This design comes from an exercise in tuning for small area on the open sky130 flow, not from production work. At most, simulation tests tie the RTL to the original design; equivalence was not proved. Not every run is shown, and edits may drop behaviour that the tests do not exercise. No functional check of the RTL was part of run 2. The clock cells of runs 6 to 11 come from the design's own scripts or RTL, not from TritonCTS. The flow treats the clock pin as an ideal source. Dropping or thinning the clock tree relies on that and would not hold on a real chip.

--- design/flow/run.sh ---
#!/bin/bash
# synth_recipe.tcl (not shown) runs the flow's synth.tcl, then flattens the netlist and writes it again
# the make line also repeats each setting of config.mk as NAME=value (left out here)
make -C /OpenROAD-flow-scripts/flow DESIGN_CONFIG=/design/flow/config.mk WORK_HOME=/design/flow/orfs CLKGATE_MAP_FILE= SYNTH_SCRIPT=/design/flow/synth_recipe.tcl finish
--- design/flow/constraint.sdc ---
create_clock -name core_clock -period 5.0 [get_ports {clk}]
set_input_delay 1.0000 -clock core_clock [delete_from_list [all_inputs] [get_ports {clk}]]
set_output_delay 1.0000 -clock core_clock [all_outputs]
set_load 0.01 [all_outputs]
--- design/flow/design.v ---
`timescale 1ns / 1ps
module digital_clock(
    output reg [7:0] seg_out,
    output reg [3:0] seg_digit,
    input clk,
    input reset
    );
	reg [1:0] state;
	integer state_count;
	reg state_sel;
    parameter s0 = 2'b00;
    parameter s1 = 2'b01;
    parameter s2 = 2'b10;
    parameter s3 = 2'b11;
	parameter SEC_LIMIT = 99;
	parameter SCAN_LIMIT = 20;
	integer count;
	integer sec;
	integer min01;
	integer min10;
	integer hour01;
	integer hour10;
	integer mode;
	 always@(posedge clk , negedge reset)begin
			if(!reset)begin
				state_count <= 0;
				state_sel <= 0;
			end
			else begin
				if (state_count <SCAN_LIMIT)begin
					state_count <= state_count + 1 ;
					state_sel <= 0;
				end
				else begin
					state_count <= 0;
					state_sel <= 1;
				end
			end
  end
    always@(posedge clk, negedge reset)
    begin
        if(!reset)
            state <= s0;
        else if(state_sel)
            state <= state + 2'b01;
    end
	always@(posedge clk, negedge reset)begin
        if(!reset)begin
            count<=0;
			sec <= 0;
			min01<=0;
			min10<=0;
			hour01<=0;	
			hour10<=0;
        end
        else begin
            if(count < SEC_LIMIT)
				count <= count +1;
			else begin
				count <= 0;
                if(sec < 59)
					sec <= sec +1;
                else begin
					sec <= 0;
					min01 <= min01 +1 ;
				end
            end
			if(min01 > 9)begin
				min01 <= 0;
				min10 <= min10 + 1;
			end
			else
				;
			if(min10 > 5)begin
				min10 <= 0;
				hour01 <= hour01 +1;
			end
			else
				;
			if(hour01 > 3 && hour10 == 2)begin
				hour01 <= 0;
				hour10 <= 0;
			end
			else if(hour01 > 9) begin
				hour01 <= 0;
				hour10 <= hour10 + 1;
			end	
			else
				;
		end
	end
	always@(posedge clk, negedge reset)begin
		if(!reset)begin
            seg_out <= 8'b1111_1100;
            seg_digit <= 4'b1110;
            mode <= 0;
        end
		else begin
			case(state)
			s0:begin
				seg_digit <= 4'b1110;
				mode <= min01;
			end
			s1:begin
				seg_digit <= 4'b1101;
				mode <= min10;
			end
			s2:begin
				seg_digit <= 4'b1011;
				mode <= hour01;
			end
			s3:begin
				seg_digit <= 4'b0111;
				mode <= hour10;
			end
			endcase
			case(mode)
			0:seg_out[7:0] <= 8'b1111_1100;
			1:seg_out[7:0] <= 8'b0110_0000;
			2:seg_out[7:0] <= 8'b1101_1010;
			3:seg_out[7:0] <= 8'b1111_0010;
			4:seg_out[7:0] <= 8'b0110_0110;
			5:seg_out[7:0] <= 8'b1011_0110;
			6:seg_out[7:0] <= 8'b1011_1110;
			7:seg_out[7:0] <= 8'b1110_0000;
			8:seg_out[7:0] <= 8'b1111_1110;
			9:seg_out[7:0] <= 8'b1110_0110;
			default : seg_out[7:0] <= 8'b1111_1100;
			endcase
		end
	end
endmodule
--- design/flow/config.mk ---
export PLATFORM = sky130hd
export DESIGN_NAME = digital_clock
export DESIGN_NICKNAME = digital_clock
export VERILOG_FILES = /design/flow/design.v
export SDC_FILE = /design/flow/constraint.sdc
export NUM_CORES = 4
export LEC_CHECK = 0
export CAP_MARGIN = 20
export CORE_MARGIN = 2
export CORE_UTILIZATION = 40
export SLEW_MARGIN = 20
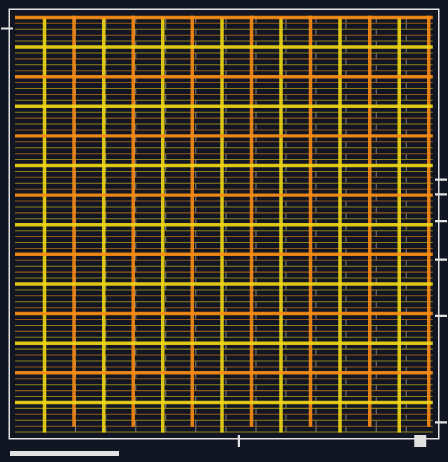
Run 1: supply network
Scale bar: 50 µm. Pins as bars on the die edge. Tap cells in grey.
- VDD: orange
- VSS: yellow
- met4 straps: 14
- tap cells: 468
- rows: 70
- signal pins: 14
- met1 rails: 71
Die Y: 197 µm
Core ar.: 36500 µm²

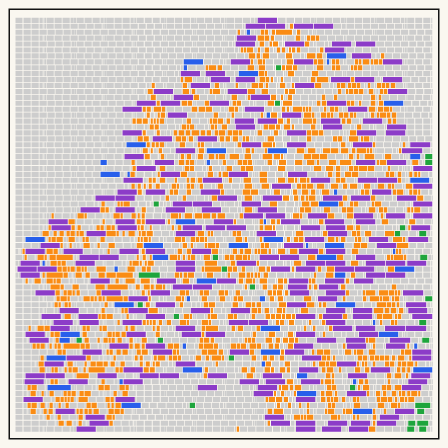
Run 1: cell classes on the final placement
Fill, decap, tap and diode cells in grey.
- remaining logic cells: orange (cells 1192; share of their area 49%)
- clock drivers and dummy loads: blue (cells 58; share of their area 6.3%)
- remaining buffers and delay cells: green (cells 29; share of their area 1.8%)
- sequential cells: purple (cells 270; share of their area 43%)
# rows: 70
fraction of area in registers: 0.417

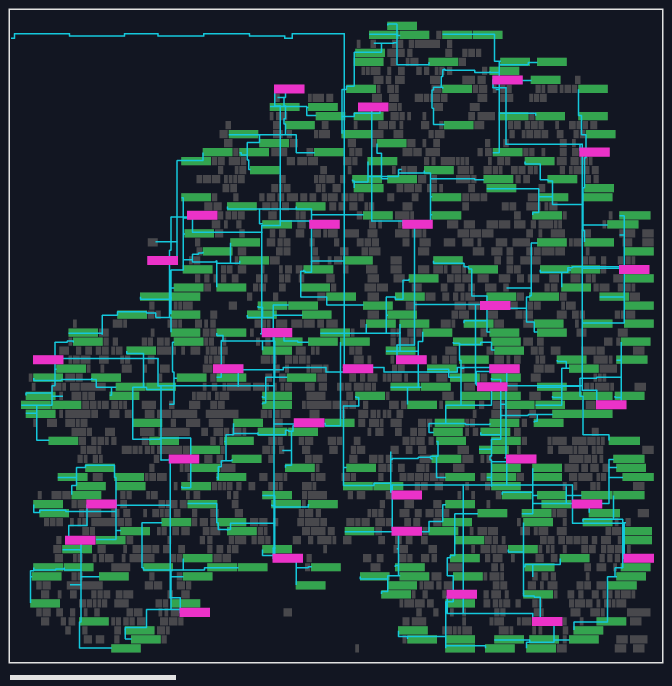
Run 1: clock distribution
Scale bar: 50 µm.
- clock wires: cyan (length 3960 µm)
- clock-net drivers: magenta (count 31)
- flip-flops: green (count 270)
- flops lie: widely spread

==> results.txt, run 1 <==
cts repair resizes=0; post-synthesis cell area=~15000 µm²; Final WS setup=~2 ns; setup TNS=0 ns; crit path from=count[0]$_DFF_PN0_; Max Freq=~340 MHz; fraction of area in multi-input gates=0.455; Cell Area, Placed=between 15000 and 20000 µm²; Post-synth EDFFs=0; final setup vio count=0; Clk Latency, worst-skew pair=approximately 0.59 ns; global-route wire length before repair=about 63000 µm; number of synthesized register bits=270; largest family of logic cells by synthesized area=simple AND/OR/NAND/NOR gates; Post-Synth Simple-Gate Area=0.256; DIE AREA=between 30000 and 40000 µm²; post-CTS setup buffer count=0; number of DRC markers in iteration 0=1228; Data buffer area share=0.0176; Synth Area in XOR/XNOR=0.0585; crit start category=flip-flop; count leader, synth=dfrtp_1; ys async rst share=1.00; Pre-antenna DRT Iters=10; initial antenna violation count=0; post-synthesis compound-gate area fraction=0.142; Layout fillers=~3.5k; Levels on crit path=7; RD Place Congestion=around 0.9; DP Wirelength=26400 µm; CP max FO=30; Seq/Total Area, Yosys=0.456; Non-clock buffers=29; Final Non-Filler Cells=roughly 2.0k; hold_buf cts=0; GR Util met3=0.0299; port bufs=12; Max-cap violations=0; die width=roughly 200 µm; H-Tree Depth=1; Critical R2R Launch=count[0]$_DFF_PN0_; M1 wire length=between 15000 and 20000 µm; Synth top area share=0.441; max layer used=met4; CTS Buf Count=31; residual DRC count=0; Root Buffer=clkbuf_16; Hold Crit Class=input port to async pin; Critical Path RT=5.48 ns; Biggest Area Class=multi-input gates; biggest area consumer among synthesized cells=dfrtp_1; M1 GR Usage=0.280; WP buf/inv=1; clk slew on worst S/H paths=0.06 ns; post-synthesis mux area share=0.0183; antenna viol nets, final=0; Crit-path slowest cell=o31ai_4; RR Endpoint=min01[29]$_DFFE_PN0P_; Initial Util=0.406; register area=around 6800 µm²; ClkCell Share=0.0606; Remaining Overflow, GRT=0; final instance area=16200 µm²; Worst Hold Slack=around 0.43 ns; wire per inst=roughly 19 µm; ANT cells=0; FFs & Latches=between 200 and 300; Multi-In Gates=around 1.1k; syn nets=between 1.5k and 2k; largest net degree at the start of global routing=roughly 100; Crit path top cell by count=nor4_1; Via density=between 6 and 7; synth top area cells=dfrtp_1 44%, xnor2_1 4.0%, a21oi_1 3.8%, nor4_1 3.5%, nor2_1 2.9%; Placement Setup Slack=2.03 ns; CP Capture Type=flip-flop; most frequent cells in the layout=261 x dfrtp_1, 114 x a21oi_1, 112 x nor2_1; Layout Nets=1550; Placed Cells=around 2.0k; Mapped Cells=~1.6k; Worst Setup EP=min01[29]$_DFFE_PN0P_; Area Growth Syn to Fin=9.49%; cell breakdown of the critical path=ha_1, nor4_1, o211ai_2, o31ai_4, buf_4, nor4_1, o21a_1; Worst-Margin Slew=between 0.9 and 1 ns; WL met2=~18000 µm; R2R Setup Slk=slightly above 2 ns; Clock Sinks=270; Top Usage Layer GRT=met2; fin. max-slew vios=0; Crit path largest cell delay=around 0.8 ns; R2R cell count=7; CTS tree=done; Multi-input gate area=approximately 7400 µm²; syn_area_per_cell=about 9.5 µm²; Util after Layout=0.444; synthesized-area fraction occupied by adder cells=0.0203; share of layout cells above drive strength 1=0.0788; vias in the first global route=around 12k; number of well taps=468; Crit path max-delay family=compound AO/OA/AOI/OAI gates; routed via count=~12k; inverters=60; clk_skew=0.0241 ns; crit share post-route=0.595; Crit Path Class=flip-flop to flip-flop; M2 GR Usage=0.315; Syn. warnings=1; worst-case headroom to the max-slew limit=0.334; Routed WL=between 30000 and 40000 µm; WL met3=approximately 2300 µm; fin crit period=a little under 3 ns; commonest non-fill, non-tap cell in the layout=dfrtp_1; synth unique cells=74; critical path data arrival time=about 3.5 ns; status=complete, no violations; io pins=14; clk buf depth=3; clk_buf instances=42; RSZ-0062 raised after global routing=false; final hold violation count=0; Total GRT Usage=0.201; top cells by instance count after synthesis=261 x dfrtp_1, 114 x a21oi_1, 114 x nor2_1, 99 x nand2_1, 82 x nor4_1; Post-synth top flop=dfrtp_1
Run 1, routed metal, one colour a layer:
Only two layers are drawn.
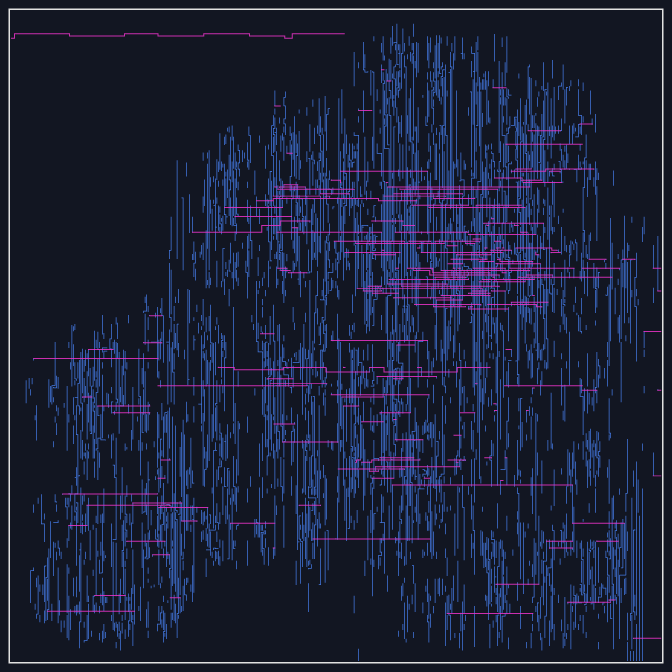

==> run 1 -> run 2 <==
==> design/flow/design.v (replaced) <==
`timescale 1ns / 1ps
module digital_clock(
    output [7:0] seg_out,
    output [3:0] seg_digit,
    input clk,
    input reset
    );
	reg [6:0] cnt;
	reg [4:0] scnt;
	reg [1:0] sel;       
	reg [5:0] sec;
	reg [3:0] min01;
	reg [2:0] min10;
	reg [3:0] hour01;
	reg [1:0] hour10;
	wire tick  = (cnt == 7'd101);
	wire stick = scnt[4] & scnt[2] & scnt[1] & scnt[0];    
	wire mtick = tick & (sec == 6'd59);
	always @(posedge clk, negedge reset) begin
		if (!reset) begin
			cnt <= 0;
			scnt <= 0;
			sel <= 0;
			sec <= 0;
			min01 <= 0;
			min10 <= 0;
			hour01 <= 0;
			hour10 <= 0;
		end else begin
			cnt <= tick ? 7'd2 : cnt + 7'd1;
			scnt <= stick ? 5'd3 : scnt + 5'd1;
			sel <= sel + {1'b0, stick};
			if (tick)
				sec <= (sec == 6'd59) ? 6'd0 : sec + 6'd1;
			if (mtick)
				min01 <= min01 + 4'd1;
			if (min01[3] & min01[1]) begin           
				min01 <= 0;
				min10 <= min10 + 3'd1;
			end
			if (min10[2] & min10[1]) begin           
				min10 <= 0;
				hour01 <= hour01 + 4'd1;
			end
			if (hour01[2] & hour10[1]) begin         
				hour01 <= 0;
				hour10 <= 0;
			end else if (hour01[3] & hour01[1]) begin   
				hour01 <= 0;
				hour10 <= hour10 + 2'd1;
			end
		end
	end
	wire [1:0] dsel = sel + {1'b0, stick};
	assign seg_digit = ~(4'b0001 << dsel);
	reg [3:0] mode;
	always @(*) begin
		case (sel)
			2'd0: mode = min01;
			2'd1: mode = {1'b0, min10};
			2'd2: mode = hour01;
			default: mode = {2'b00, hour10};
		endcase
	end
	reg [7:0] seg;
	always @(*) begin
		case (mode)
			4'd1: seg = 8'b0110_0000;
			4'd2: seg = 8'b1101_1010;
			4'd3: seg = 8'b1111_0010;
			4'd4: seg = 8'b0110_0110;
			4'd5: seg = 8'b1011_0110;
			4'd6: seg = 8'b1011_1110;
			4'd7: seg = 8'b1110_0000;
			4'd8: seg = 8'b1111_1110;
			4'd9: seg = 8'b1110_0110;
			default: seg = 8'b1111_1100;
		endcase
	end
	assign seg_out = seg;
endmodule
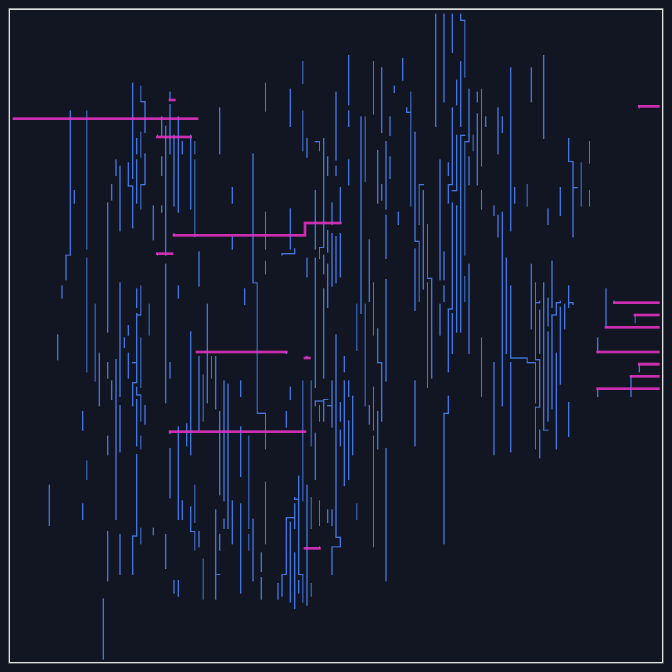
Run 2: routed metal, one colour a layer
Only two layers are drawn.
- M2: blue (wire length 1620 µm)
- M3: magenta (wire length 106 µm)
wire per inst: 13.0 µm
Routed WL: 3360 µm
Total GRT Usage: 0.150

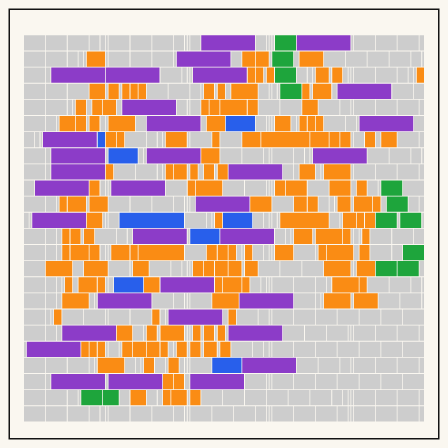
Run 2: cell classes on the final placement
Fill, decap, tap and diode cells in grey.
- clock drivers and dummy loads: blue (cells 8; share of their area 5.6%)
- remaining buffers and delay cells: green (cells 13; share of their area 6.1%)
- remaining logic cells: orange (cells 152; share of their area 49%)
- sequential cells: purple (cells 33; share of their area 40%)

==> results.txt, run 2 <==
status=complete, no violations; FFs & Latches=33; biggest area consumer among synthesized cells=dfrtp_1; Cell Area, Placed=between 2000 and 2500 µm²; crit path from=sel[1]$_DFF_PN0_; Non-clock buffers=13; number of DRC markers in iteration 0=54; Clk Latency, worst-skew pair=about 0.29 ns; Crit-path slowest cell=mux4_2; Worst Setup EP=seg_out[7]; post-CTS setup buffer count=0; port bufs=12; WL met2=1620 µm; hold_buf cts=0; GR Util met3=0.0375; Critical R2R Launch=cnt[1]$_DFF_PN0_; Data buffer area share=0.0594; synthesized-area fraction occupied by adder cells=0.0941; Placed Cells=250; Critical Path RT=around 4 ns; RD Place Congestion=between 0.7 and 0.8; Final WS setup=approximately 1.5 ns; Levels on crit path=5; DIE AREA=~5200 µm²; register area=826 µm²; ClkCell Share=0.0542; CP Capture Type=primary output; clk slew on worst S/H paths=0.07 ns; H-Tree Depth=2; global-route wire length before repair=a little over 6000 µm; io pins=14; crit start category=flip-flop; Layout Nets=221; residual DRC count=0; # rows=24; M2 GR Usage=0.247; Max-cap violations=0; Multi-input gate area=just under 1000 µm²; Util after Layout=0.486; syn nets=approximately 210; Mapped Cells=~190; largest net degree at the start of global routing=34; routed via count=between 1k and 1.5k; Syn. warnings=1; share of layout cells above drive strength 1=0.102; fin crit period=about 3.5 ns; Via density=around 5.3; CTS tree=done; Crit path max-delay family=multiplexers; clk_skew=approximately 0.008 ns; top cells by instance count after synthesis=33 x dfrtp_1, 21 x nand2_1, 14 x ha_1, 14 x nand3_1, 13 x nor2_1; ys async rst share=1.00; most frequent cells in the layout=33 x dfrtp_1, 21 x nand2_1, 14 x nand3_1, 14 x ha_1, 13 x nor2_1; clk_buf instances=7; M1 wire length=between 1500 and 2000 µm; R2R Setup Slk=between 3 and 4 ns; ANT cells=0; Placement Setup Slack=between 1.5 and 2 ns; synth unique cells=39; Crit path largest cell delay=0.60 ns; Worst Hold Slack=0.499 ns; fraction of area in registers=0.385; Post-synth top flop=dfrtp_1; final setup vio count=0; Synth top area share=0.444; crit share post-route=0.709; final instance area=around 2100 µm²; Layout fillers=400; die width=around 72 µm; Remaining Overflow, GRT=0; WL met3=roughly 110 µm; Final Non-Filler Cells=258; M1 GR Usage=0.182; fraction of area in multi-input gates=0.452; Core ar.=4410 µm²; Top Usage Layer GRT=met2; Multi-In Gates=141; max layer used=met4; R2R cell count=6; Post-Synth Simple-Gate Area=0.211; number of well taps=between 50 and 60; Synth Area in XOR/XNOR=0.0518
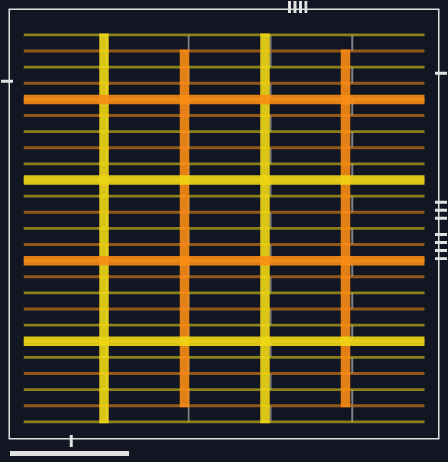
Run 2: supply network
Scale bar: 20 µm. Pins as bars on the die edge. Tap cells in grey.
- VDD: orange
- VSS: yellow
- signal pins: 14
- met5 straps: 4

Run 2, top view of the die:
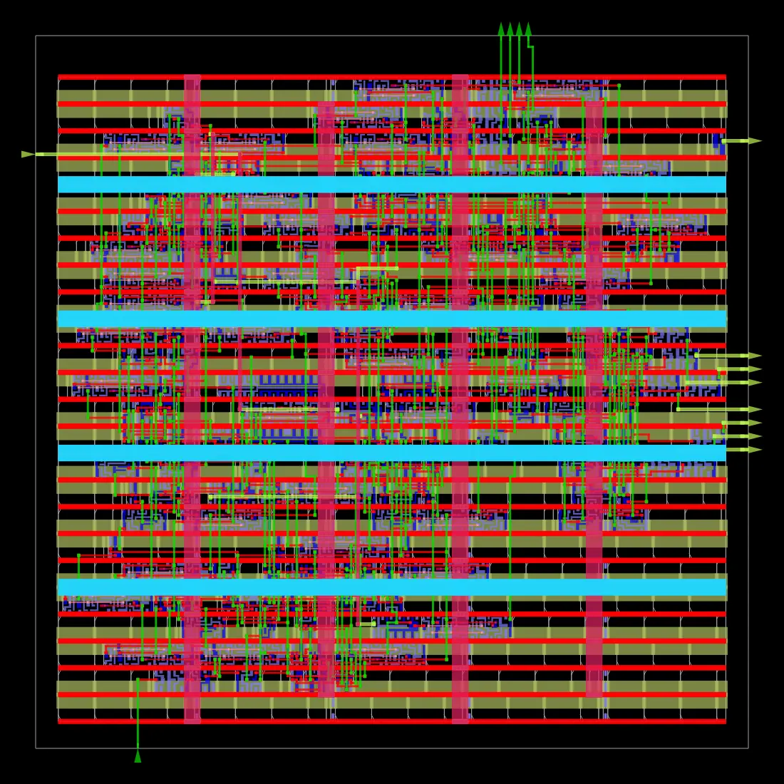

==> run 2 -> run 3 <==
--- a/design/flow/design.v
+++ b/design/flow/design.v
@@ -7,19 +7,16 @@
     );
-	reg [6:0] cnt;
-	reg [4:0] scnt;
-	reg [1:0] sel;       
-	reg [5:0] sec;
-	reg [3:0] min01;
-	reg [2:0] min10;
-	reg [3:0] hour01;
-	reg [1:0] hour10;
-	wire tick  = (cnt == 7'd101);
-	wire stick = scnt[4] & scnt[2] & scnt[1] & scnt[0];    
-	wire mtick = tick & (sec == 6'd59);
+	reg [12:0] tim;      
+	reg [4:0]  scn;      
+	reg [1:0]  sel;      
+	reg [3:0]  min01;
+	reg [2:0]  min10;
+	reg [3:0]  hour01;
+	reg [1:0]  hour10;
+	wire mtick = (tim[12:1] == 12'b110100011010);
+	wire stick = (scn[4:1] == 4'b0101);
 	always @(posedge clk, negedge reset) begin
 		if (!reset) begin
-			cnt <= 0;
-			scnt <= 0;
+			tim <= 13'b0010100011010;
+			scn <= 5'b10110;
 			sel <= 0;
-			sec <= 0;
 			min01 <= 0;
@@ -29,7 +26,5 @@
 		end else begin
-			cnt <= tick ? 7'd2 : cnt + 7'd1;
-			scnt <= stick ? 5'd3 : scnt + 5'd1;
+			tim <= {tim[11:0], ~(tim[12] ^ tim[11]) ^ mtick};
+			scn <= {scn[3:0], ~(scn[4] ^ scn[2]) ^ stick};
 			sel <= sel + {1'b0, stick};
-			if (tick)
-				sec <= (sec == 6'd59) ? 6'd0 : sec + 6'd1;
 			if (mtick)
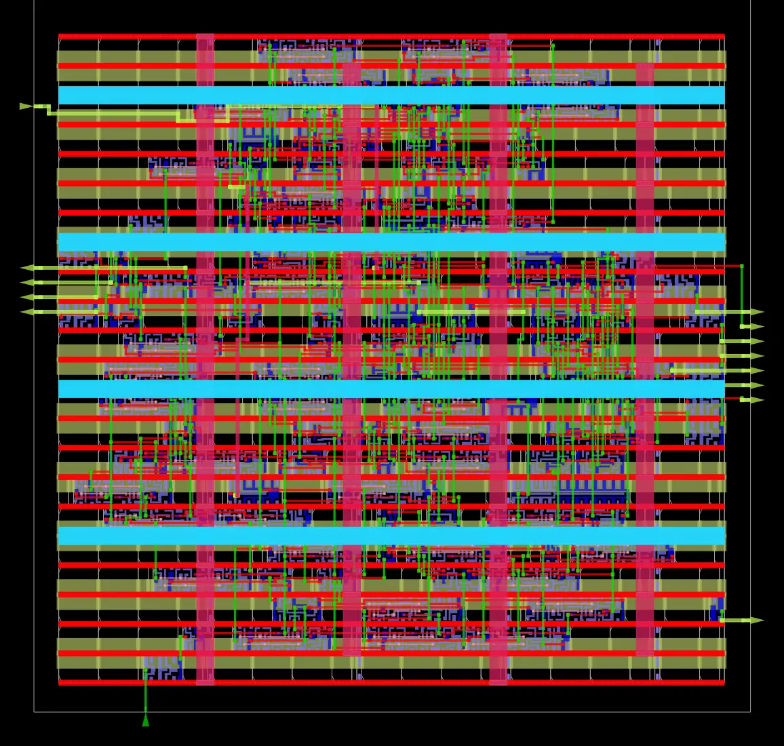
Run 3: top view of the die
Util after Layout: 0.495
# rows: 22
Final Non-Filler Cells: 194

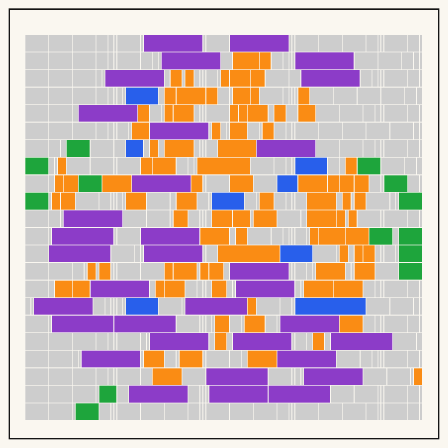
Run 3: cell classes on the final placement
Fill, decap, tap and diode cells in grey.
- remaining buffers and delay cells: green (cells 13; share of their area 7.2%)
- clock drivers and dummy loads: blue (cells 8; share of their area 6.5%)
- sequential cells: purple (cells 33; share of their area 47%)
- remaining logic cells: orange (cells 92; share of their area 39%)
Core ar.: 3690 µm²
fraction of area in registers: 0.458
final instance area: 1830 µm²

==> results.txt, run 3 <==
Top Usage Layer GRT=met2; register area=836 µm²; Worst Hold Slack=0.357 ns; Layout fillers=356; Remaining Overflow, GRT=0; Seq/Total Area, Yosys=0.537; FFs & Latches=33; Clk Latency, worst-skew pair=around 0.28 ns; Crit path max-delay family=multiplexers; synth unique cells=38; M1 wire length=~1200 µm; R2R Setup Slk=around 3.6 ns; number of well taps=48; DIE AREA=between 4000 and 5000 µm²; Non-clock buffers=13; initial antenna violation count=0; Multi-In Gates=between 80 and 90; CP max FO=7; global-route wire length before repair=4470 µm; WP buf/inv=2; Multi-input gate area=~670 µm²; Die Y=~66 µm; post-CTS setup buffer count=0; post-synthesis mux area share=0.0780; CTS Buf Count=5; clk_skew=between 0.004 and 0.005 ns; syn nets=about 140; io pins=14; critical path data arrival time=about 2.6 ns; largest net degree at the start of global routing=34; Clock Sinks=33; R2R cell count=4; Root Buffer=clkbuf_8; antenna viol nets, final=0; synth top area cells=dfrtp_1 40%, dfstp_2 14%, ha_1 8.8%, xor2_1 3.4%, mux2i_1 3.2%; clk slew on worst S/H paths=0.07 ns; Placement Setup Slack=1.71 ns; share of layout cells above drive strength 1=0.171; post-synthesis cell area=1560 µm²; largest family of logic cells by synthesized area=simple AND/OR/NAND/NOR gates; die width=about 66 µm; Levels on crit path=6; Layout Nets=~160; Cell Area, Placed=around 1700 µm²; CP Capture Type=primary output; H-Tree Depth=2; Routed WL=approximately 2600 µm; Placed Cells=between 150 and 200; wire per inst=between 10 and 15 µm; clk buf depth=2; Crit path largest cell delay=0.69 ns; count leader, synth=dfrtp_1; Synth Area in XOR/XNOR=0.0394; vias in the first global route=between 900 and 1k; most frequent cells in the layout=25 x dfrtp_1, 12 x nand2_1, 12 x clkdlybuf4s50_1; syn_area_per_cell=between 10 and 15 µm²; ys async rst share=1.00; number of synthesized register bits=33; M1 GR Usage=0.175; fraction of area in multi-input gates=0.366; Post-synth EDFFs=0; status=complete, no violations; ClkCell Share=0.0631; Post-synth top flop=dfrtp_1; port bufs=12; Initial Util=0.422; Critical Path RT=4.00 ns; synthesized-area fraction occupied by adder cells=0.0885; Post-Synth Simple-Gate Area=0.143; Crit Path Class=flip-flop to primary output; crit start category=flip-flop; setup TNS=0 ns; cts repair resizes=0; Area Growth Syn to Fin=17.4%; Max-cap violations=0; CTS tree=done; Syn. warnings=1; ANT cells=0; Worst Setup EP=seg_out[3]; WL met3=between 100 and 150 µm; number of DRC markers in iteration 0=17; Final WS setup=approximately 1.4 ns; Data buffer area share=0.0699; GR Util met3=0.0460
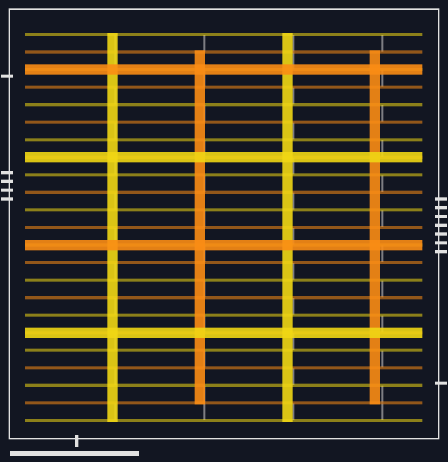
Run 3: supply network
Scale bar: 20 µm. Pins as bars on the die edge. Tap cells in grey.
- VDD: orange
- VSS: yellow
- met5 straps: 4
- met1 rails: 23
- rows: 22
- tap cells: 48
- signal pins: 14

Run 3, routed metal, one colour a layer:
Only two layers are drawn.
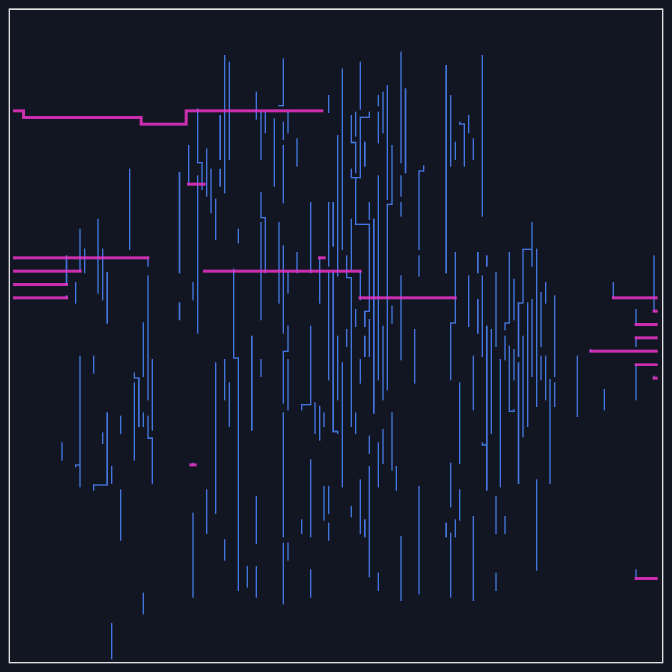

==> run 3 -> run 4 <==
==> design/flow/flow/run.sh (new file) <==
#!/bin/bash
# Own layout flow: the standard flow, except
#  - synthesis maps the logic with an area-oriented ABC script and no adder
#    cells (registers are checked to match the standard synthesis),
#  - ports are buffered with the smallest buffer,
#  - clock tree synthesis uses small clock buffers and no dummy loads.
set -euo pipefail
W=$(pwd)
F=$W/flow
R=$W/orfs/results/$FLOW_PLATFORM/digital_clock/base

# 1. the standard synthesis, for its register names
bash standard.sh synth > std_synth.log 2>&1
cp $R/1_2_yosys.v std_netlist.v

# 2. our synthesis
export OWN_ABC_SCRIPT=$F/abc_area.script
make -C $FLOW_HOME DESIGN_CONFIG=$FLOW_CONFIG WORK_HOME=$W/orfs_own CLKGATE_MAP_FILE= \
  SYNTH_SCRIPT=$F/own_synth.tcl ADDER_MAP_FILE= synth > own_synth.log 2>&1
cp $W/orfs_own/results/$FLOW_PLATFORM/digital_clock/base/1_2_yosys.v own_netlist.v
if python3 $F/regs.py std_netlist.v own_netlist.v > regs.log 2>&1; then
  cp own_netlist.v $R/1_2_yosys.v
  touch $R/1_2_yosys.v
else
  echo "registers differ; keeping the standard netlist" >> regs.log
fi

# 3. the rest of the standard flow
export BUFFER_PORTS_ARGS="-buffer_cell sky130_fd_sc_hd__buf_1"
export CTS_ARGS="-sink_clustering_enable -repair_clock_nets -dont_use_dummy_load -buf_list {sky130_fd_sc_hd__clkbuf_2 sky130_fd_sc_hd__clkbuf_4 sky130_fd_sc_hd__clkbuf_8}"
bash standard.sh finish > finish.log 2>&1
==> design/flow/flow/abc_area.script (new file) <==
strash
&get -n
&deepsyn -T 10
&put
dch -f
map -a
==> design/flow/flow/own_synth.tcl (new file) <==
# The standard flow's synthesis script (synth_recipe.tcl) with one change: the final ABC
# mapping uses the area-oriented script in this folder (OWN_ABC_SCRIPT).
proc synth {args} { yosys synth -nofsm -noshare {*}$args }
proc abc {args} {
  set i [lsearch -exact $args -script]
  if { $i >= 0 } {
    set args [lreplace $args [expr { $i + 1 }] [expr { $i + 1 }] $::env(OWN_ABC_SCRIPT)]
  }
  yosys abc {*}$args
}
source $::env(SCRIPTS_DIR)/synth.tcl
# left out here: clear keep_hierarchy, flatten, clean up, hide names made inside functions, write 1_2_yosys.v
==> design/flow/flow/regs.py (new file) <==
# regs.py std.v own.v: exit 0 when both netlists hold the same registers
# (same instance names, same cell type up to drive strength)
import re, sys
def regs(path):
    out = {}
    for cell, name in re.findall(r'^\s*(sky130_fd_sc_hd__\w+)\s+(\S+)\s*\(', open(path).read(), re.M):
        base = re.sub(r'_\d+$', '', cell.replace('sky130_fd_sc_hd__', ''))
        if base.startswith(('df', 'edf', 'sdf', 'sedf', 'dl')):
            out[name] = base
    return out
a, b = regs(sys.argv[1]), regs(sys.argv[2])
print(len(a), 'registers in the standard netlist,', len(b), 'in ours')
sys.exit(0 if a == b and a else 1)
==> design/flow/standard.sh (new file) <==
#!/bin/bash
# synth_recipe.tcl (not shown) runs the flow's synth.tcl, then flattens the netlist and writes it again
# the make line also repeats each setting of config.mk as NAME=value (left out here)
make -C /OpenROAD-flow-scripts/flow DESIGN_CONFIG=/design/flow/config.mk WORK_HOME=/design/flow/orfs CLKGATE_MAP_FILE= SYNTH_SCRIPT=/design/flow/synth_recipe.tcl "${@:-finish}"
removed: design/flow/run.sh
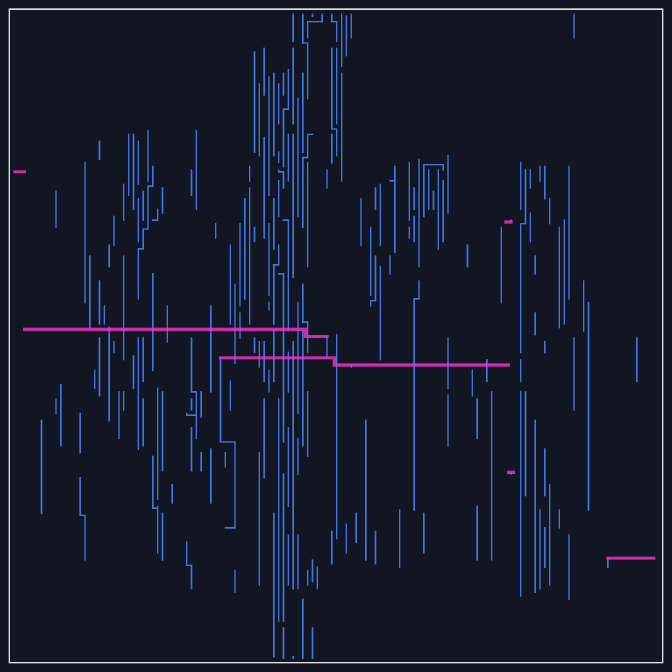
Run 4: routed metal, one colour a layer
Only two layers are drawn.
- M3: magenta (wire length 63.2 µm)
- M2: blue (wire length 1180 µm)

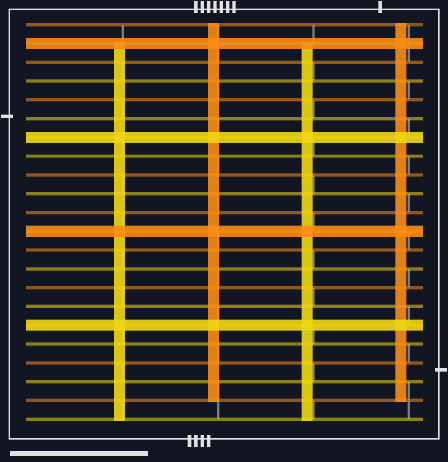
Run 4: supply network
Scale bar: 20 µm. Pins as bars on the die edge. Tap cells in grey.
- VDD: orange
- VSS: yellow
- met4 straps: 4
- met1 rails: 22
- tap cells: 46
die width: 62.0 µm
Core ar.: 3280 µm²
Die Y: 62.0 µm

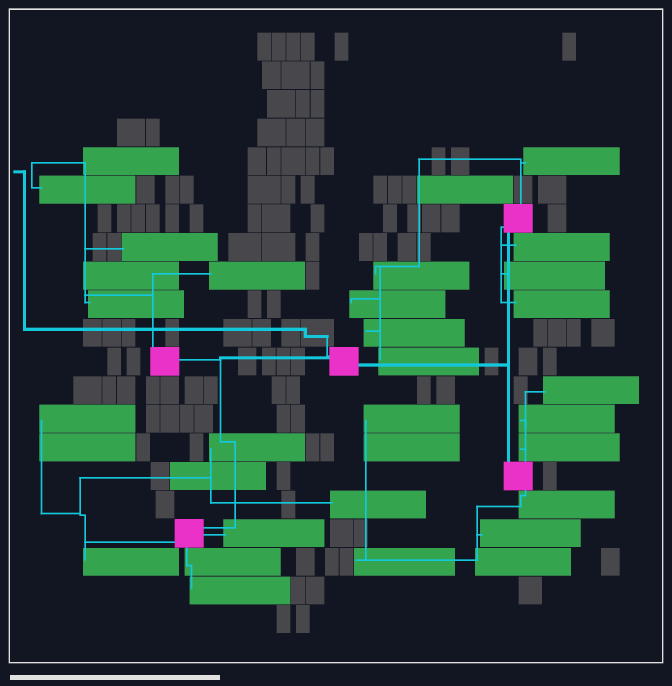
Run 4: clock distribution
Scale bar: 20 µm.
- flip-flops: green (count 33)
- clock-net drivers: magenta (count 5)
- clock wires: cyan (length 349 µm)
- routed clock nets: 6
clk_skew: 0.0166 ns
Clk Latency, worst-skew pair: 0.32 ns

==> results.txt, run 4 <==
status=complete, no violations; M1 wire length=between 1000 and 1500 µm; Worst Setup EP=seg_out[7]; setup TNS=0 ns; # rows=21; Multi-input gate area=403 µm²; Critical R2R Launch=tim[4]$_DFF_PN1_; global-route wire length before repair=~3800 µm; GR Util met3=0.0497; clk slew on worst S/H paths=~0.090 ns; fin. max-slew vios=0; Total GRT Usage=0.144; Critical Path RT=about 4.0 ns; hold_buf cts=0; io pins=14; final hold violation count=0; CTS Buf Count=5; Max-cap violations=0; Area Growth Syn to Fin=9.96%; Hold Crit Class=flip-flop to flip-flop; Max Freq=around 290 MHz; M1 GR Usage=0.163; Crit-path slowest cell=dfrtp_1; Remaining Overflow, GRT=0; R2R cell count=8; clk_buf instances=5; crit start category=flip-flop; Crit Path Class=flip-flop to primary output; crit share post-route=0.695; Top Registers=tim (13), scn (5); routed via count=979; Crit path top cell by count=clkinv_1; Placed Cells=approximately 200; post-synthesis cell area=between 1000 and 1500 µm²; RD Place Congestion=approximately 0.76; Non-clock buffers=12; WL met2=between 1000 and 1500 µm; Crit path largest cell delay=0.44 ns; WHS Path Cells=0; Crit path max-delay family=compound AO/OA/AOI/OAI gates; Via density=about 4.8; final setup vio count=0; number of well taps=46; Top Usage Layer GRT=met2; crit path from=sel[0]$_DFF_PN0_; wire per inst=~11 µm; CP max FO=6; Placement Setup Slack=approximately 1.9 ns; DIE AREA=between 3000 and 4000 µm²; M2 GR Usage=0.237; WP buf/inv=3; max reg flops=13; Worst-Margin Slew=0.756 ns; initial antenna violation count=0; max layer used=met4; fin crit period=around 3.5 ns; syn_area_per_cell=roughly 9.5 µm²; syn nets=between 100 and 150; Layout Nets=162; fraction of area in registers=0.566; CTS tree=done; share of layout cells above drive strength 1=0.0949; FFs & Latches=33; commonest non-fill, non-tap cell in the layout=clkinv_1; register area=approximately 840 µm²; WL met3=about 63 µm; RR Endpoint=min01[3]$_DFFE_PN0P_; cts repair resizes=0; Data buffer area share=0.0313; DP Wirelength=about 1700 µm; cell breakdown of the critical path=nor2_1, clkinv_1, o221ai_1, o21ai_0, clkinv_1, nand2_1, a22oi_1, nand3b_1, buf_1; Routed WL=roughly 2300 µm; Util after Layout=0.450; Pre-antenna DRT Iters=4; post-CTS setup buffer count=0; residual DRC count=0; Root Buffer=clkbuf_4; ClkCell Share=0.0254; most frequent cells in the layout=26 x clkinv_1, 25 x dfrtp_1, 22 x nor2_1; hold endpoint=scn[1]$_DFF_PN1_; Final Non-Filler Cells=just over 200; clk buf depth=2; CP Capture Type=primary output; number of DRC markers in iteration 0=26; Syn. warnings=1; Levels on crit path=9; Worst Hold Slack=roughly 0.37 ns; H-Tree Depth=2; vias in the first global route=932; RSZ-0062 raised after global routing=false; Multi-In Gates=82; largest net degree at the start of global routing=34; inverters=26; Mapped Cells=about 140; antenna viol nets, final=0; Clock Sinks=33; Initial Util=0.409; final instance area=between 1000 and 1500 µm²; Final WS setup=approximately 1.5 ns; worst-case headroom to the max-slew limit=0.496; R2R Setup Slk=3.11 ns; Biggest register=tim; critical path data arrival time=between 2 and 2.5 ns; Cell Area, Placed=1440 µm²; port bufs=12; ANT cells=0; Biggest Area Class=sequential cells; Layout fillers=about 320; startpoint of the worst hold path=scn[0]$_DFF_PN0_; fraction of area in multi-input gates=0.273
Run 4, top view of the die:
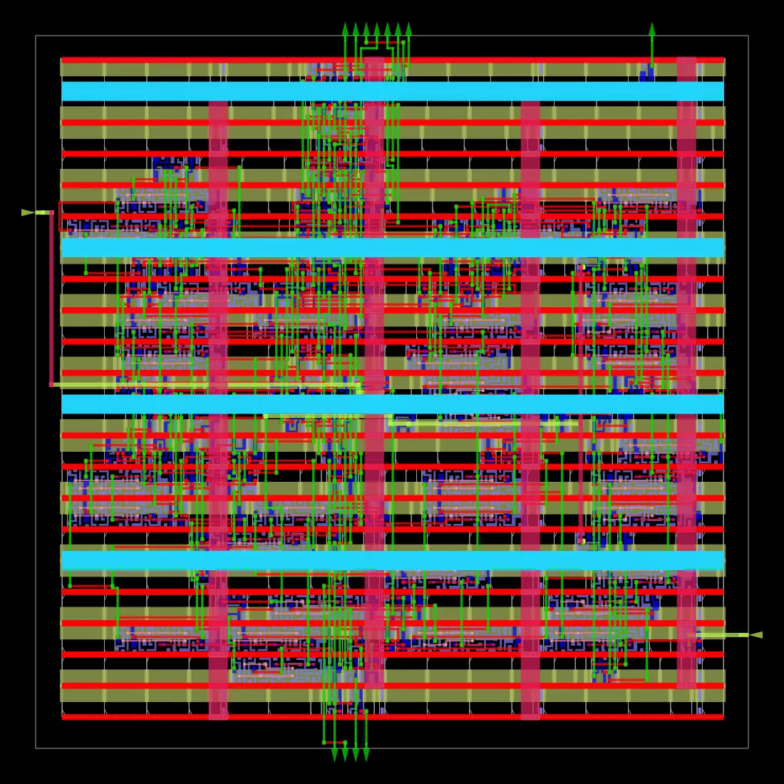

==> run 4 -> run 5 <==
==> design/flow/design.v (replaced) <==
`timescale 1ns / 1ps
module digital_clock(
    output [7:0] seg_out,
    output [3:0] seg_digit,
    input clk,
    input reset
    );
	reg [2:0]  pre;      
	reg [2:0]  sev;      
	reg [10:0] tim;      
	reg [1:0]  sel;      
	reg [3:0]  min01;
	reg [2:0]  min10;
	reg [3:0]  hour01;
	reg [1:0]  hour10;
	wire tend = ~tim[10] & tim[9] & tim[8] & (tim[6:0] == 7'd0);
	wire mtick = tend & pre[1] & pre[0];           
	wire stick = pre[2] & pre[1] & sev[1] & sev[0];   
	wire c1 = min01[3] & min01[1];
	wire c2 = min10[2] & min10[1];
	wire c3 = hour01[3] & hour01[1];
	always @(posedge clk, negedge reset) begin
		if (!reset) begin
			pre <= 3'b000;
			sev <= 3'b000;
			tim <= 11'b00110000000;
			sel <= 0;
			min01 <= 0;
			min10 <= 0;
			hour01 <= 0;
			hour10 <= 0;
		end else begin
			pre <= {pre[1:0], ~pre[0] | pre[2]};
			sev <= {sev[1:0], ~(sev[2] ^ sev[1])};
			tim <= {tim[9:0], ~(tim[10] ^ tim[8]) ^ tend};
			sel <= {sel[1] ^ (sel[0] & stick), sel[0] ^ stick};
			min01[0] <= min01[0] ^ mtick;
			min01[1] <= (min01[1] & ~min01[3]) ^ (mtick & min01[0]);
			min01[2] <= min01[2] ^ (mtick & min01[0] & min01[1]);
			min01[3] <= (min01[3] & ~min01[1]) | (mtick & min01[0] & min01[1] & min01[2]);
			min10[0] <= min10[0] ^ c1;
			min10[1] <= (min10[1] & ~min10[2]) ^ (c1 & min10[0]);
			min10[2] <= (min10[2] & ~min10[1]) | (c1 & min10[0] & min10[1]);
			hour01[0] <= hour01[0] ^ c2;
			hour01[1] <= (hour01[1] & ~hour01[3]) ^ (c2 & hour01[0]);
			hour01[2] <= (hour01[2] & ~hour10[1]) ^ (c2 & hour01[0] & hour01[1]);
			hour01[3] <= (hour01[3] & ~hour01[1]) | (c2 & hour01[0] & hour01[1] & hour01[2]);
			hour10[0] <= hour10[0] ^ c3;
			hour10[1] <= (hour10[1] & ~hour01[2]) | (hour10[0] & c3);
		end
	end
	wire [1:0] dsel = {sel[1] ^ (sel[0] & stick), sel[0] ^ stick};
	assign seg_digit = ~(4'b0001 << dsel);
	wire [3:0] x;
	assign x[3] = ~sel[0] & (sel[1] ? hour01[3] : min01[3]);
	assign x[2] = sel[1] ? (~sel[0] & hour01[2]) : (sel[0] ? min10[2] : min01[2]);
	assign x[1] = sel[1] ? (sel[0] ? hour10[1] : hour01[1]) : (sel[0] ? min10[1] : min01[1]);
	assign x[0] = sel[1] ? (sel[0] ? hour10[0] : hour01[0]) : (sel[0] ? min10[0] : min01[0]);
	assign seg_out[7] = x[3] | x[1] | ~(x[2] ^ x[0]);
	assign seg_out[6] = ~(x[2] & (x[1] ^ x[0]));
	assign seg_out[5] = x[3] | x[2] | ~x[1] | x[0];
	assign seg_out[4] = ~((~x[1] & (x[2] ^ x[0])) | (x[2] & x[1] & x[0]));
	assign seg_out[3] = ~x[0] & (~x[2] | x[1]);
	assign seg_out[2] = ~((~x[3] & ~x[2] & (x[1] | x[0])) | (x[1] & x[0]));
	assign seg_out[1] = ~((~x[3] & ~x[2] & ~x[1]) | (x[2] & x[1] & x[0]) | (x[3] & x[1]));
	assign seg_out[0] = 1'b0;
endmodule
--- a/design/flow/flow/run.sh
+++ b/design/flow/flow/run.sh
@@ -29,3 +29,4 @@
 export BUFFER_PORTS_ARGS="-buffer_cell sky130_fd_sc_hd__buf_1"
-export CTS_ARGS="-sink_clustering_enable -repair_clock_nets -dont_use_dummy_load -buf_list {sky130_fd_sc_hd__clkbuf_2 sky130_fd_sc_hd__clkbuf_4 sky130_fd_sc_hd__clkbuf_8}"
+CTS_DEFAULT="-sink_clustering_enable -repair_clock_nets -dont_use_dummy_load -buf_list {sky130_fd_sc_hd__clkbuf_2 sky130_fd_sc_hd__clkbuf_4 sky130_fd_sc_hd__clkbuf_8}"
+export CTS_ARGS="${OWN_CTS_ARGS:-$CTS_DEFAULT}"
 bash standard.sh finish > finish.log 2>&1
==> design/flow/flow/abc_area.script (replaced) <==
strash
&get -n
&deepsyn -T 10
&put
&get -n
&dch -f
&nf -R 1000 -a
&put
strash
&get -n
&dch -f
&nf -R 1000 -a
&put
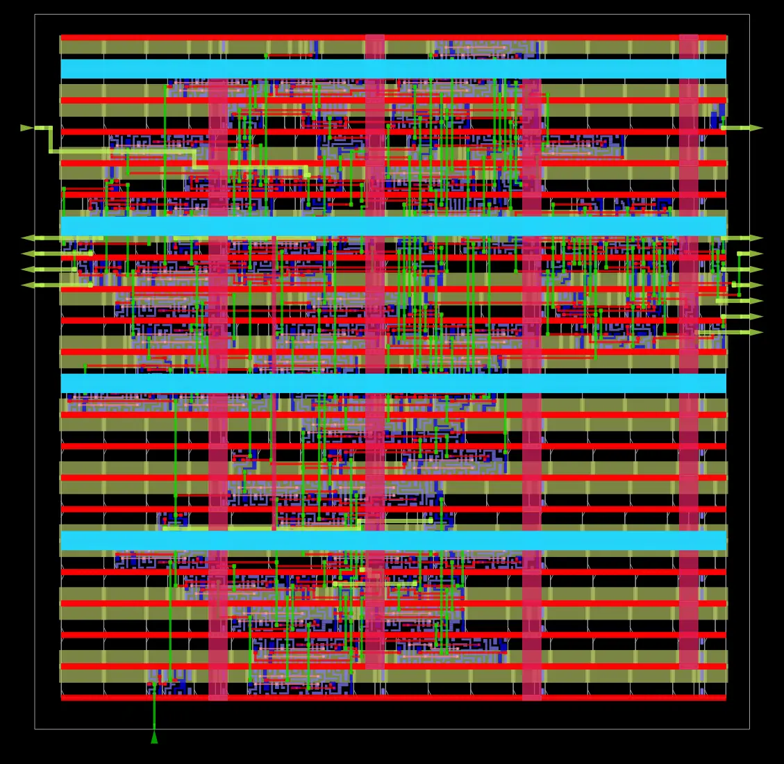
Run 5: top view of the die
# rows: 21
die width: 61.9 µm
Util after Layout: 0.445
DIE AREA: 3830 µm²
Routed WL: 1970 µm

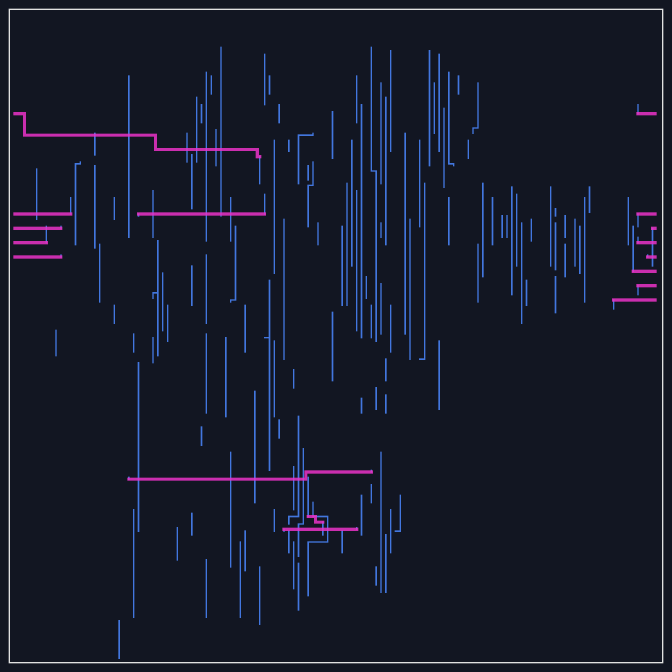
Run 5: routed metal, one colour a layer
Only two layers are drawn.
- M2: blue (wire length 830 µm)
- M3: magenta (wire length 102 µm)

==> results.txt, run 5 <==
post-synthesis cell area=between 1000 and 1500 µm²; Post-synth EDFFs=0; Worst Setup EP=seg_out[7]; ClkCell Share=0.0257; Multi-In Gates=63; fin. max-slew vios=0; Max-cap violations=0; synth top area cells=dfrtp_1 56%, ha_1 7.5%, xnor2_1 4.6%, dfstp_2 3.9%, mux4_2 3.4%; inverters=6; share of layout cells above drive strength 1=0.109; status=complete, no violations; Pre-antenna DRT Iters=4; clk slew on worst S/H paths=roughly 0.090 ns; ANT cells=0; Clock Sinks=32; Placed Cells=160; post-synthesis compound-gate area fraction=0.0327; fraction of area in multi-input gates=0.333; M1 GR Usage=0.183; port bufs=12; Initial Util=0.408; Crit path largest cell delay=0.63 ns; wire per inst=approximately 12 µm; Synth top area share=0.561; Synth Area in XOR/XNOR=0.0589; Cell Area, Placed=1420 µm²; crit path from=sel[0]$_DFF_PN0_; commonest non-fill, non-tap cell in the layout=dfrtp_1; post-CTS setup buffer count=0; top cells by instance count after synthesis=30 x dfrtp_1, 8 x ha_1, 7 x nand2_1, 7 x nor2_1, 7 x xnor2_1; biggest area consumer among synthesized cells=dfrtp_1; Syn. warnings=1; syn_area_per_cell=~13 µm²; RR Endpoint=min01[2]$_DFF_PN0_; M1 wire length=between 1000 and 1500 µm; Crit Path Class=flip-flop to primary output; clk buf depth=2; residual DRC count=0; most frequent cells in the layout=30 x dfrtp_1, 12 x buf_1, 8 x ha_1; synthesized-area fraction occupied by adder cells=0.0748; Root Buffer=clkbuf_4; RSZ-0062 raised after global routing=false; RD Place Congestion=0.702; R2R Setup Slk=between 3 and 4 ns; cts repair resizes=0; Clk Latency, worst-skew pair=between 0.3 and 0.4 ns; vias in the first global route=approximately 750; Multi-input gate area=487 µm²; CTS tree=done; Final Non-Filler Cells=~170; Post-synth top flop=dfrtp_1; ys async rst share=1.00; count leader, synth=dfrtp_1; WP buf/inv=1; initial antenna violation count=0; CP Capture Type=primary output; DP Wirelength=about 1400 µm; Seq/Total Area, Yosys=0.600; WHS Path Cells=0; startpoint of the worst hold path=tim[4]$_DFF_PN0_; critical path data arrival time=just over 2 ns; Top Usage Layer GRT=met2; number of DRC markers in iteration 0=27; number of well taps=46; routed via count=736; hold_buf cts=0; fin crit period=roughly 3.0 ns; Total GRT Usage=0.133; clk_skew=0.0154 ns; Top Registers=tim (11), hour01 (4), min01 (4)
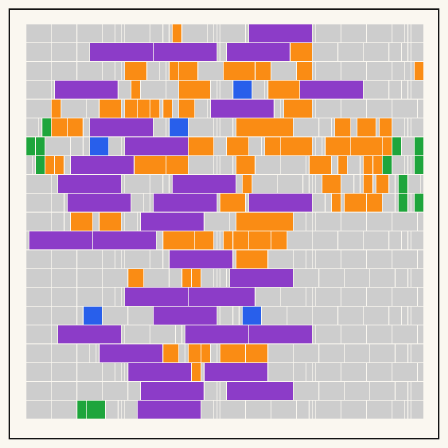
Run 5: cell classes on the final placement
Fill, decap, tap and diode cells in grey.
- sequential cells: purple (cells 32; share of their area 57%)
- remaining logic cells: orange (cells 69; share of their area 36%)
- clock-net drivers: blue (cells 5; share of their area 2.7%)
- remaining buffers and delay cells: green (cells 13; share of their area 3.7%)
fraction of area in registers: 0.550
final instance area: 1460 µm²

Run 5, routing congestion:
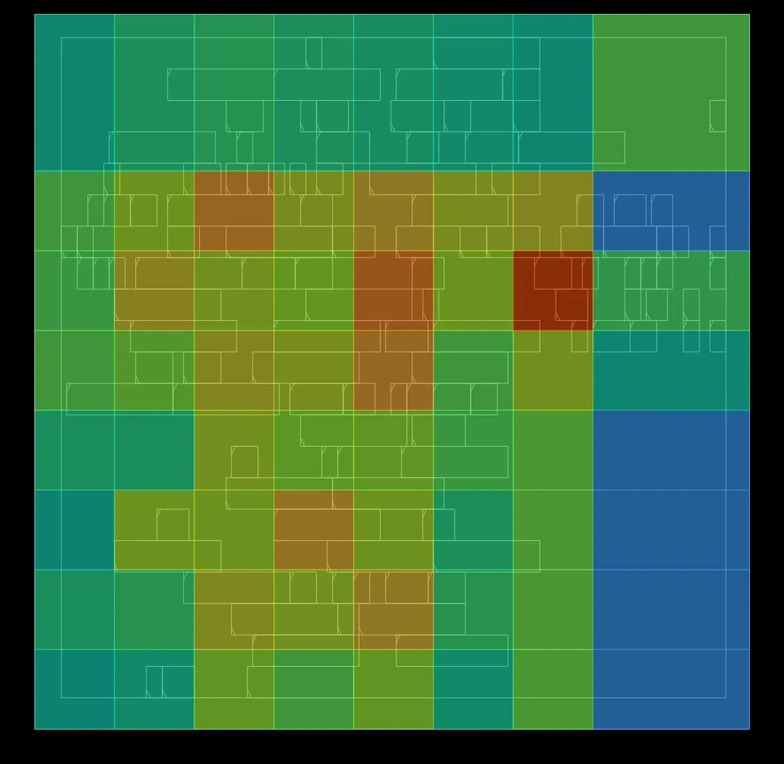

==> run 5 -> run 6 <==
--- a/design/flow/flow/run.sh
+++ b/design/flow/flow/run.sh
@@ -31,2 +31,5 @@
 export CTS_ARGS="${OWN_CTS_ARGS:-$CTS_DEFAULT}"
+export OWN_CLK_BUF=${OWN_CLK_BUF:-sky130_fd_sc_hd__clkbuf_16}
+export OWN_CLK_NBUF=${OWN_CLK_NBUF:-1}
+export POST_CTS_TCL=$F/post_cts.tcl
 bash standard.sh finish > finish.log 2>&1
==> design/flow/flow/post_cts.tcl (new file) <==
# POST_CTS_TCL hook: replace the clock tree that CTS built (a root buffer and
# four leaf buffers) with OWN_CLK_NBUF clock buffers of type OWN_CLK_BUF, each
# driven by the clock port and driving one group of registers (k-means on the
# register locations), placed at its group's centre; then re-legalise.
set block [ord::get_db_block]
set db [ord::get_db]
set clk_net [$block findNet clk]
set nbuf $::env(OWN_CLK_NBUF)
set tree {}
foreach inst [$block getInsts] {
  if { [string match "clkbuf_*" [$inst getName]] } {
    lappend tree $inst
  }
}
# register clock pins and their locations
set pins {}
foreach inst [$block getInsts] {
  if { ![[$inst getMaster] isSequential] } { continue }
  set it [$inst findITerm CLK]
  if { $it == "NULL" } { continue }
  set loc [$inst getLocation]
  lappend pins [list $it [lindex $loc 0] [lindex $loc 1]]
}
# k-means, seeded from the pins sorted by x
set sorted [lsort -integer -index 1 $pins]
set np [llength $sorted]
set cx {}
set cy {}
for { set k 0 } { $k < $nbuf } { incr k } {
  set p [lindex $sorted [expr { int(($k + 0.5) * $np / $nbuf) }]]
  lappend cx [lindex $p 1]
  lappend cy [lindex $p 2]
}
for { set iter 0 } { $iter < 20 } { incr iter } {
  set sx [lrepeat $nbuf 0.0]
  set sy [lrepeat $nbuf 0.0]
  set sn [lrepeat $nbuf 0]
  set assign {}
  foreach p $sorted {
    set best 0
    set bd 1e30
    for { set k 0 } { $k < $nbuf } { incr k } {
      set dx [expr { [lindex $p 1] - [lindex $cx $k] }]
      set dy [expr { [lindex $p 2] - [lindex $cy $k] }]
      set d [expr { abs($dx) + abs($dy) }]
      if { $d < $bd } { set bd $d; set best $k }
    }
    lappend assign $best
    lset sx $best [expr { [lindex $sx $best] + [lindex $p 1] }]
    lset sy $best [expr { [lindex $sy $best] + [lindex $p 2] }]
    lset sn $best [expr { [lindex $sn $best] + 1 }]
  }
  for { set k 0 } { $k < $nbuf } { incr k } {
    if { [lindex $sn $k] > 0 } {
      lset cx $k [expr { [lindex $sx $k] / [lindex $sn $k] }]
      lset cy $k [expr { [lindex $sy $k] / [lindex $sn $k] }]
    }
  }
}
# remove the CTS tree
foreach inst $tree {
  foreach it [$inst getITerms] {
    set net [$it getNet]
    if { $net != "NULL" && [$net getName] != "clk" } {
      $it disconnect
      if { [llength [$net getITerms]] == 0 && [llength [$net getBTerms]] == 0 } {
        odb::dbNet_destroy $net
      }
    }
  }
  odb::dbInst_destroy $inst
}
# new buffers
set buf_master [$db findMaster $::env(OWN_CLK_BUF)]
set nets {}
for { set k 0 } { $k < $nbuf } { incr k } {
  set net [odb::dbNet_create $block "clknet_own_$k"]
  $net setSigType CLOCK
  set buf [odb::dbInst_create $block $buf_master "clkbuf_own_$k"]
  [$buf findITerm A] connect $clk_net
  [$buf findITerm X] connect $net
  $buf setLocation [expr { int([lindex $cx $k]) }] [expr { int([lindex $cy $k]) }]
  $buf setPlacementStatus PLACED
  lappend nets $net
}
foreach p $sorted k $assign {
  set it [lindex $p 0]
  $it disconnect
  $it connect [lindex $nets $k]
}
puts "post_cts: [llength $tree] tree buffers replaced by $nbuf $::env(OWN_CLK_BUF) driving $np clock pins"
detailed_placement
check_placement -verbose
estimate_parasitics -placement
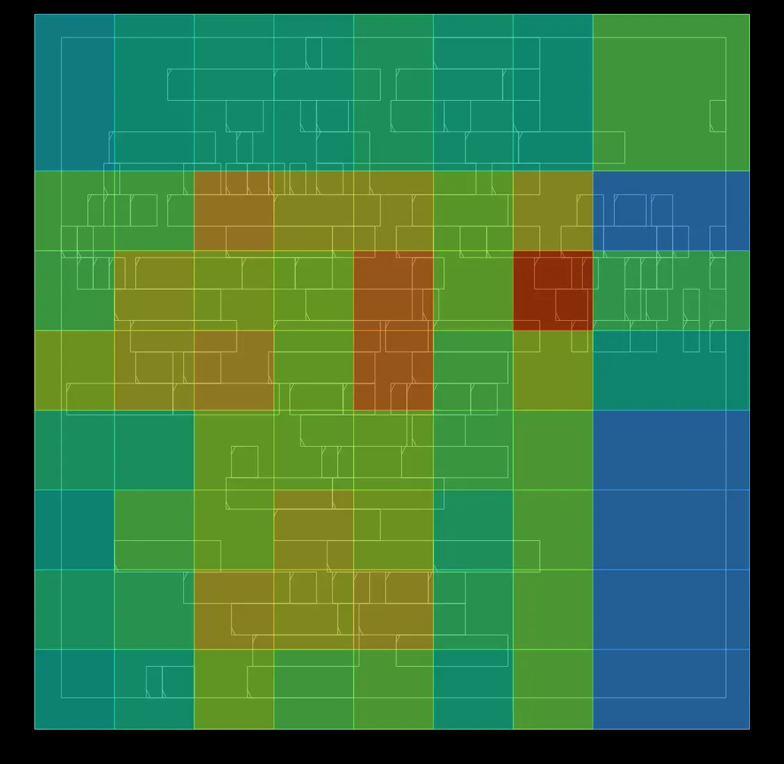
Run 6: routing congestion
wire per inst: 12.1 µm
Util after Layout: 0.441
Total GRT Usage: 0.120

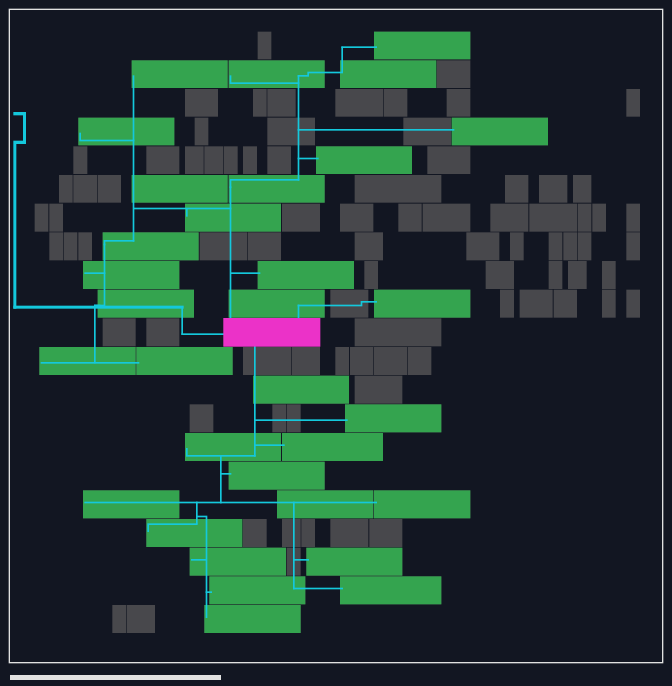
Run 6: clock distribution
Scale bar: 20 µm.
- clock wires: cyan (length 281 µm)
- clock-net drivers: magenta (count 1)
- flip-flops: green (count 32)
- routed clock nets: 2

==> results.txt, run 6 <==
status=complete, no violations; Worst Setup EP=seg_out[7]; initial antenna violation count=0; number of synthesized register bits=32; syn nets=around 110; Syn. warnings=1; fraction of area in multi-input gates=0.336; DIE AREA=3830 µm²; Via density=4.46; number of DRC markers in iteration 0=22; critical path data arrival time=roughly 1.9 ns; Pre-antenna DRT Iters=4; WL met3=approximately 47 µm; Synth top area share=0.561; Layout fillers=approximately 300; FFs & Latches=32; Max Freq=~340 MHz; Critical R2R Launch=tim[8]$_DFF_PN1_; RR Endpoint=min01[2]$_DFF_PN0_; Cell Area, Placed=around 1400 µm²; largest family of logic cells by synthesized area=simple AND/OR/NAND/NOR gates; final instance area=1450 µm²; Layout Nets=between 100 and 150; Area Growth Syn to Fin=8.13%; Crit path max-delay family=multiplexers; R2R Setup Slk=approximately 3.2 ns; io pins=14; register area=~800 µm²; synth top area cells=dfrtp_1 56%, ha_1 7.5%, xnor2_1 4.6%, dfstp_2 3.9%, mux4_2 3.4%; Biggest register=tim; RD Place Congestion=0.702; Crit-path slowest cell=mux4_2; post-synthesis compound-gate area fraction=0.0327; Clock Sinks=32; WP buf/inv=1; Critical Path RT=4.00 ns; die width=61.9 µm; fin. max-slew vios=0; synth unique cells=29; RSZ-0062 raised after global routing=false; Placement Setup Slack=~2.3 ns; post-synthesis cell area=~1300 µm²; Placed Cells=160; Crit Path Class=flip-flop to primary output; biggest area consumer among synthesized cells=dfrtp_1; Hold Crit Class=flip-flop to flip-flop; final hold violation count=0; Routed WL=between 1500 and 2000 µm; Final WS setup=roughly 2.1 ns; WHS Path Cells=0; Multi-In Gates=63; top cells by instance count after synthesis=30 x dfrtp_1, 8 x ha_1, 7 x nand2_1, 7 x nor2_1, 7 x xnor2_1; cell breakdown of the critical path=mux4_2, xnor2_1, or3_1, buf_1; Top Usage Layer GRT=met1; share of layout cells above drive strength 1=0.0783; M2 GR Usage=0.173; antenna viol nets, final=0; syn_area_per_cell=12.9 µm²; final setup vio count=0; Max-cap violations=0; max reg flops=11; fraction of area in registers=0.555; WL met2=820 µm; ANT cells=0; Worst Hold Slack=0.368 ns; commonest non-fill, non-tap cell in the layout=dfrtp_1; post-synthesis mux area share=0.0645; number of well taps=between 40 and 50; R2R cell count=6; vias in the first global route=approximately 700; residual DRC count=0; startpoint of the worst hold path=tim[7]$_DFF_PN1_; synthesized-area fraction occupied by adder cells=0.0748; Mapped Cells=about 100; ys async rst share=1.00; # rows=21; Seq/Total Area, Yosys=0.600; max layer used=met4; Synth Area in XOR/XNOR=0.0589; routed via count=around 720; clk slew on worst S/H paths=around 0.11 ns; setup TNS=0 ns; Initial Util=0.408; hold endpoint=tim[8]$_DFF_PN1_; GR Util met3=0.0124; M1 wire length=between 1000 and 1500 µm; crit share post-route=0.581; DP Wirelength=1440 µm; CP Capture Type=primary output; clk_skew=a little under 0.002 ns; crit start category=flip-flop; largest net degree at the start of global routing=33; Top Registers=tim (11), hour01 (4), min01 (4); count leader, synth=dfrtp_1; Post-synth EDFFs=0; Clk Latency, worst-skew pair=about 0.17 ns; port bufs=12; Multi-input gate area=about 500 µm²; inverters=6; Post-synth top flop=dfrtp_1; CP max FO=6; crit path from=sel[0]$_DFF_PN0_; M1 GR Usage=0.195; most frequent cells in the layout=30 x dfrtp_1, 12 x buf_1, 8 x ha_1; Biggest Area Class=sequential cells; fin crit period=approximately 2.9 ns; Remaining Overflow, GRT=0; Crit path largest cell delay=around 0.63 ns; Post-Synth Simple-Gate Area=0.130; Levels on crit path=4; global-route wire length before repair=between 3000 and 4000 µm; Core ar.=around 3300 µm²
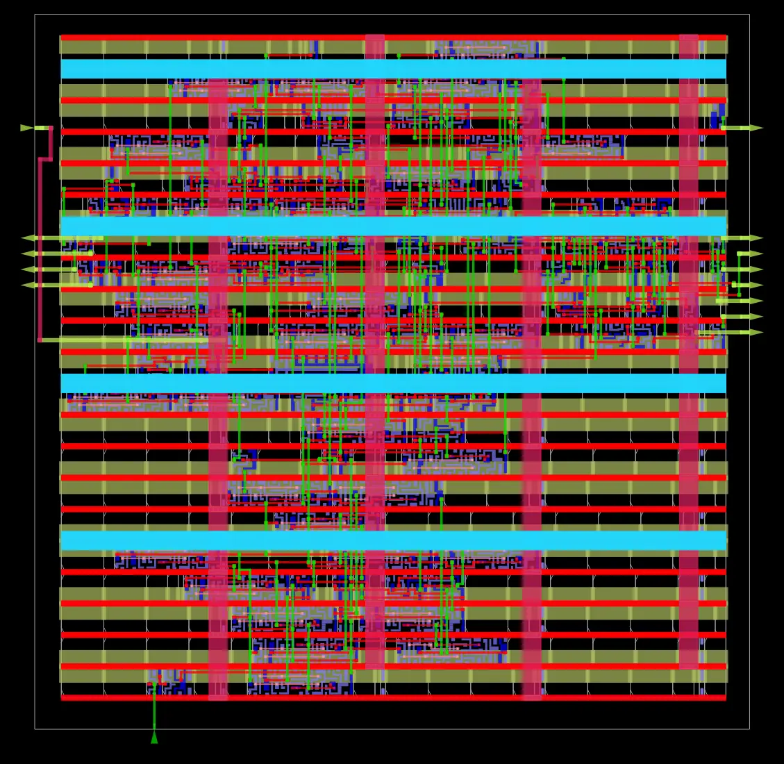
Run 6: top view of the die
Die Y: 61.9 µm
Final Non-Filler Cells: 161

Run 6, routed metal, one colour a layer:
Only two layers are drawn.
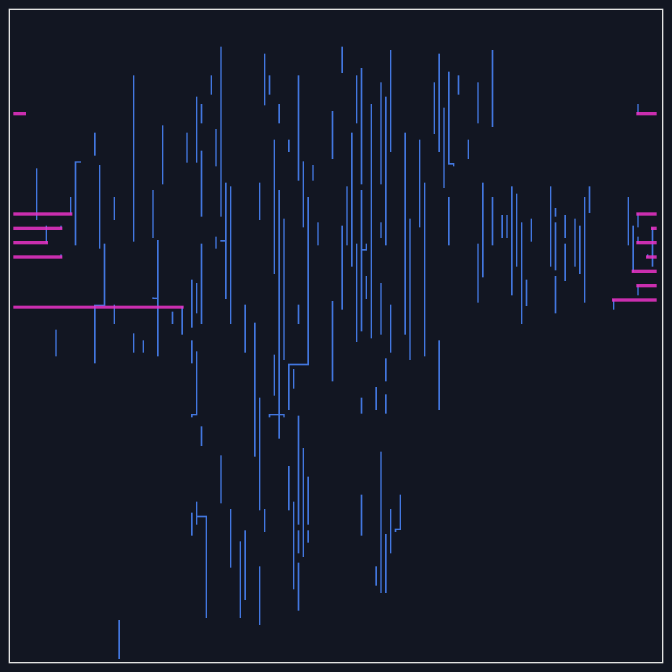

==> run 6 -> run 7 <==
--- a/design/flow/config.mk
+++ b/design/flow/config.mk
@@ -9,3 +9,4 @@
 export CORE_MARGIN = 2
-export CORE_UTILIZATION = 40
+export CORE_UTILIZATION = 70
+export PLACE_DENSITY = 0.75
 export SLEW_MARGIN = 20
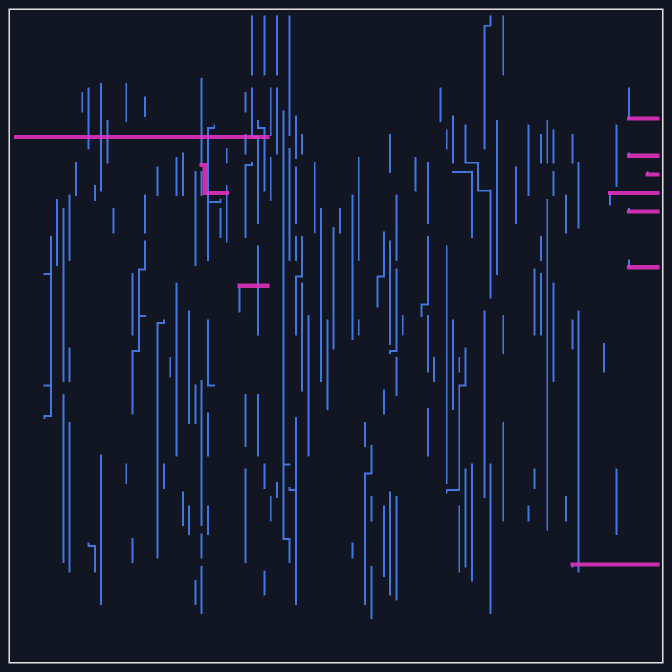
Run 7: routed metal, one colour a layer
Only two layers are drawn.
- M3: magenta (wire length 43.0 µm)
- M2: blue (wire length 827 µm)
Routed WL: 1810 µm
wire per inst: 12.9 µm
Total GRT Usage: 0.186
routed via count: 749

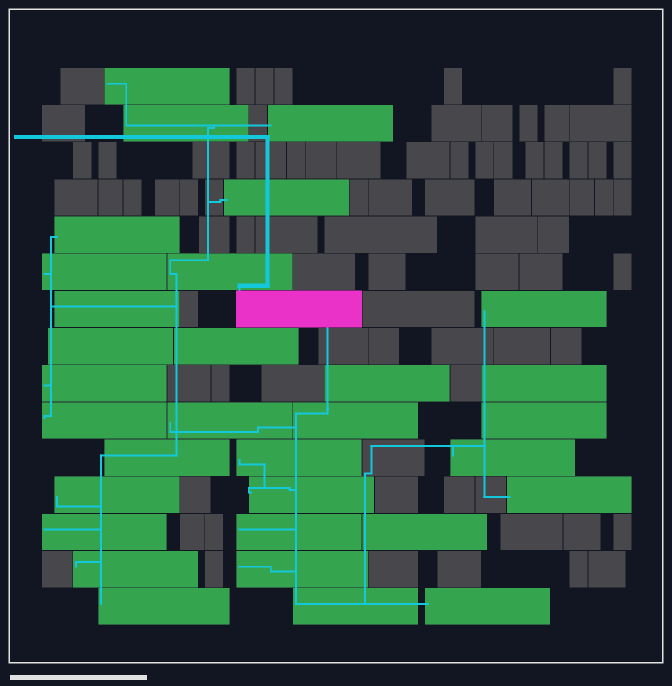
Run 7: clock distribution
Scale bar: 10 µm.
- flip-flops: green (count 32)
- clock-net drivers: magenta (count 1)
- clock wires: cyan (length 225 µm)
- routed clock nets: 2

==> results.txt, run 7 <==
Biggest Area Class=sequential cells; Via density=about 5.4; crit start category=flip-flop; commonest non-fill, non-tap cell in the layout=dfrtp_1; Final Non-Filler Cells=140; Initial Util=0.759; CP max FO=6; Top Registers=tim (11), hour01 (4), min01 (4); fin crit period=approximately 2.9 ns; number of DRC markers in iteration 0=6; Multi-input gate area=about 490 µm²; syn_area_per_cell=12.9 µm²; crit share post-route=0.572; Crit Path Class=flip-flop to primary output; syn nets=about 110; Critical R2R Launch=tim[8]$_DFF_PN1_; Post-synth top flop=dfrtp_1; Mapped Cells=104; WL met3=42 µm; number of synthesized register bits=32; initial antenna violation count=0; Layout Nets=approximately 130; Pre-antenna DRT Iters=4; Clk Latency, worst-skew pair=0.16 ns; max reg flops=11; GR Util met3=0.0226; R2R Setup Slk=about 3.1 ns; startpoint of the worst hold path=tim[7]$_DFF_PN1_; number of well taps=25; port bufs=12; biggest area consumer among synthesized cells=dfrtp_1; fraction of area in registers=0.565; fraction of area in multi-input gates=0.342; inverters=6; DP Wirelength=roughly 1400 µm; register area=approximately 800 µm²; status=complete, no violations; WP buf/inv=1; residual DRC count=0; setup TNS=0 ns; largest family of logic cells by synthesized area=simple AND/OR/NAND/NOR gates; WHS Path Cells=0; Multi-In Gates=63; Synth Area in XOR/XNOR=0.0589; Max Freq=about 350 MHz; count leader, synth=dfrtp_1; synthesized-area fraction occupied by adder cells=0.0748; M1 wire length=931 µm; Layout fillers=between 90 and 100; Final WS setup=2.14 ns; Biggest register=tim; Top Usage Layer GRT=met1; post-synthesis compound-gate area fraction=0.0327; Max-cap violations=0; most frequent cells in the layout=30 x dfrtp_1, 12 x buf_1, 8 x ha_1; DIE AREA=approximately 2300 µm²; Seq/Total Area, Yosys=0.600; Clock Sinks=32; M2 GR Usage=0.267; largest net degree at the start of global routing=33; Area Growth Syn to Fin=6.17%; RR Endpoint=min01[2]$_DFF_PN0_; ANT cells=0; Util after Layout=0.806; RD Place Congestion=around 0.80; Hold Crit Class=flip-flop to flip-flop; final instance area=between 1000 and 1500 µm²; CP Capture Type=primary output; max layer used=met4; io pins=14; final hold violation count=0; Synth top area share=0.561; RSZ-0062 raised after global routing=false; Remaining Overflow, GRT=0; final setup vio count=0; Placed Cells=approximately 140; Worst Setup EP=seg_out[7]; vias in the first global route=between 600 and 700; M1 GR Usage=0.316; FFs & Latches=32; Levels on crit path=4; Worst Hold Slack=between 0.3 and 0.4 ns; synth unique cells=29; crit path from=sel[0]$_DFF_PN0_; Crit path largest cell delay=roughly 0.62 ns; cell breakdown of the critical path=mux4_2, xnor2_1, or3_1, buf_1; clk_skew=around 0.0026 ns; fin. max-slew vios=0; global-route wire length before repair=between 2000 and 3000 µm; Cell Area, Placed=between 1000 and 1500 µm²; clk slew on worst S/H paths=approximately 0.1 ns; antenna viol nets, final=0; Crit path max-delay family=multiplexers; Critical Path RT=around 4 ns; R2R cell count=6; Post-synth EDFFs=0; hold endpoint=tim[8]$_DFF_PN1_; share of layout cells above drive strength 1=0.0783; ys async rst share=1.00; Crit-path slowest cell=mux4_2
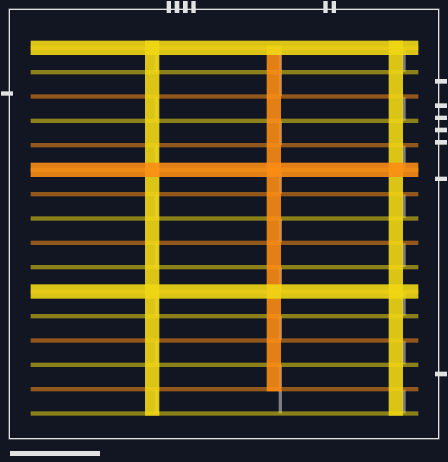
Run 7: supply network
Scale bar: 10 µm. Pins as bars on the die edge. Tap cells in grey.
- VDD: orange
- VSS: yellow
- met4 straps: 3
- tap cells: 25
- met5 straps: 3
- rows: 15
- met1 rails: 16
Die Y: 47.7 µm
die width: 47.7 µm
Core ar.: 1760 µm²

Run 7, cell classes on the final placement:
Fill, decap, tap and diode cells in grey.
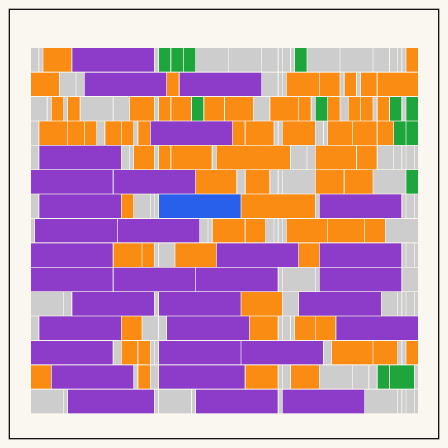

==> run 7 -> run 8 <==
--- a/design/flow/flow/run.sh
+++ b/design/flow/flow/run.sh
@@ -31,3 +31,3 @@
 export CTS_ARGS="${OWN_CTS_ARGS:-$CTS_DEFAULT}"
-export OWN_CLK_BUF=${OWN_CLK_BUF:-sky130_fd_sc_hd__clkbuf_16}
+export OWN_CLK_BUF=${OWN_CLK_BUF:-sky130_fd_sc_hd__buf_12}
 export OWN_CLK_NBUF=${OWN_CLK_NBUF:-1}
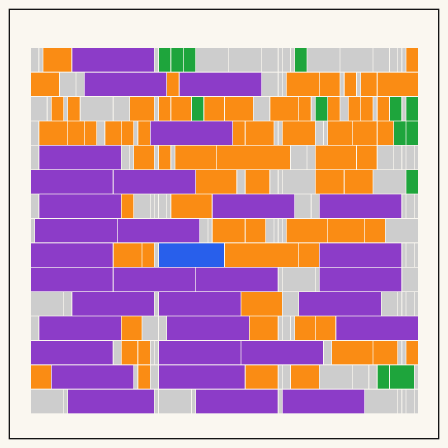
Run 8: cell classes on the final placement
Fill, decap, tap and diode cells in grey.
- clock-net drivers: blue (cells 1; share of their area 1.4%)
- remaining buffers and delay cells: green (cells 13; share of their area 3.8%)
- sequential cells: purple (cells 32; share of their area 58%)
- remaining logic cells: orange (cells 69; share of their area 37%)

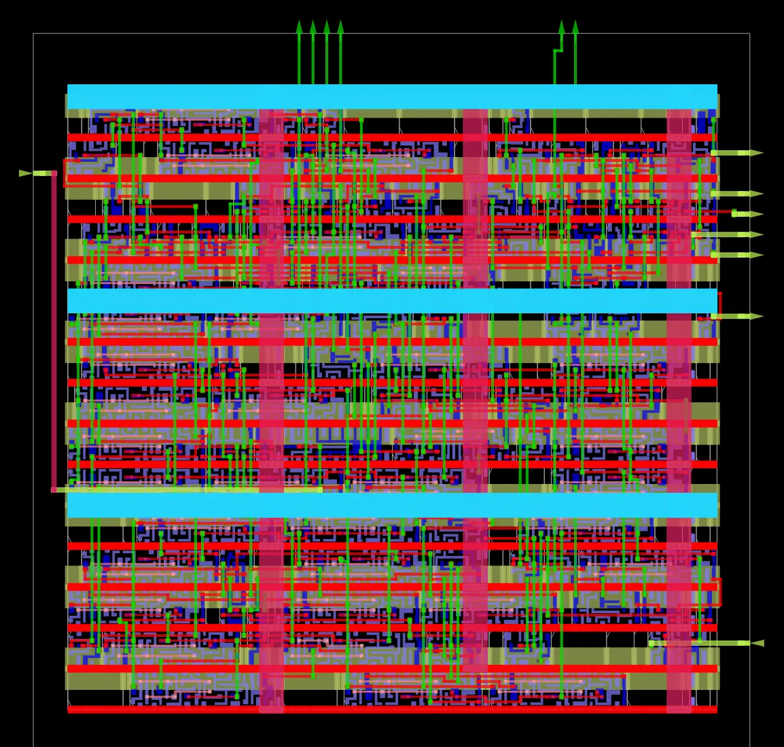
Run 8: top view of the die
# rows: 15
Util after Layout: 0.803
DIE AREA: 2280 µm²
final instance area: 1420 µm²

==> results.txt, run 8 <==
status=complete, no violations; R2R cell count=6; Max Freq=approximately 350 MHz; WL met3=37 µm; M2 GR Usage=0.275; largest net degree at the start of global routing=33; Max-cap violations=0; Crit-path slowest cell=mux4_2; setup TNS=0 ns; post-synthesis mux area share=0.0645; Post-synth EDFFs=0; Worst Hold Slack=between 0.3 and 0.4 ns; register area=approximately 800 µm²; ANT cells=0; wire per inst=approximately 13 µm; Cell Area, Placed=~1400 µm²; crit start category=flip-flop; Area Growth Syn to Fin=5.79%; Die Y=approximately 48 µm; FFs & Latches=32; Layout fillers=just under 100; synth unique cells=29; Critical Path RT=4.00 ns; WL met2=862 µm; Via density=around 5.3; cell breakdown of the critical path=mux4_2, xnor2_1, or3_1, buf_1; biggest area consumer among synthesized cells=dfrtp_1; Synth top area share=0.561; fraction of area in multi-input gates=0.344; Levels on crit path=4; number of synthesized register bits=32; io pins=14; count leader, synth=dfrtp_1; critical path data arrival time=roughly 1.9 ns; post-synthesis compound-gate area fraction=0.0327; Remaining Overflow, GRT=0; Hold Crit Class=flip-flop to flip-flop; Post-Synth Simple-Gate Area=0.130; R2R Setup Slk=between 3 and 4 ns; max layer used=met4; number of well taps=25; antenna viol nets, final=0; Placed Cells=139; max reg flops=11; initial antenna violation count=0; post-synthesis cell area=between 1000 and 1500 µm²; ys async rst share=1.00; Biggest register=tim; M1 GR Usage=0.312; RD Place Congestion=roughly 0.80; Crit path largest cell delay=0.62 ns; startpoint of the worst hold path=tim[7]$_DFF_PN1_; Initial Util=0.759; Placement Setup Slack=~2.3 ns; crit path from=sel[0]$_DFF_PN0_; Crit Path Class=flip-flop to primary output; commonest non-fill, non-tap cell in the layout=dfrtp_1; vias in the first global route=between 600 and 700; Clock Sinks=32; Core ar.=about 1800 µm²; most frequent cells in the layout=30 x dfrtp_1, 12 x buf_1, 8 x ha_1; Seq/Total Area, Yosys=0.600; clk slew on worst S/H paths=0.11 ns; WHS Path Cells=0; GR Util met3=0.0226; M1 wire length=between 900 and 1000 µm; synth top area cells=dfrtp_1 56%, ha_1 7.5%, xnor2_1 4.6%, dfstp_2 3.9%, mux4_2 3.4%; Top Usage Layer GRT=met1; largest family of logic cells by synthesized area=simple AND/OR/NAND/NOR gates; crit share post-route=0.570; WP buf/inv=1; CP Capture Type=primary output; RSZ-0062 raised after global routing=false; Syn. warnings=1; routed via count=between 700 and 800; syn nets=about 110; Final WS setup=~2.1 ns
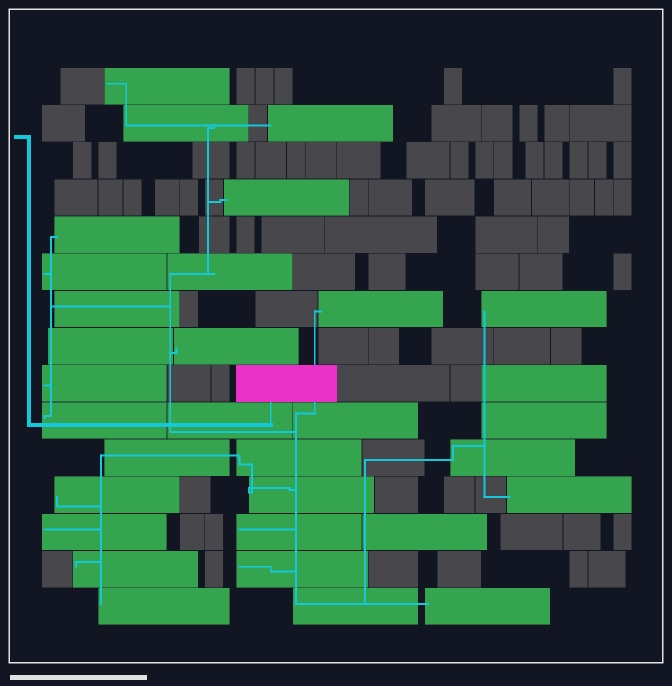
Run 8: clock distribution
Scale bar: 10 µm.
- flip-flops: green (count 32)
- clock-net drivers: magenta (count 1)
- clock wires: cyan (length 238 µm)
- routed clock nets: 2
clk_skew: 0.00255 ns
Clk Latency, worst-skew pair: 0.14 ns

Run 8, routed metal, one colour a layer:
Only two layers are drawn.
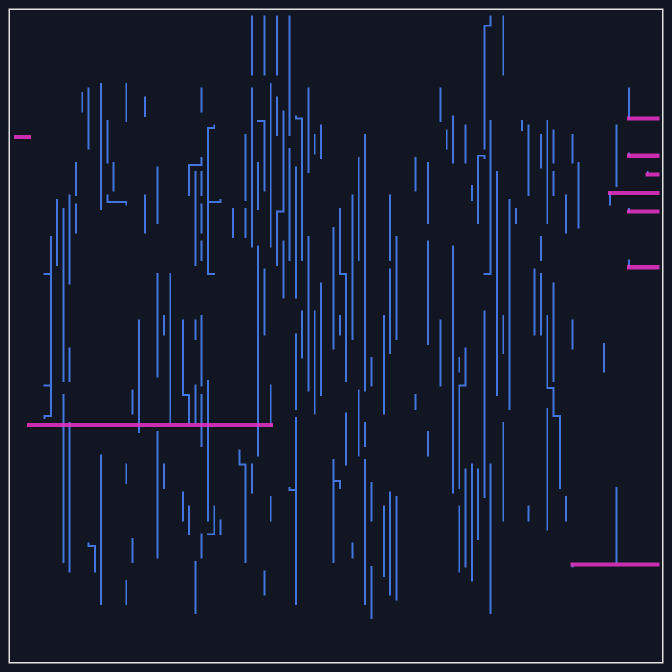

==> run 8 -> run 9 <==
--- a/design/flow/flow/run.sh
+++ b/design/flow/flow/run.sh
@@ -31,4 +31,4 @@
 export CTS_ARGS="${OWN_CTS_ARGS:-$CTS_DEFAULT}"
-export OWN_CLK_BUF=${OWN_CLK_BUF:-sky130_fd_sc_hd__buf_12}
-export OWN_CLK_NBUF=${OWN_CLK_NBUF:-1}
+export OWN_CLK_BUF=${OWN_CLK_BUF:-sky130_fd_sc_hd__clkbuf_8}
+export OWN_CLK_NBUF=${OWN_CLK_NBUF:-2}
 export POST_CTS_TCL=$F/post_cts.tcl
--- a/design/flow/config.mk
+++ b/design/flow/config.mk
@@ -9,4 +9,3 @@
 export CORE_MARGIN = 2
-export CORE_UTILIZATION = 70
-export PLACE_DENSITY = 0.75
+export CORE_UTILIZATION = 40
 export SLEW_MARGIN = 20
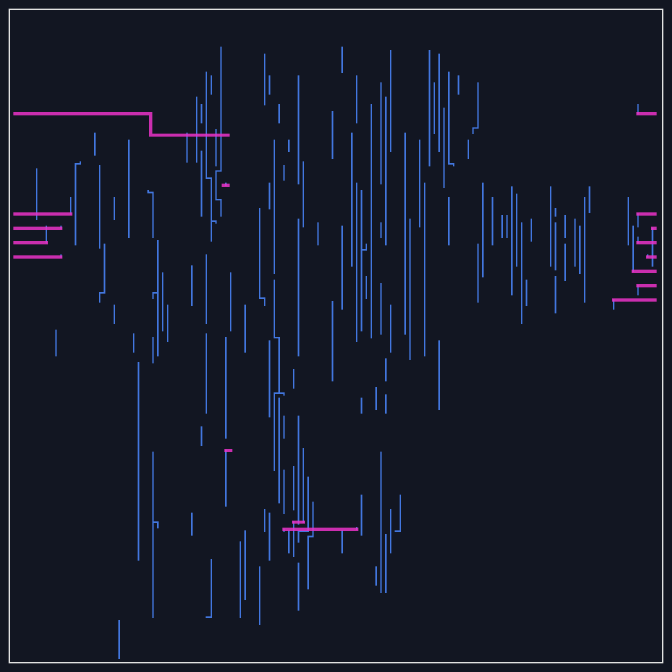
Run 9: routed metal, one colour a layer
Only two layers are drawn.
- M3: magenta (wire length 60.9 µm)
- M2: blue (wire length 815 µm)

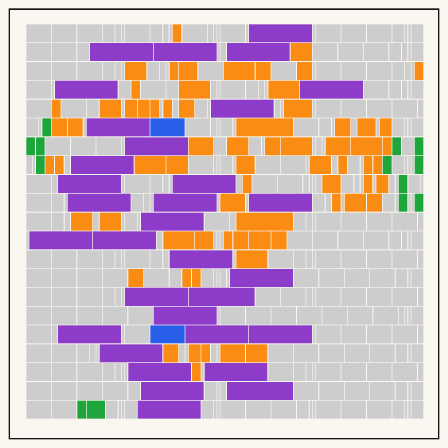
Run 9: cell classes on the final placement
Fill, decap, tap and diode cells in grey.
- remaining buffers and delay cells: green (cells 13; share of their area 3.8%)
- sequential cells: purple (cells 32; share of their area 58%)
- clock-net drivers: blue (cells 2; share of their area 2.0%)
- remaining logic cells: orange (cells 69; share of their area 37%)

==> results.txt, run 9 <==
Crit path largest cell delay=between 0.6 and 0.7 ns; fraction of area in registers=0.554; number of synthesized register bits=32; inverters=6; clk slew on worst S/H paths=0.10 ns; number of DRC markers in iteration 0=19; number of well taps=between 40 and 50; syn nets=about 110; Cell Area, Placed=approximately 1400 µm²; Layout fillers=between 300 and 400; Syn. warnings=1; Top Registers=tim (11), hour01 (4), min01 (4); Remaining Overflow, GRT=0; post-synthesis compound-gate area fraction=0.0327; Post-synth top flop=dfrtp_1; Biggest Area Class=sequential cells; WL met3=60 µm; biggest area consumer among synthesized cells=dfrtp_1; Top Usage Layer GRT=met2; die width=61.9 µm; final setup vio count=0; Critical R2R Launch=tim[8]$_DFF_PN1_; crit path from=sel[0]$_DFF_PN0_; Multi-input gate area=487 µm²; RD Place Congestion=between 0.7 and 0.8; M1 GR Usage=0.182; M2 GR Usage=0.183; Layout Nets=approximately 130; R2R cell count=6; Seq/Total Area, Yosys=0.600; routed via count=722; count leader, synth=dfrtp_1; largest net degree at the start of global routing=33; Max-cap violations=0; Worst Setup EP=seg_out[7]; residual DRC count=0; cell breakdown of the critical path=mux4_2, xnor2_1, or3_1, buf_1; syn_area_per_cell=roughly 13 µm²; Post-Synth Simple-Gate Area=0.130; Clk Latency, worst-skew pair=0.15 ns; Core ar.=3280 µm²; Placed Cells=160; hold endpoint=tim[8]$_DFF_PN1_; M1 wire length=between 1000 and 1500 µm; Critical Path RT=approximately 4 ns; Crit path max-delay family=multiplexers; Crit-path slowest cell=mux4_2; ANT cells=0; max layer used=met4; synth top area cells=dfrtp_1 56%, ha_1 7.5%, xnor2_1 4.6%, dfstp_2 3.9%, mux4_2 3.4%; fin crit period=2.88 ns; Mapped Cells=roughly 100; WP buf/inv=1; Synth top area share=0.561; Util after Layout=0.442; CP Capture Type=primary output; status=complete, no violations; Hold Crit Class=flip-flop to flip-flop; Clock Sinks=32; crit share post-route=0.576; Crit Path Class=flip-flop to primary output; RSZ-0062 raised after global routing=false; synthesized-area fraction occupied by adder cells=0.0748; commonest non-fill, non-tap cell in the layout=dfrtp_1; Pre-antenna DRT Iters=4; RR Endpoint=min01[2]$_DFF_PN0_; Post-synth EDFFs=0; final hold violation count=0; Area Growth Syn to Fin=8.32%; share of layout cells above drive strength 1=0.0862; R2R Setup Slk=3.23 ns; FFs & Latches=32; critical path data arrival time=approximately 1.9 ns; Biggest register=tim; crit start category=flip-flop; DP Wirelength=about 1400 µm; global-route wire length before repair=3410 µm; max reg flops=11; Initial Util=0.408; Max Freq=about 350 MHz; Multi-In Gates=63; synth unique cells=29; Worst Hold Slack=about 0.37 ns; post-synthesis mux area share=0.0645; largest family of logic cells by synthesized area=simple AND/OR/NAND/NOR gates; Final WS setup=about 2.1 ns; fin. max-slew vios=0; GR Util met3=0.0124; setup TNS=0 ns; startpoint of the worst hold path=tim[7]$_DFF_PN1_; Synth Area in XOR/XNOR=0.0589; ys async rst share=1.00; antenna viol nets, final=0; fraction of area in multi-input gates=0.336; post-synthesis cell area=roughly 1300 µm²; DIE AREA=roughly 3800 µm²; register area=803 µm²; most frequent cells in the layout=30 x dfrtp_1, 12 x buf_1, 8 x ha_1; wire per inst=11.8 µm; vias in the first global route=between 700 and 800; WL met2=between 800 and 900 µm; Total GRT Usage=0.121; initial antenna violation count=0; Levels on crit path=4; WHS Path Cells=0; port bufs=12; # rows=21; clk_skew=0.00696 ns; CP max FO=6; Placement Setup Slack=2.31 ns; Via density=between 4 and 5; top cells by instance count after synthesis=30 x dfrtp_1, 8 x ha_1, 7 x nand2_1, 7 x nor2_1, 7 x xnor2_1
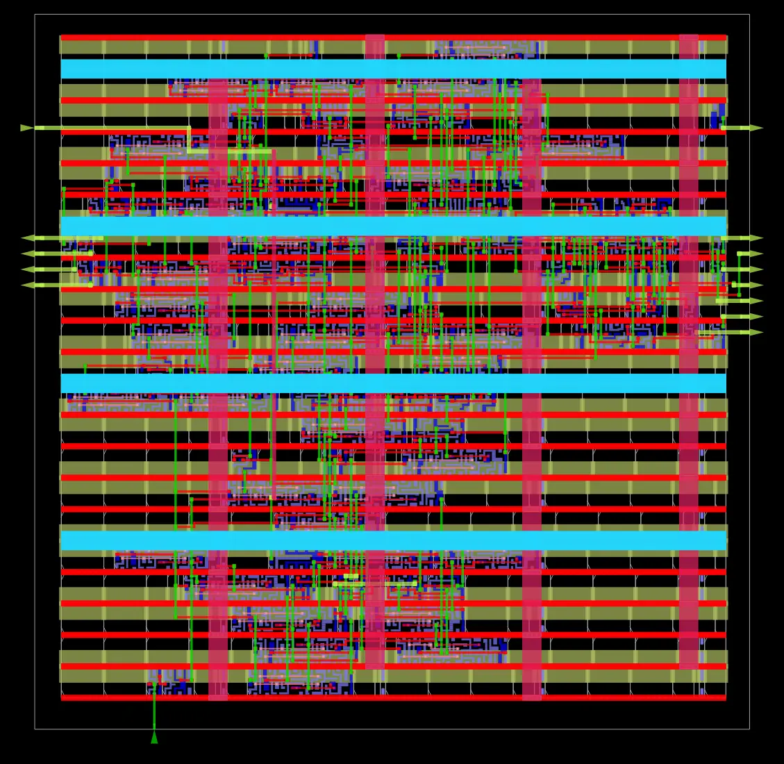
Run 9: top view of the die
final instance area: 1450 µm²
Final Non-Filler Cells: 162
Routed WL: 1920 µm
io pins: 14
Die Y: 61.9 µm

Run 9, routing congestion:
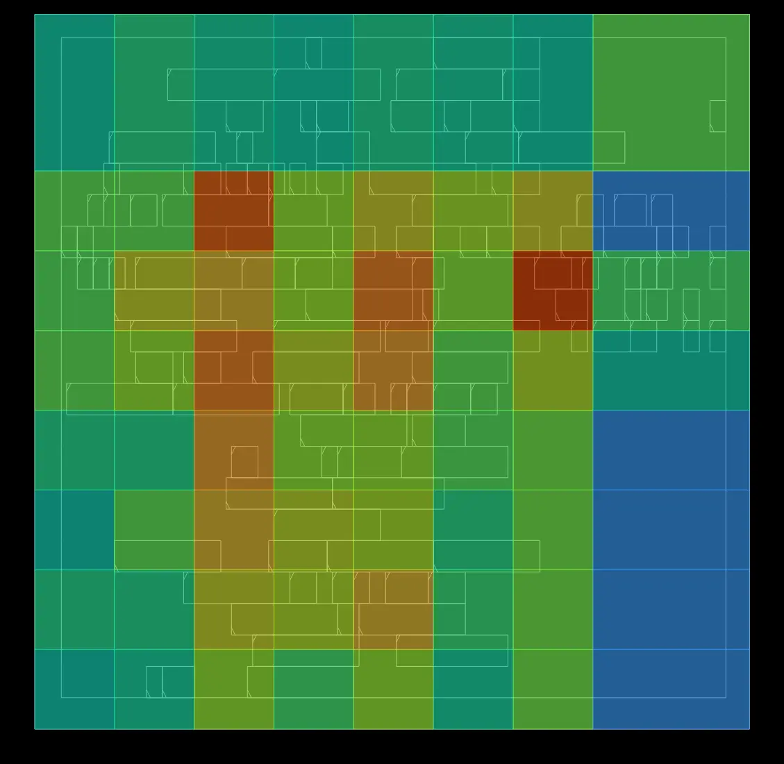

==> run 9 -> run 10 <==
--- a/design/flow/flow/run.sh
+++ b/design/flow/flow/run.sh
@@ -31,4 +31,4 @@
 export CTS_ARGS="${OWN_CTS_ARGS:-$CTS_DEFAULT}"
-export OWN_CLK_BUF=${OWN_CLK_BUF:-sky130_fd_sc_hd__clkbuf_8}
-export OWN_CLK_NBUF=${OWN_CLK_NBUF:-2}
+export OWN_CLK_BUF=${OWN_CLK_BUF:-sky130_fd_sc_hd__clkbuf_4}
+export OWN_CLK_NBUF=${OWN_CLK_NBUF:-4}
 export POST_CTS_TCL=$F/post_cts.tcl
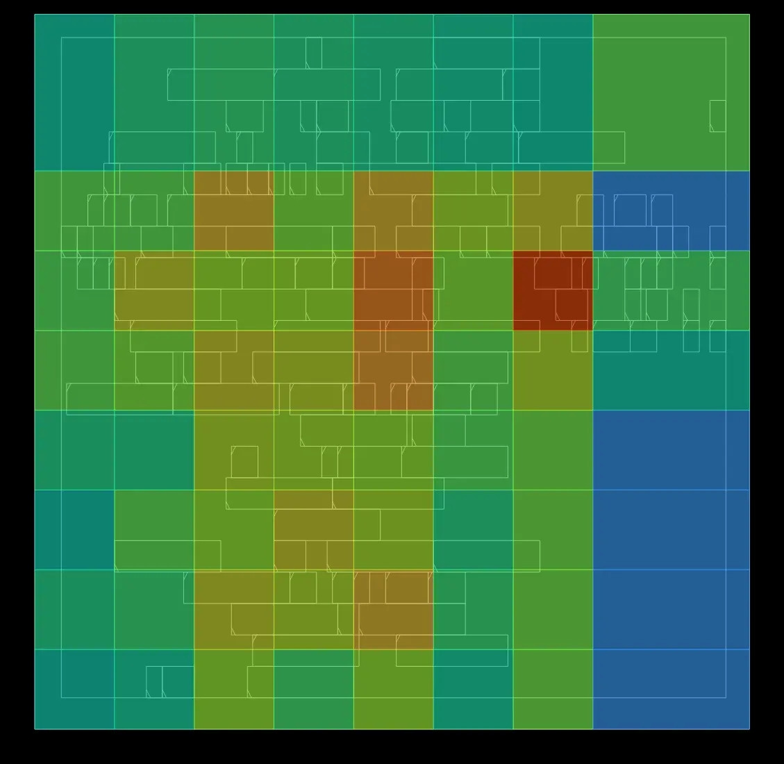
Run 10: routing congestion
GR Util met3: 0.0248
M1 GR Usage: 0.180
M2 GR Usage: 0.179
Total GRT Usage: 0.124

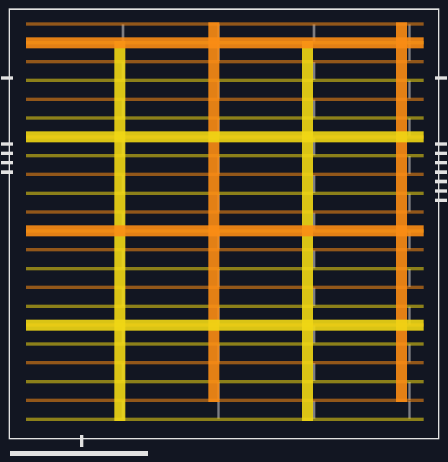
Run 10: supply network
Scale bar: 20 µm. Pins as bars on the die edge. Tap cells in grey.
- VSS: yellow
- VDD: orange
- met4 straps: 4
- signal pins: 14
- rows: 21
- tap cells: 46
- met1 rails: 22
die width: 61.9 µm
Core ar.: 3280 µm²

==> results.txt, run 10 <==
status=complete, no violations; number of DRC markers in iteration 0=22; Routed WL=about 1900 µm; R2R cell count=6; residual DRC count=0; register area=approximately 800 µm²; Multi-input gate area=between 400 and 500 µm²; count leader, synth=dfrtp_1; RSZ-0062 raised after global routing=false; Critical R2R Launch=tim[8]$_DFF_PN1_; Layout fillers=307; Multi-In Gates=63; FFs & Latches=32; syn nets=between 100 and 150; commonest non-fill, non-tap cell in the layout=dfrtp_1; WL met3=just under 70 µm; Max-cap violations=0; Levels on crit path=4; Synth top area share=0.561; hold endpoint=tim[8]$_DFF_PN1_; R2R Setup Slk=approximately 3.2 ns; Mapped Cells=approximately 100; Top Usage Layer GRT=met1; ys async rst share=1.00; wire per inst=11.7 µm; WP buf/inv=1; crit start category=flip-flop; syn_area_per_cell=around 13 µm²; Top Registers=tim (11), hour01 (4), min01 (4); max reg flops=11; max layer used=met4; Final WS setup=between 2 and 2.5 ns; Placed Cells=160; RD Place Congestion=0.702; final setup vio count=0; Synth Area in XOR/XNOR=0.0589; crit path from=sel[0]$_DFF_PN0_; inverters=6; WHS Path Cells=0; Pre-antenna DRT Iters=4; Remaining Overflow, GRT=0; Util after Layout=0.442; critical path data arrival time=between 1.5 and 2 ns; clk slew on worst S/H paths=0.10 ns; Seq/Total Area, Yosys=0.600; largest net degree at the start of global routing=33; synth top area cells=dfrtp_1 56%, ha_1 7.5%, xnor2_1 4.6%, dfstp_2 3.9%, mux4_2 3.4%; antenna viol nets, final=0; Area Growth Syn to Fin=8.50%; Crit Path Class=flip-flop to primary output; Clk Latency, worst-skew pair=around 0.16 ns; M1 wire length=around 1000 µm; biggest area consumer among synthesized cells=dfrtp_1; WL met2=between 800 and 900 µm; CP max FO=6; vias in the first global route=~740; Crit path largest cell delay=0.63 ns; Post-synth EDFFs=0; Syn. warnings=1; port bufs=12; global-route wire length before repair=approximately 3400 µm; clk_skew=approximately 0.018 ns; CP Capture Type=primary output; Placement Setup Slack=between 2 and 2.5 ns; fraction of area in registers=0.553; routed via count=736; Critical Path RT=~4.0 ns; Clock Sinks=32; number of synthesized register bits=32; Via density=between 4 and 5; synthesized-area fraction occupied by adder cells=0.0748; Initial Util=0.408; crit share post-route=0.571; top cells by instance count after synthesis=30 x dfrtp_1, 8 x ha_1, 7 x nand2_1, 7 x nor2_1, 7 x xnor2_1; setup TNS=0 ns; fin crit period=2.86 ns; largest family of logic cells by synthesized area=simple AND/OR/NAND/NOR gates; Max Freq=350 MHz; final instance area=1450 µm²; fraction of area in multi-input gates=0.335; post-synthesis compound-gate area fraction=0.0327; cell breakdown of the critical path=mux4_2, xnor2_1, or3_1, buf_1; fin. max-slew vios=0; DP Wirelength=between 1000 and 1500 µm; Worst Setup EP=seg_out[7]; synth unique cells=29; io pins=14; share of layout cells above drive strength 1=0.102; startpoint of the worst hold path=tim[7]$_DFF_PN1_; ANT cells=0; final hold violation count=0; Worst Hold Slack=about 0.34 ns; Biggest register=tim; Layout Nets=between 100 and 150; most frequent cells in the layout=30 x dfrtp_1, 12 x buf_1, 8 x ha_1; Post-Synth Simple-Gate Area=0.130; Crit-path slowest cell=mux4_2; RR Endpoint=min01[2]$_DFF_PN0_; Biggest Area Class=sequential cells; Hold Crit Class=flip-flop to flip-flop; post-synthesis cell area=between 1000 and 1500 µm²; post-synthesis mux area share=0.0645; initial antenna violation count=0; Post-synth top flop=dfrtp_1; number of well taps=46; Crit path max-delay family=multiplexers; Cell Area, Placed=around 1400 µm²
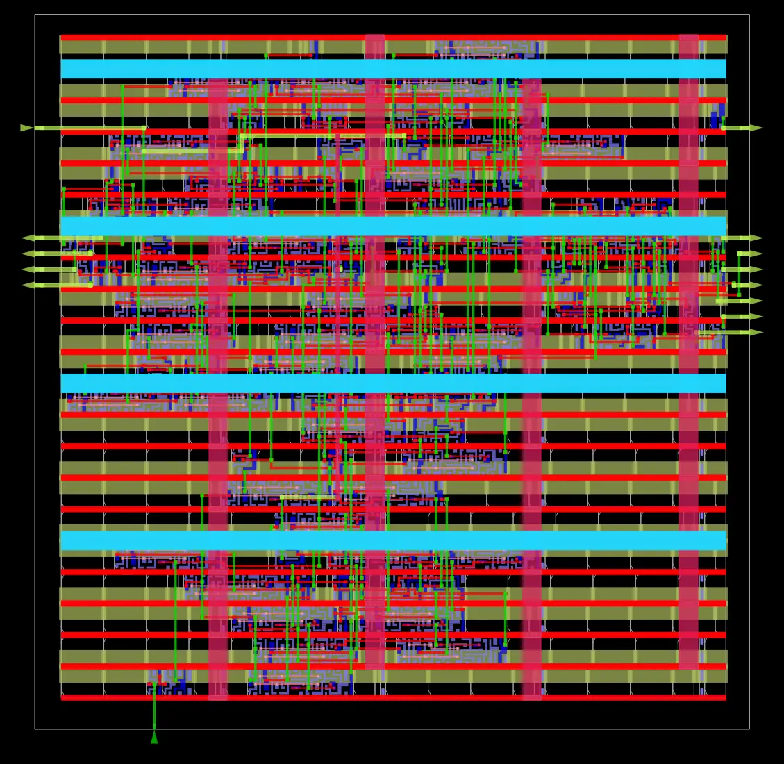
Run 10: top view of the die
# rows: 21
DIE AREA: 3830 µm²
Final Non-Filler Cells: 164

Run 10, routed metal, one colour a layer:
Only two layers are drawn.
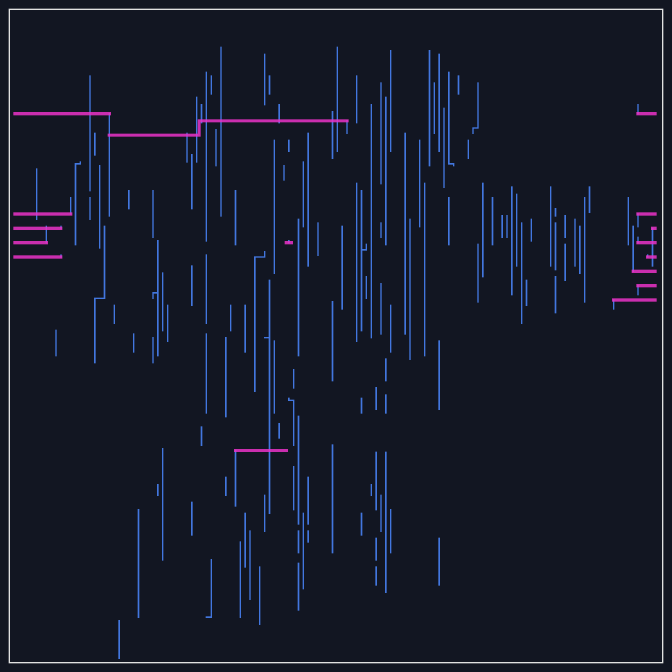

==> run 10 -> run 11 <==
--- a/design/flow/flow/run.sh
+++ b/design/flow/flow/run.sh
@@ -32,3 +32,3 @@
 export OWN_CLK_BUF=${OWN_CLK_BUF:-sky130_fd_sc_hd__clkbuf_4}
-export OWN_CLK_NBUF=${OWN_CLK_NBUF:-4}
+export OWN_CLK_NBUF=${OWN_CLK_NBUF:-3}
 export POST_CTS_TCL=$F/post_cts.tcl
--- a/design/flow/config.mk
+++ b/design/flow/config.mk
@@ -9,3 +9,4 @@
 export CORE_MARGIN = 2
-export CORE_UTILIZATION = 40
+export CORE_UTILIZATION = 70
+export PLACE_DENSITY = 0.75
 export SLEW_MARGIN = 20
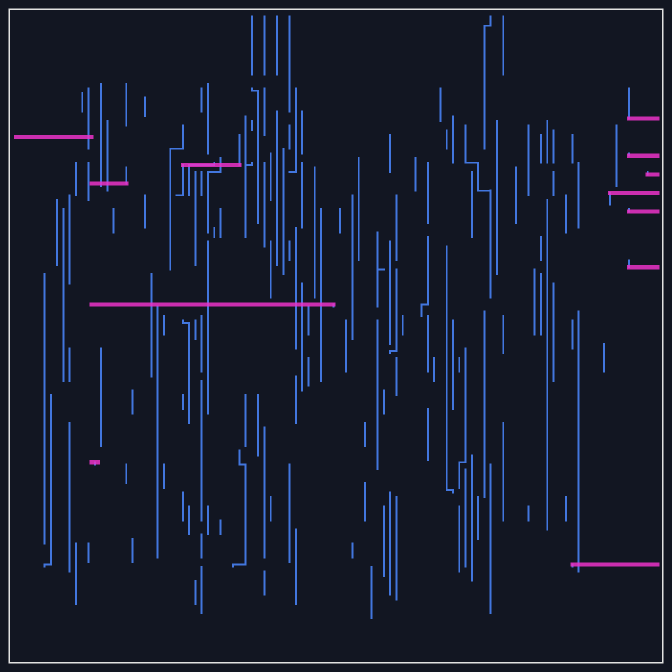
Run 11: routed metal, one colour a layer
Only two layers are drawn.
- M3: magenta (wire length 48.8 µm)
- M2: blue (wire length 802 µm)
Routed WL: 1840 µm
wire per inst: 12.9 µm

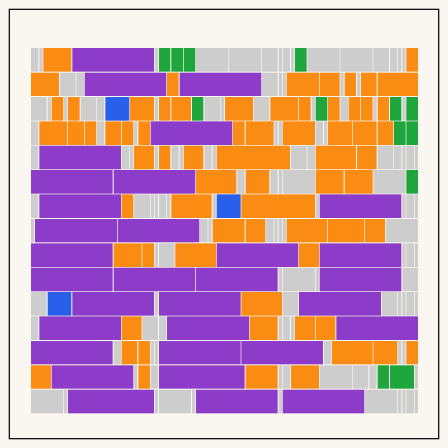
Run 11: cell classes on the final placement
Fill, decap, tap and diode cells in grey.
- sequential cells: purple (cells 32; share of their area 58%)
- remaining logic cells: orange (cells 69; share of their area 37%)
- clock-net drivers: blue (cells 3; share of their area 1.6%)
- remaining buffers and delay cells: green (cells 13; share of their area 3.8%)

==> results.txt, run 11 <==
Initial Util=0.759; share of layout cells above drive strength 1=0.0940; Top Registers=tim (11), hour01 (4), min01 (4); GR Util met3=0.0453; Critical Path RT=around 4.0 ns; status=complete, no violations; Layout Nets=~130; inverters=6; synthesized-area fraction occupied by adder cells=0.0748; M1 GR Usage=0.311; clk_skew=~0.045 ns; syn nets=approximately 110; Core ar.=between 1500 and 2000 µm²; Top Usage Layer GRT=met1; fraction of area in multi-input gates=0.343; post-synthesis mux area share=0.0645; post-synthesis compound-gate area fraction=0.0327; Critical R2R Launch=tim[8]$_DFF_PN1_; Syn. warnings=1; RD Place Congestion=0.798; Final WS setup=2.18 ns; routed via count=approximately 750; M2 GR Usage=0.267; Synth Area in XOR/XNOR=0.0589; Total GRT Usage=0.193; number of DRC markers in iteration 0=5; Seq/Total Area, Yosys=0.600; max layer used=met4; max reg flops=11; M1 wire length=~960 µm; cell breakdown of the critical path=mux4_2, xnor2_1, or3_1, buf_1; vias in the first global route=around 640; Post-Synth Simple-Gate Area=0.130; Levels on crit path=4; crit share post-route=0.563; register area=about 800 µm²; Pre-antenna DRT Iters=4; RSZ-0062 raised after global routing=false; Worst Setup EP=seg_out[7]; R2R Setup Slk=3.12 ns; number of synthesized register bits=32; Crit Path Class=flip-flop to primary output; Synth top area share=0.561; fin. max-slew vios=0; syn_area_per_cell=between 10 and 15 µm²; Area Growth Syn to Fin=5.98%; final hold violation count=0; synth unique cells=29; crit start category=flip-flop; residual DRC count=0; ys async rst share=1.00; crit path from=sel[0]$_DFF_PN0_; fin crit period=2.82 ns; Crit-path slowest cell=mux4_2; commonest non-fill, non-tap cell in the layout=dfrtp_1; Clock Sinks=32; Cell Area, Placed=between 1000 and 1500 µm²; io pins=14; post-synthesis cell area=approximately 1300 µm²; DP Wirelength=roughly 1400 µm; Biggest register=tim; port bufs=12
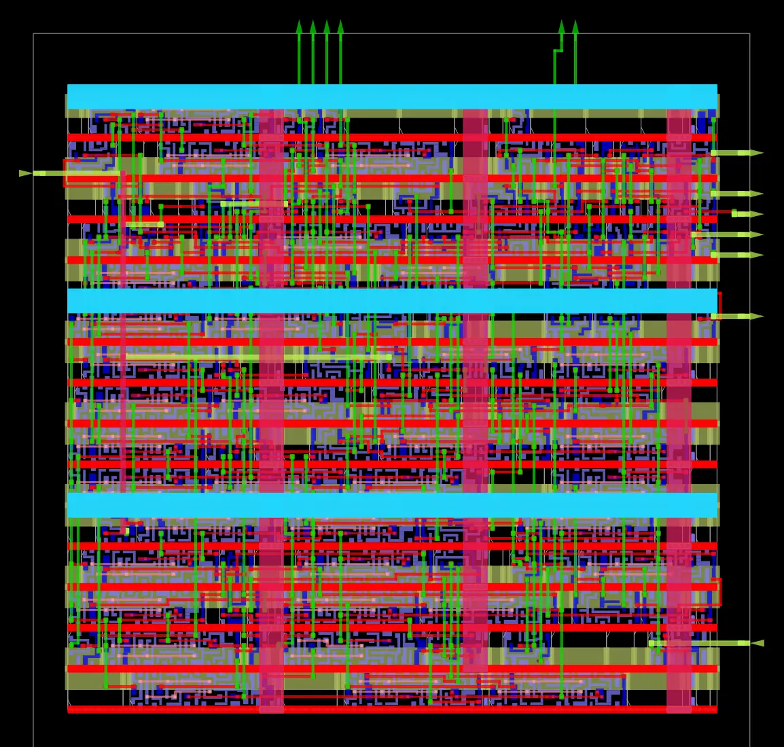
Run 11: top view of the die
Final Non-Filler Cells: 142
# rows: 15
die width: 47.7 µm
DIE AREA: 2280 µm²
Die Y: 47.7 µm


==> notes/layouts.md <==
Pictures saved along the way, in no particular order.

Cell classes on the final placement.
Fill, decap, tap and diode cells in grey.
image #1
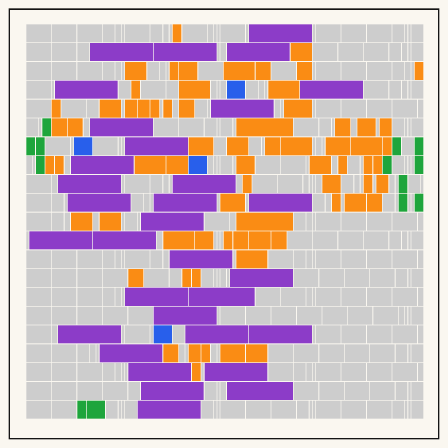
image #2
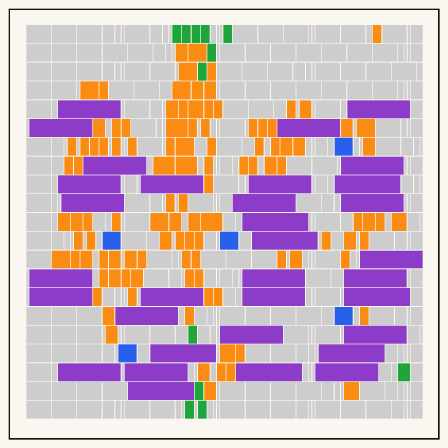
Of these, most cells: image #2
For run 10, see image #1.
For run 4, see image #2.

Key to image #1:
- remaining buffers and delay cells: green (cells 13; share of their area 3.8%)
- remaining logic cells: orange (cells 69; share of their area 37%)
- sequential cells: purple (cells 32; share of their area 58%)
- clock-net drivers: blue (cells 4; share of their area 2.2%)


==> screenshots <==
Clock distribution.
Plate I
Scale bar: 20 µm.
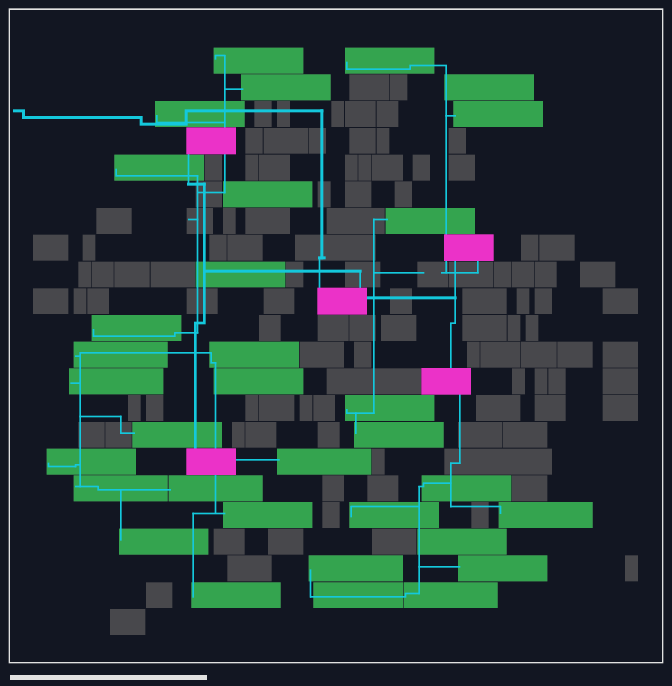
Plate II
Scale bar: 10 µm.
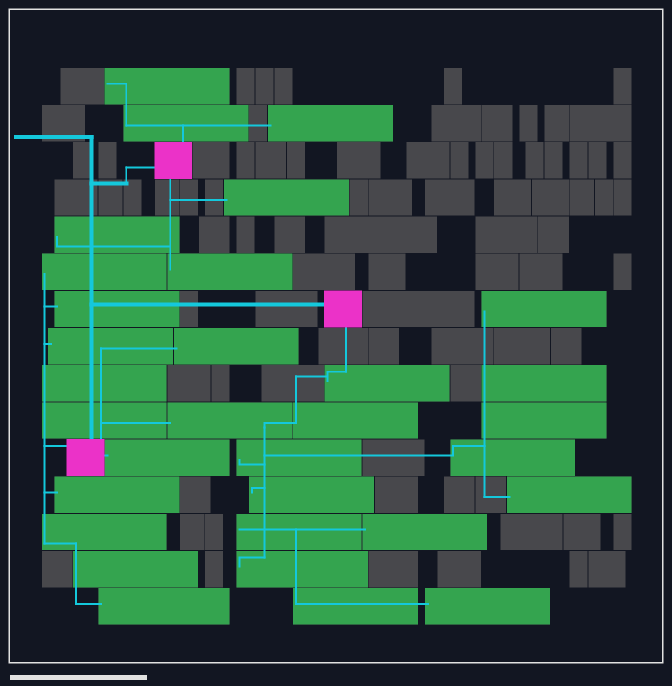
Plate III
Scale bar: 20 µm.
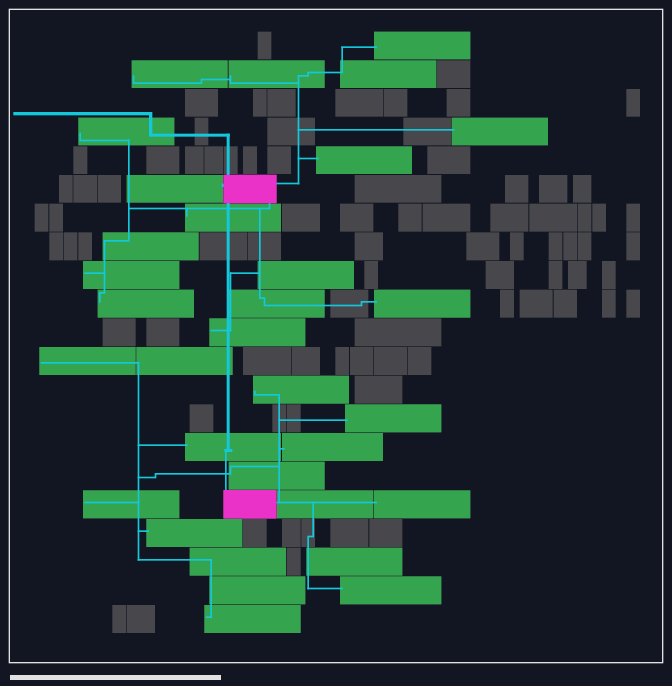
Plate IV
Scale bar: 20 µm.
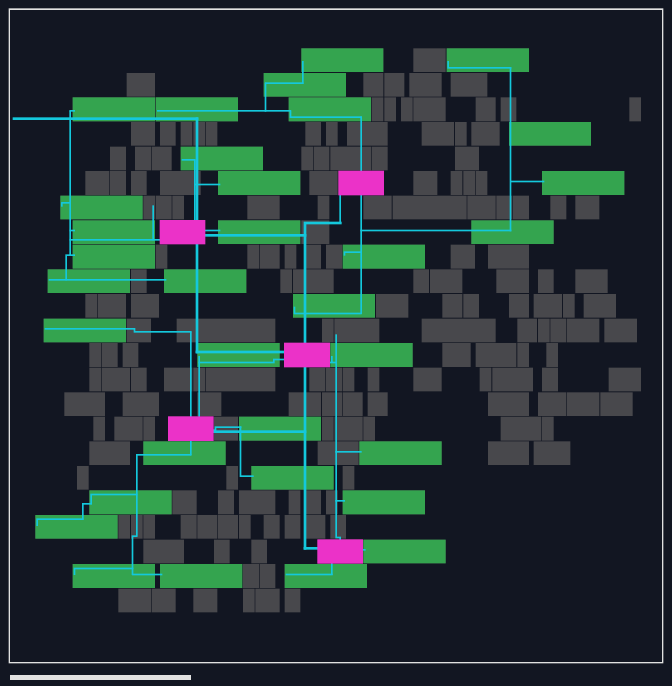
- run 9 = Plate III
- run 11 = Plate II
- run 3 = Plate I
- run 2 = Plate IV

[afterwards: timing with drivers on the ports]
Ports are ideal in the flow. The routed layouts listed here were re-timed in OpenROAD.
Step 1 assumes that a clkbuf_16 drives the clock port and a buf_2 every other input.
Step 2, shift: input delay + t, output delay - t, t = (earliest + latest rising clock arrival at the registers) / 2. This alone moves slack from input paths to output paths.
a / b / c = no drivers / after step 1 / after step 2; a / b = the first two.
run	t (ns)	setup WS [ns]	worst hold slack (ns)	latest minus earliest clock arrival (ns)	slew at the worst register clock pin (ns)
run 1	0.636	2.027 / 2.027 / 2.027	0.426 / 0.424 / 0.483	0.025 / 0.024	0.06 / 0.06
run 2	0.307	1.456 / 1.430 / 1.737	0.499 / 0.499 / 0.499	0.008 / 0.009	0.07 / 0.07
run 3	0.307	1.411 / 1.385 / 1.692	0.357 / 0.357 / 0.357	0.004 / 0.004	0.07 / 0.07
run 4	0.330	1.525 / 1.503 / 1.833	0.366 / 0.366 / 0.366	0.016 / 0.017	0.09 / 0.09
run 5	0.329	1.966 / 1.948 / 2.277	0.365 / 0.365 / 0.365	0.015 / 0.016	0.09 / 0.09
run 6	0.194	2.093 / 2.066 / 2.260	0.368 / 0.368 / 0.368	0.002 / 0.002	0.11 / 0.11
run 7	0.190	2.138 / 2.110 / 2.300	0.364 / 0.364 / 0.364	0.003 / 0.003	0.10 / 0.10
run 8	0.167	2.150 / 2.119 / 2.286	0.364 / 0.364 / 0.364	0.003 / 0.002	0.11 / 0.11
run 9	0.179	2.118 / 2.086 / 2.266	0.366 / 0.366 / 0.366	0.007 / 0.007	0.10 / 0.10
run 10	0.181	2.144 / 2.107 / 2.289	0.341 / 0.341 / 0.341	0.031 / 0.031	0.10 / 0.10
run 11	0.185	2.183 / 2.153 / 2.339	0.338 / 0.338 / 0.338	0.045 / 0.045	0.12 / 0.12
After both steps every run listed still meets setup and hold.
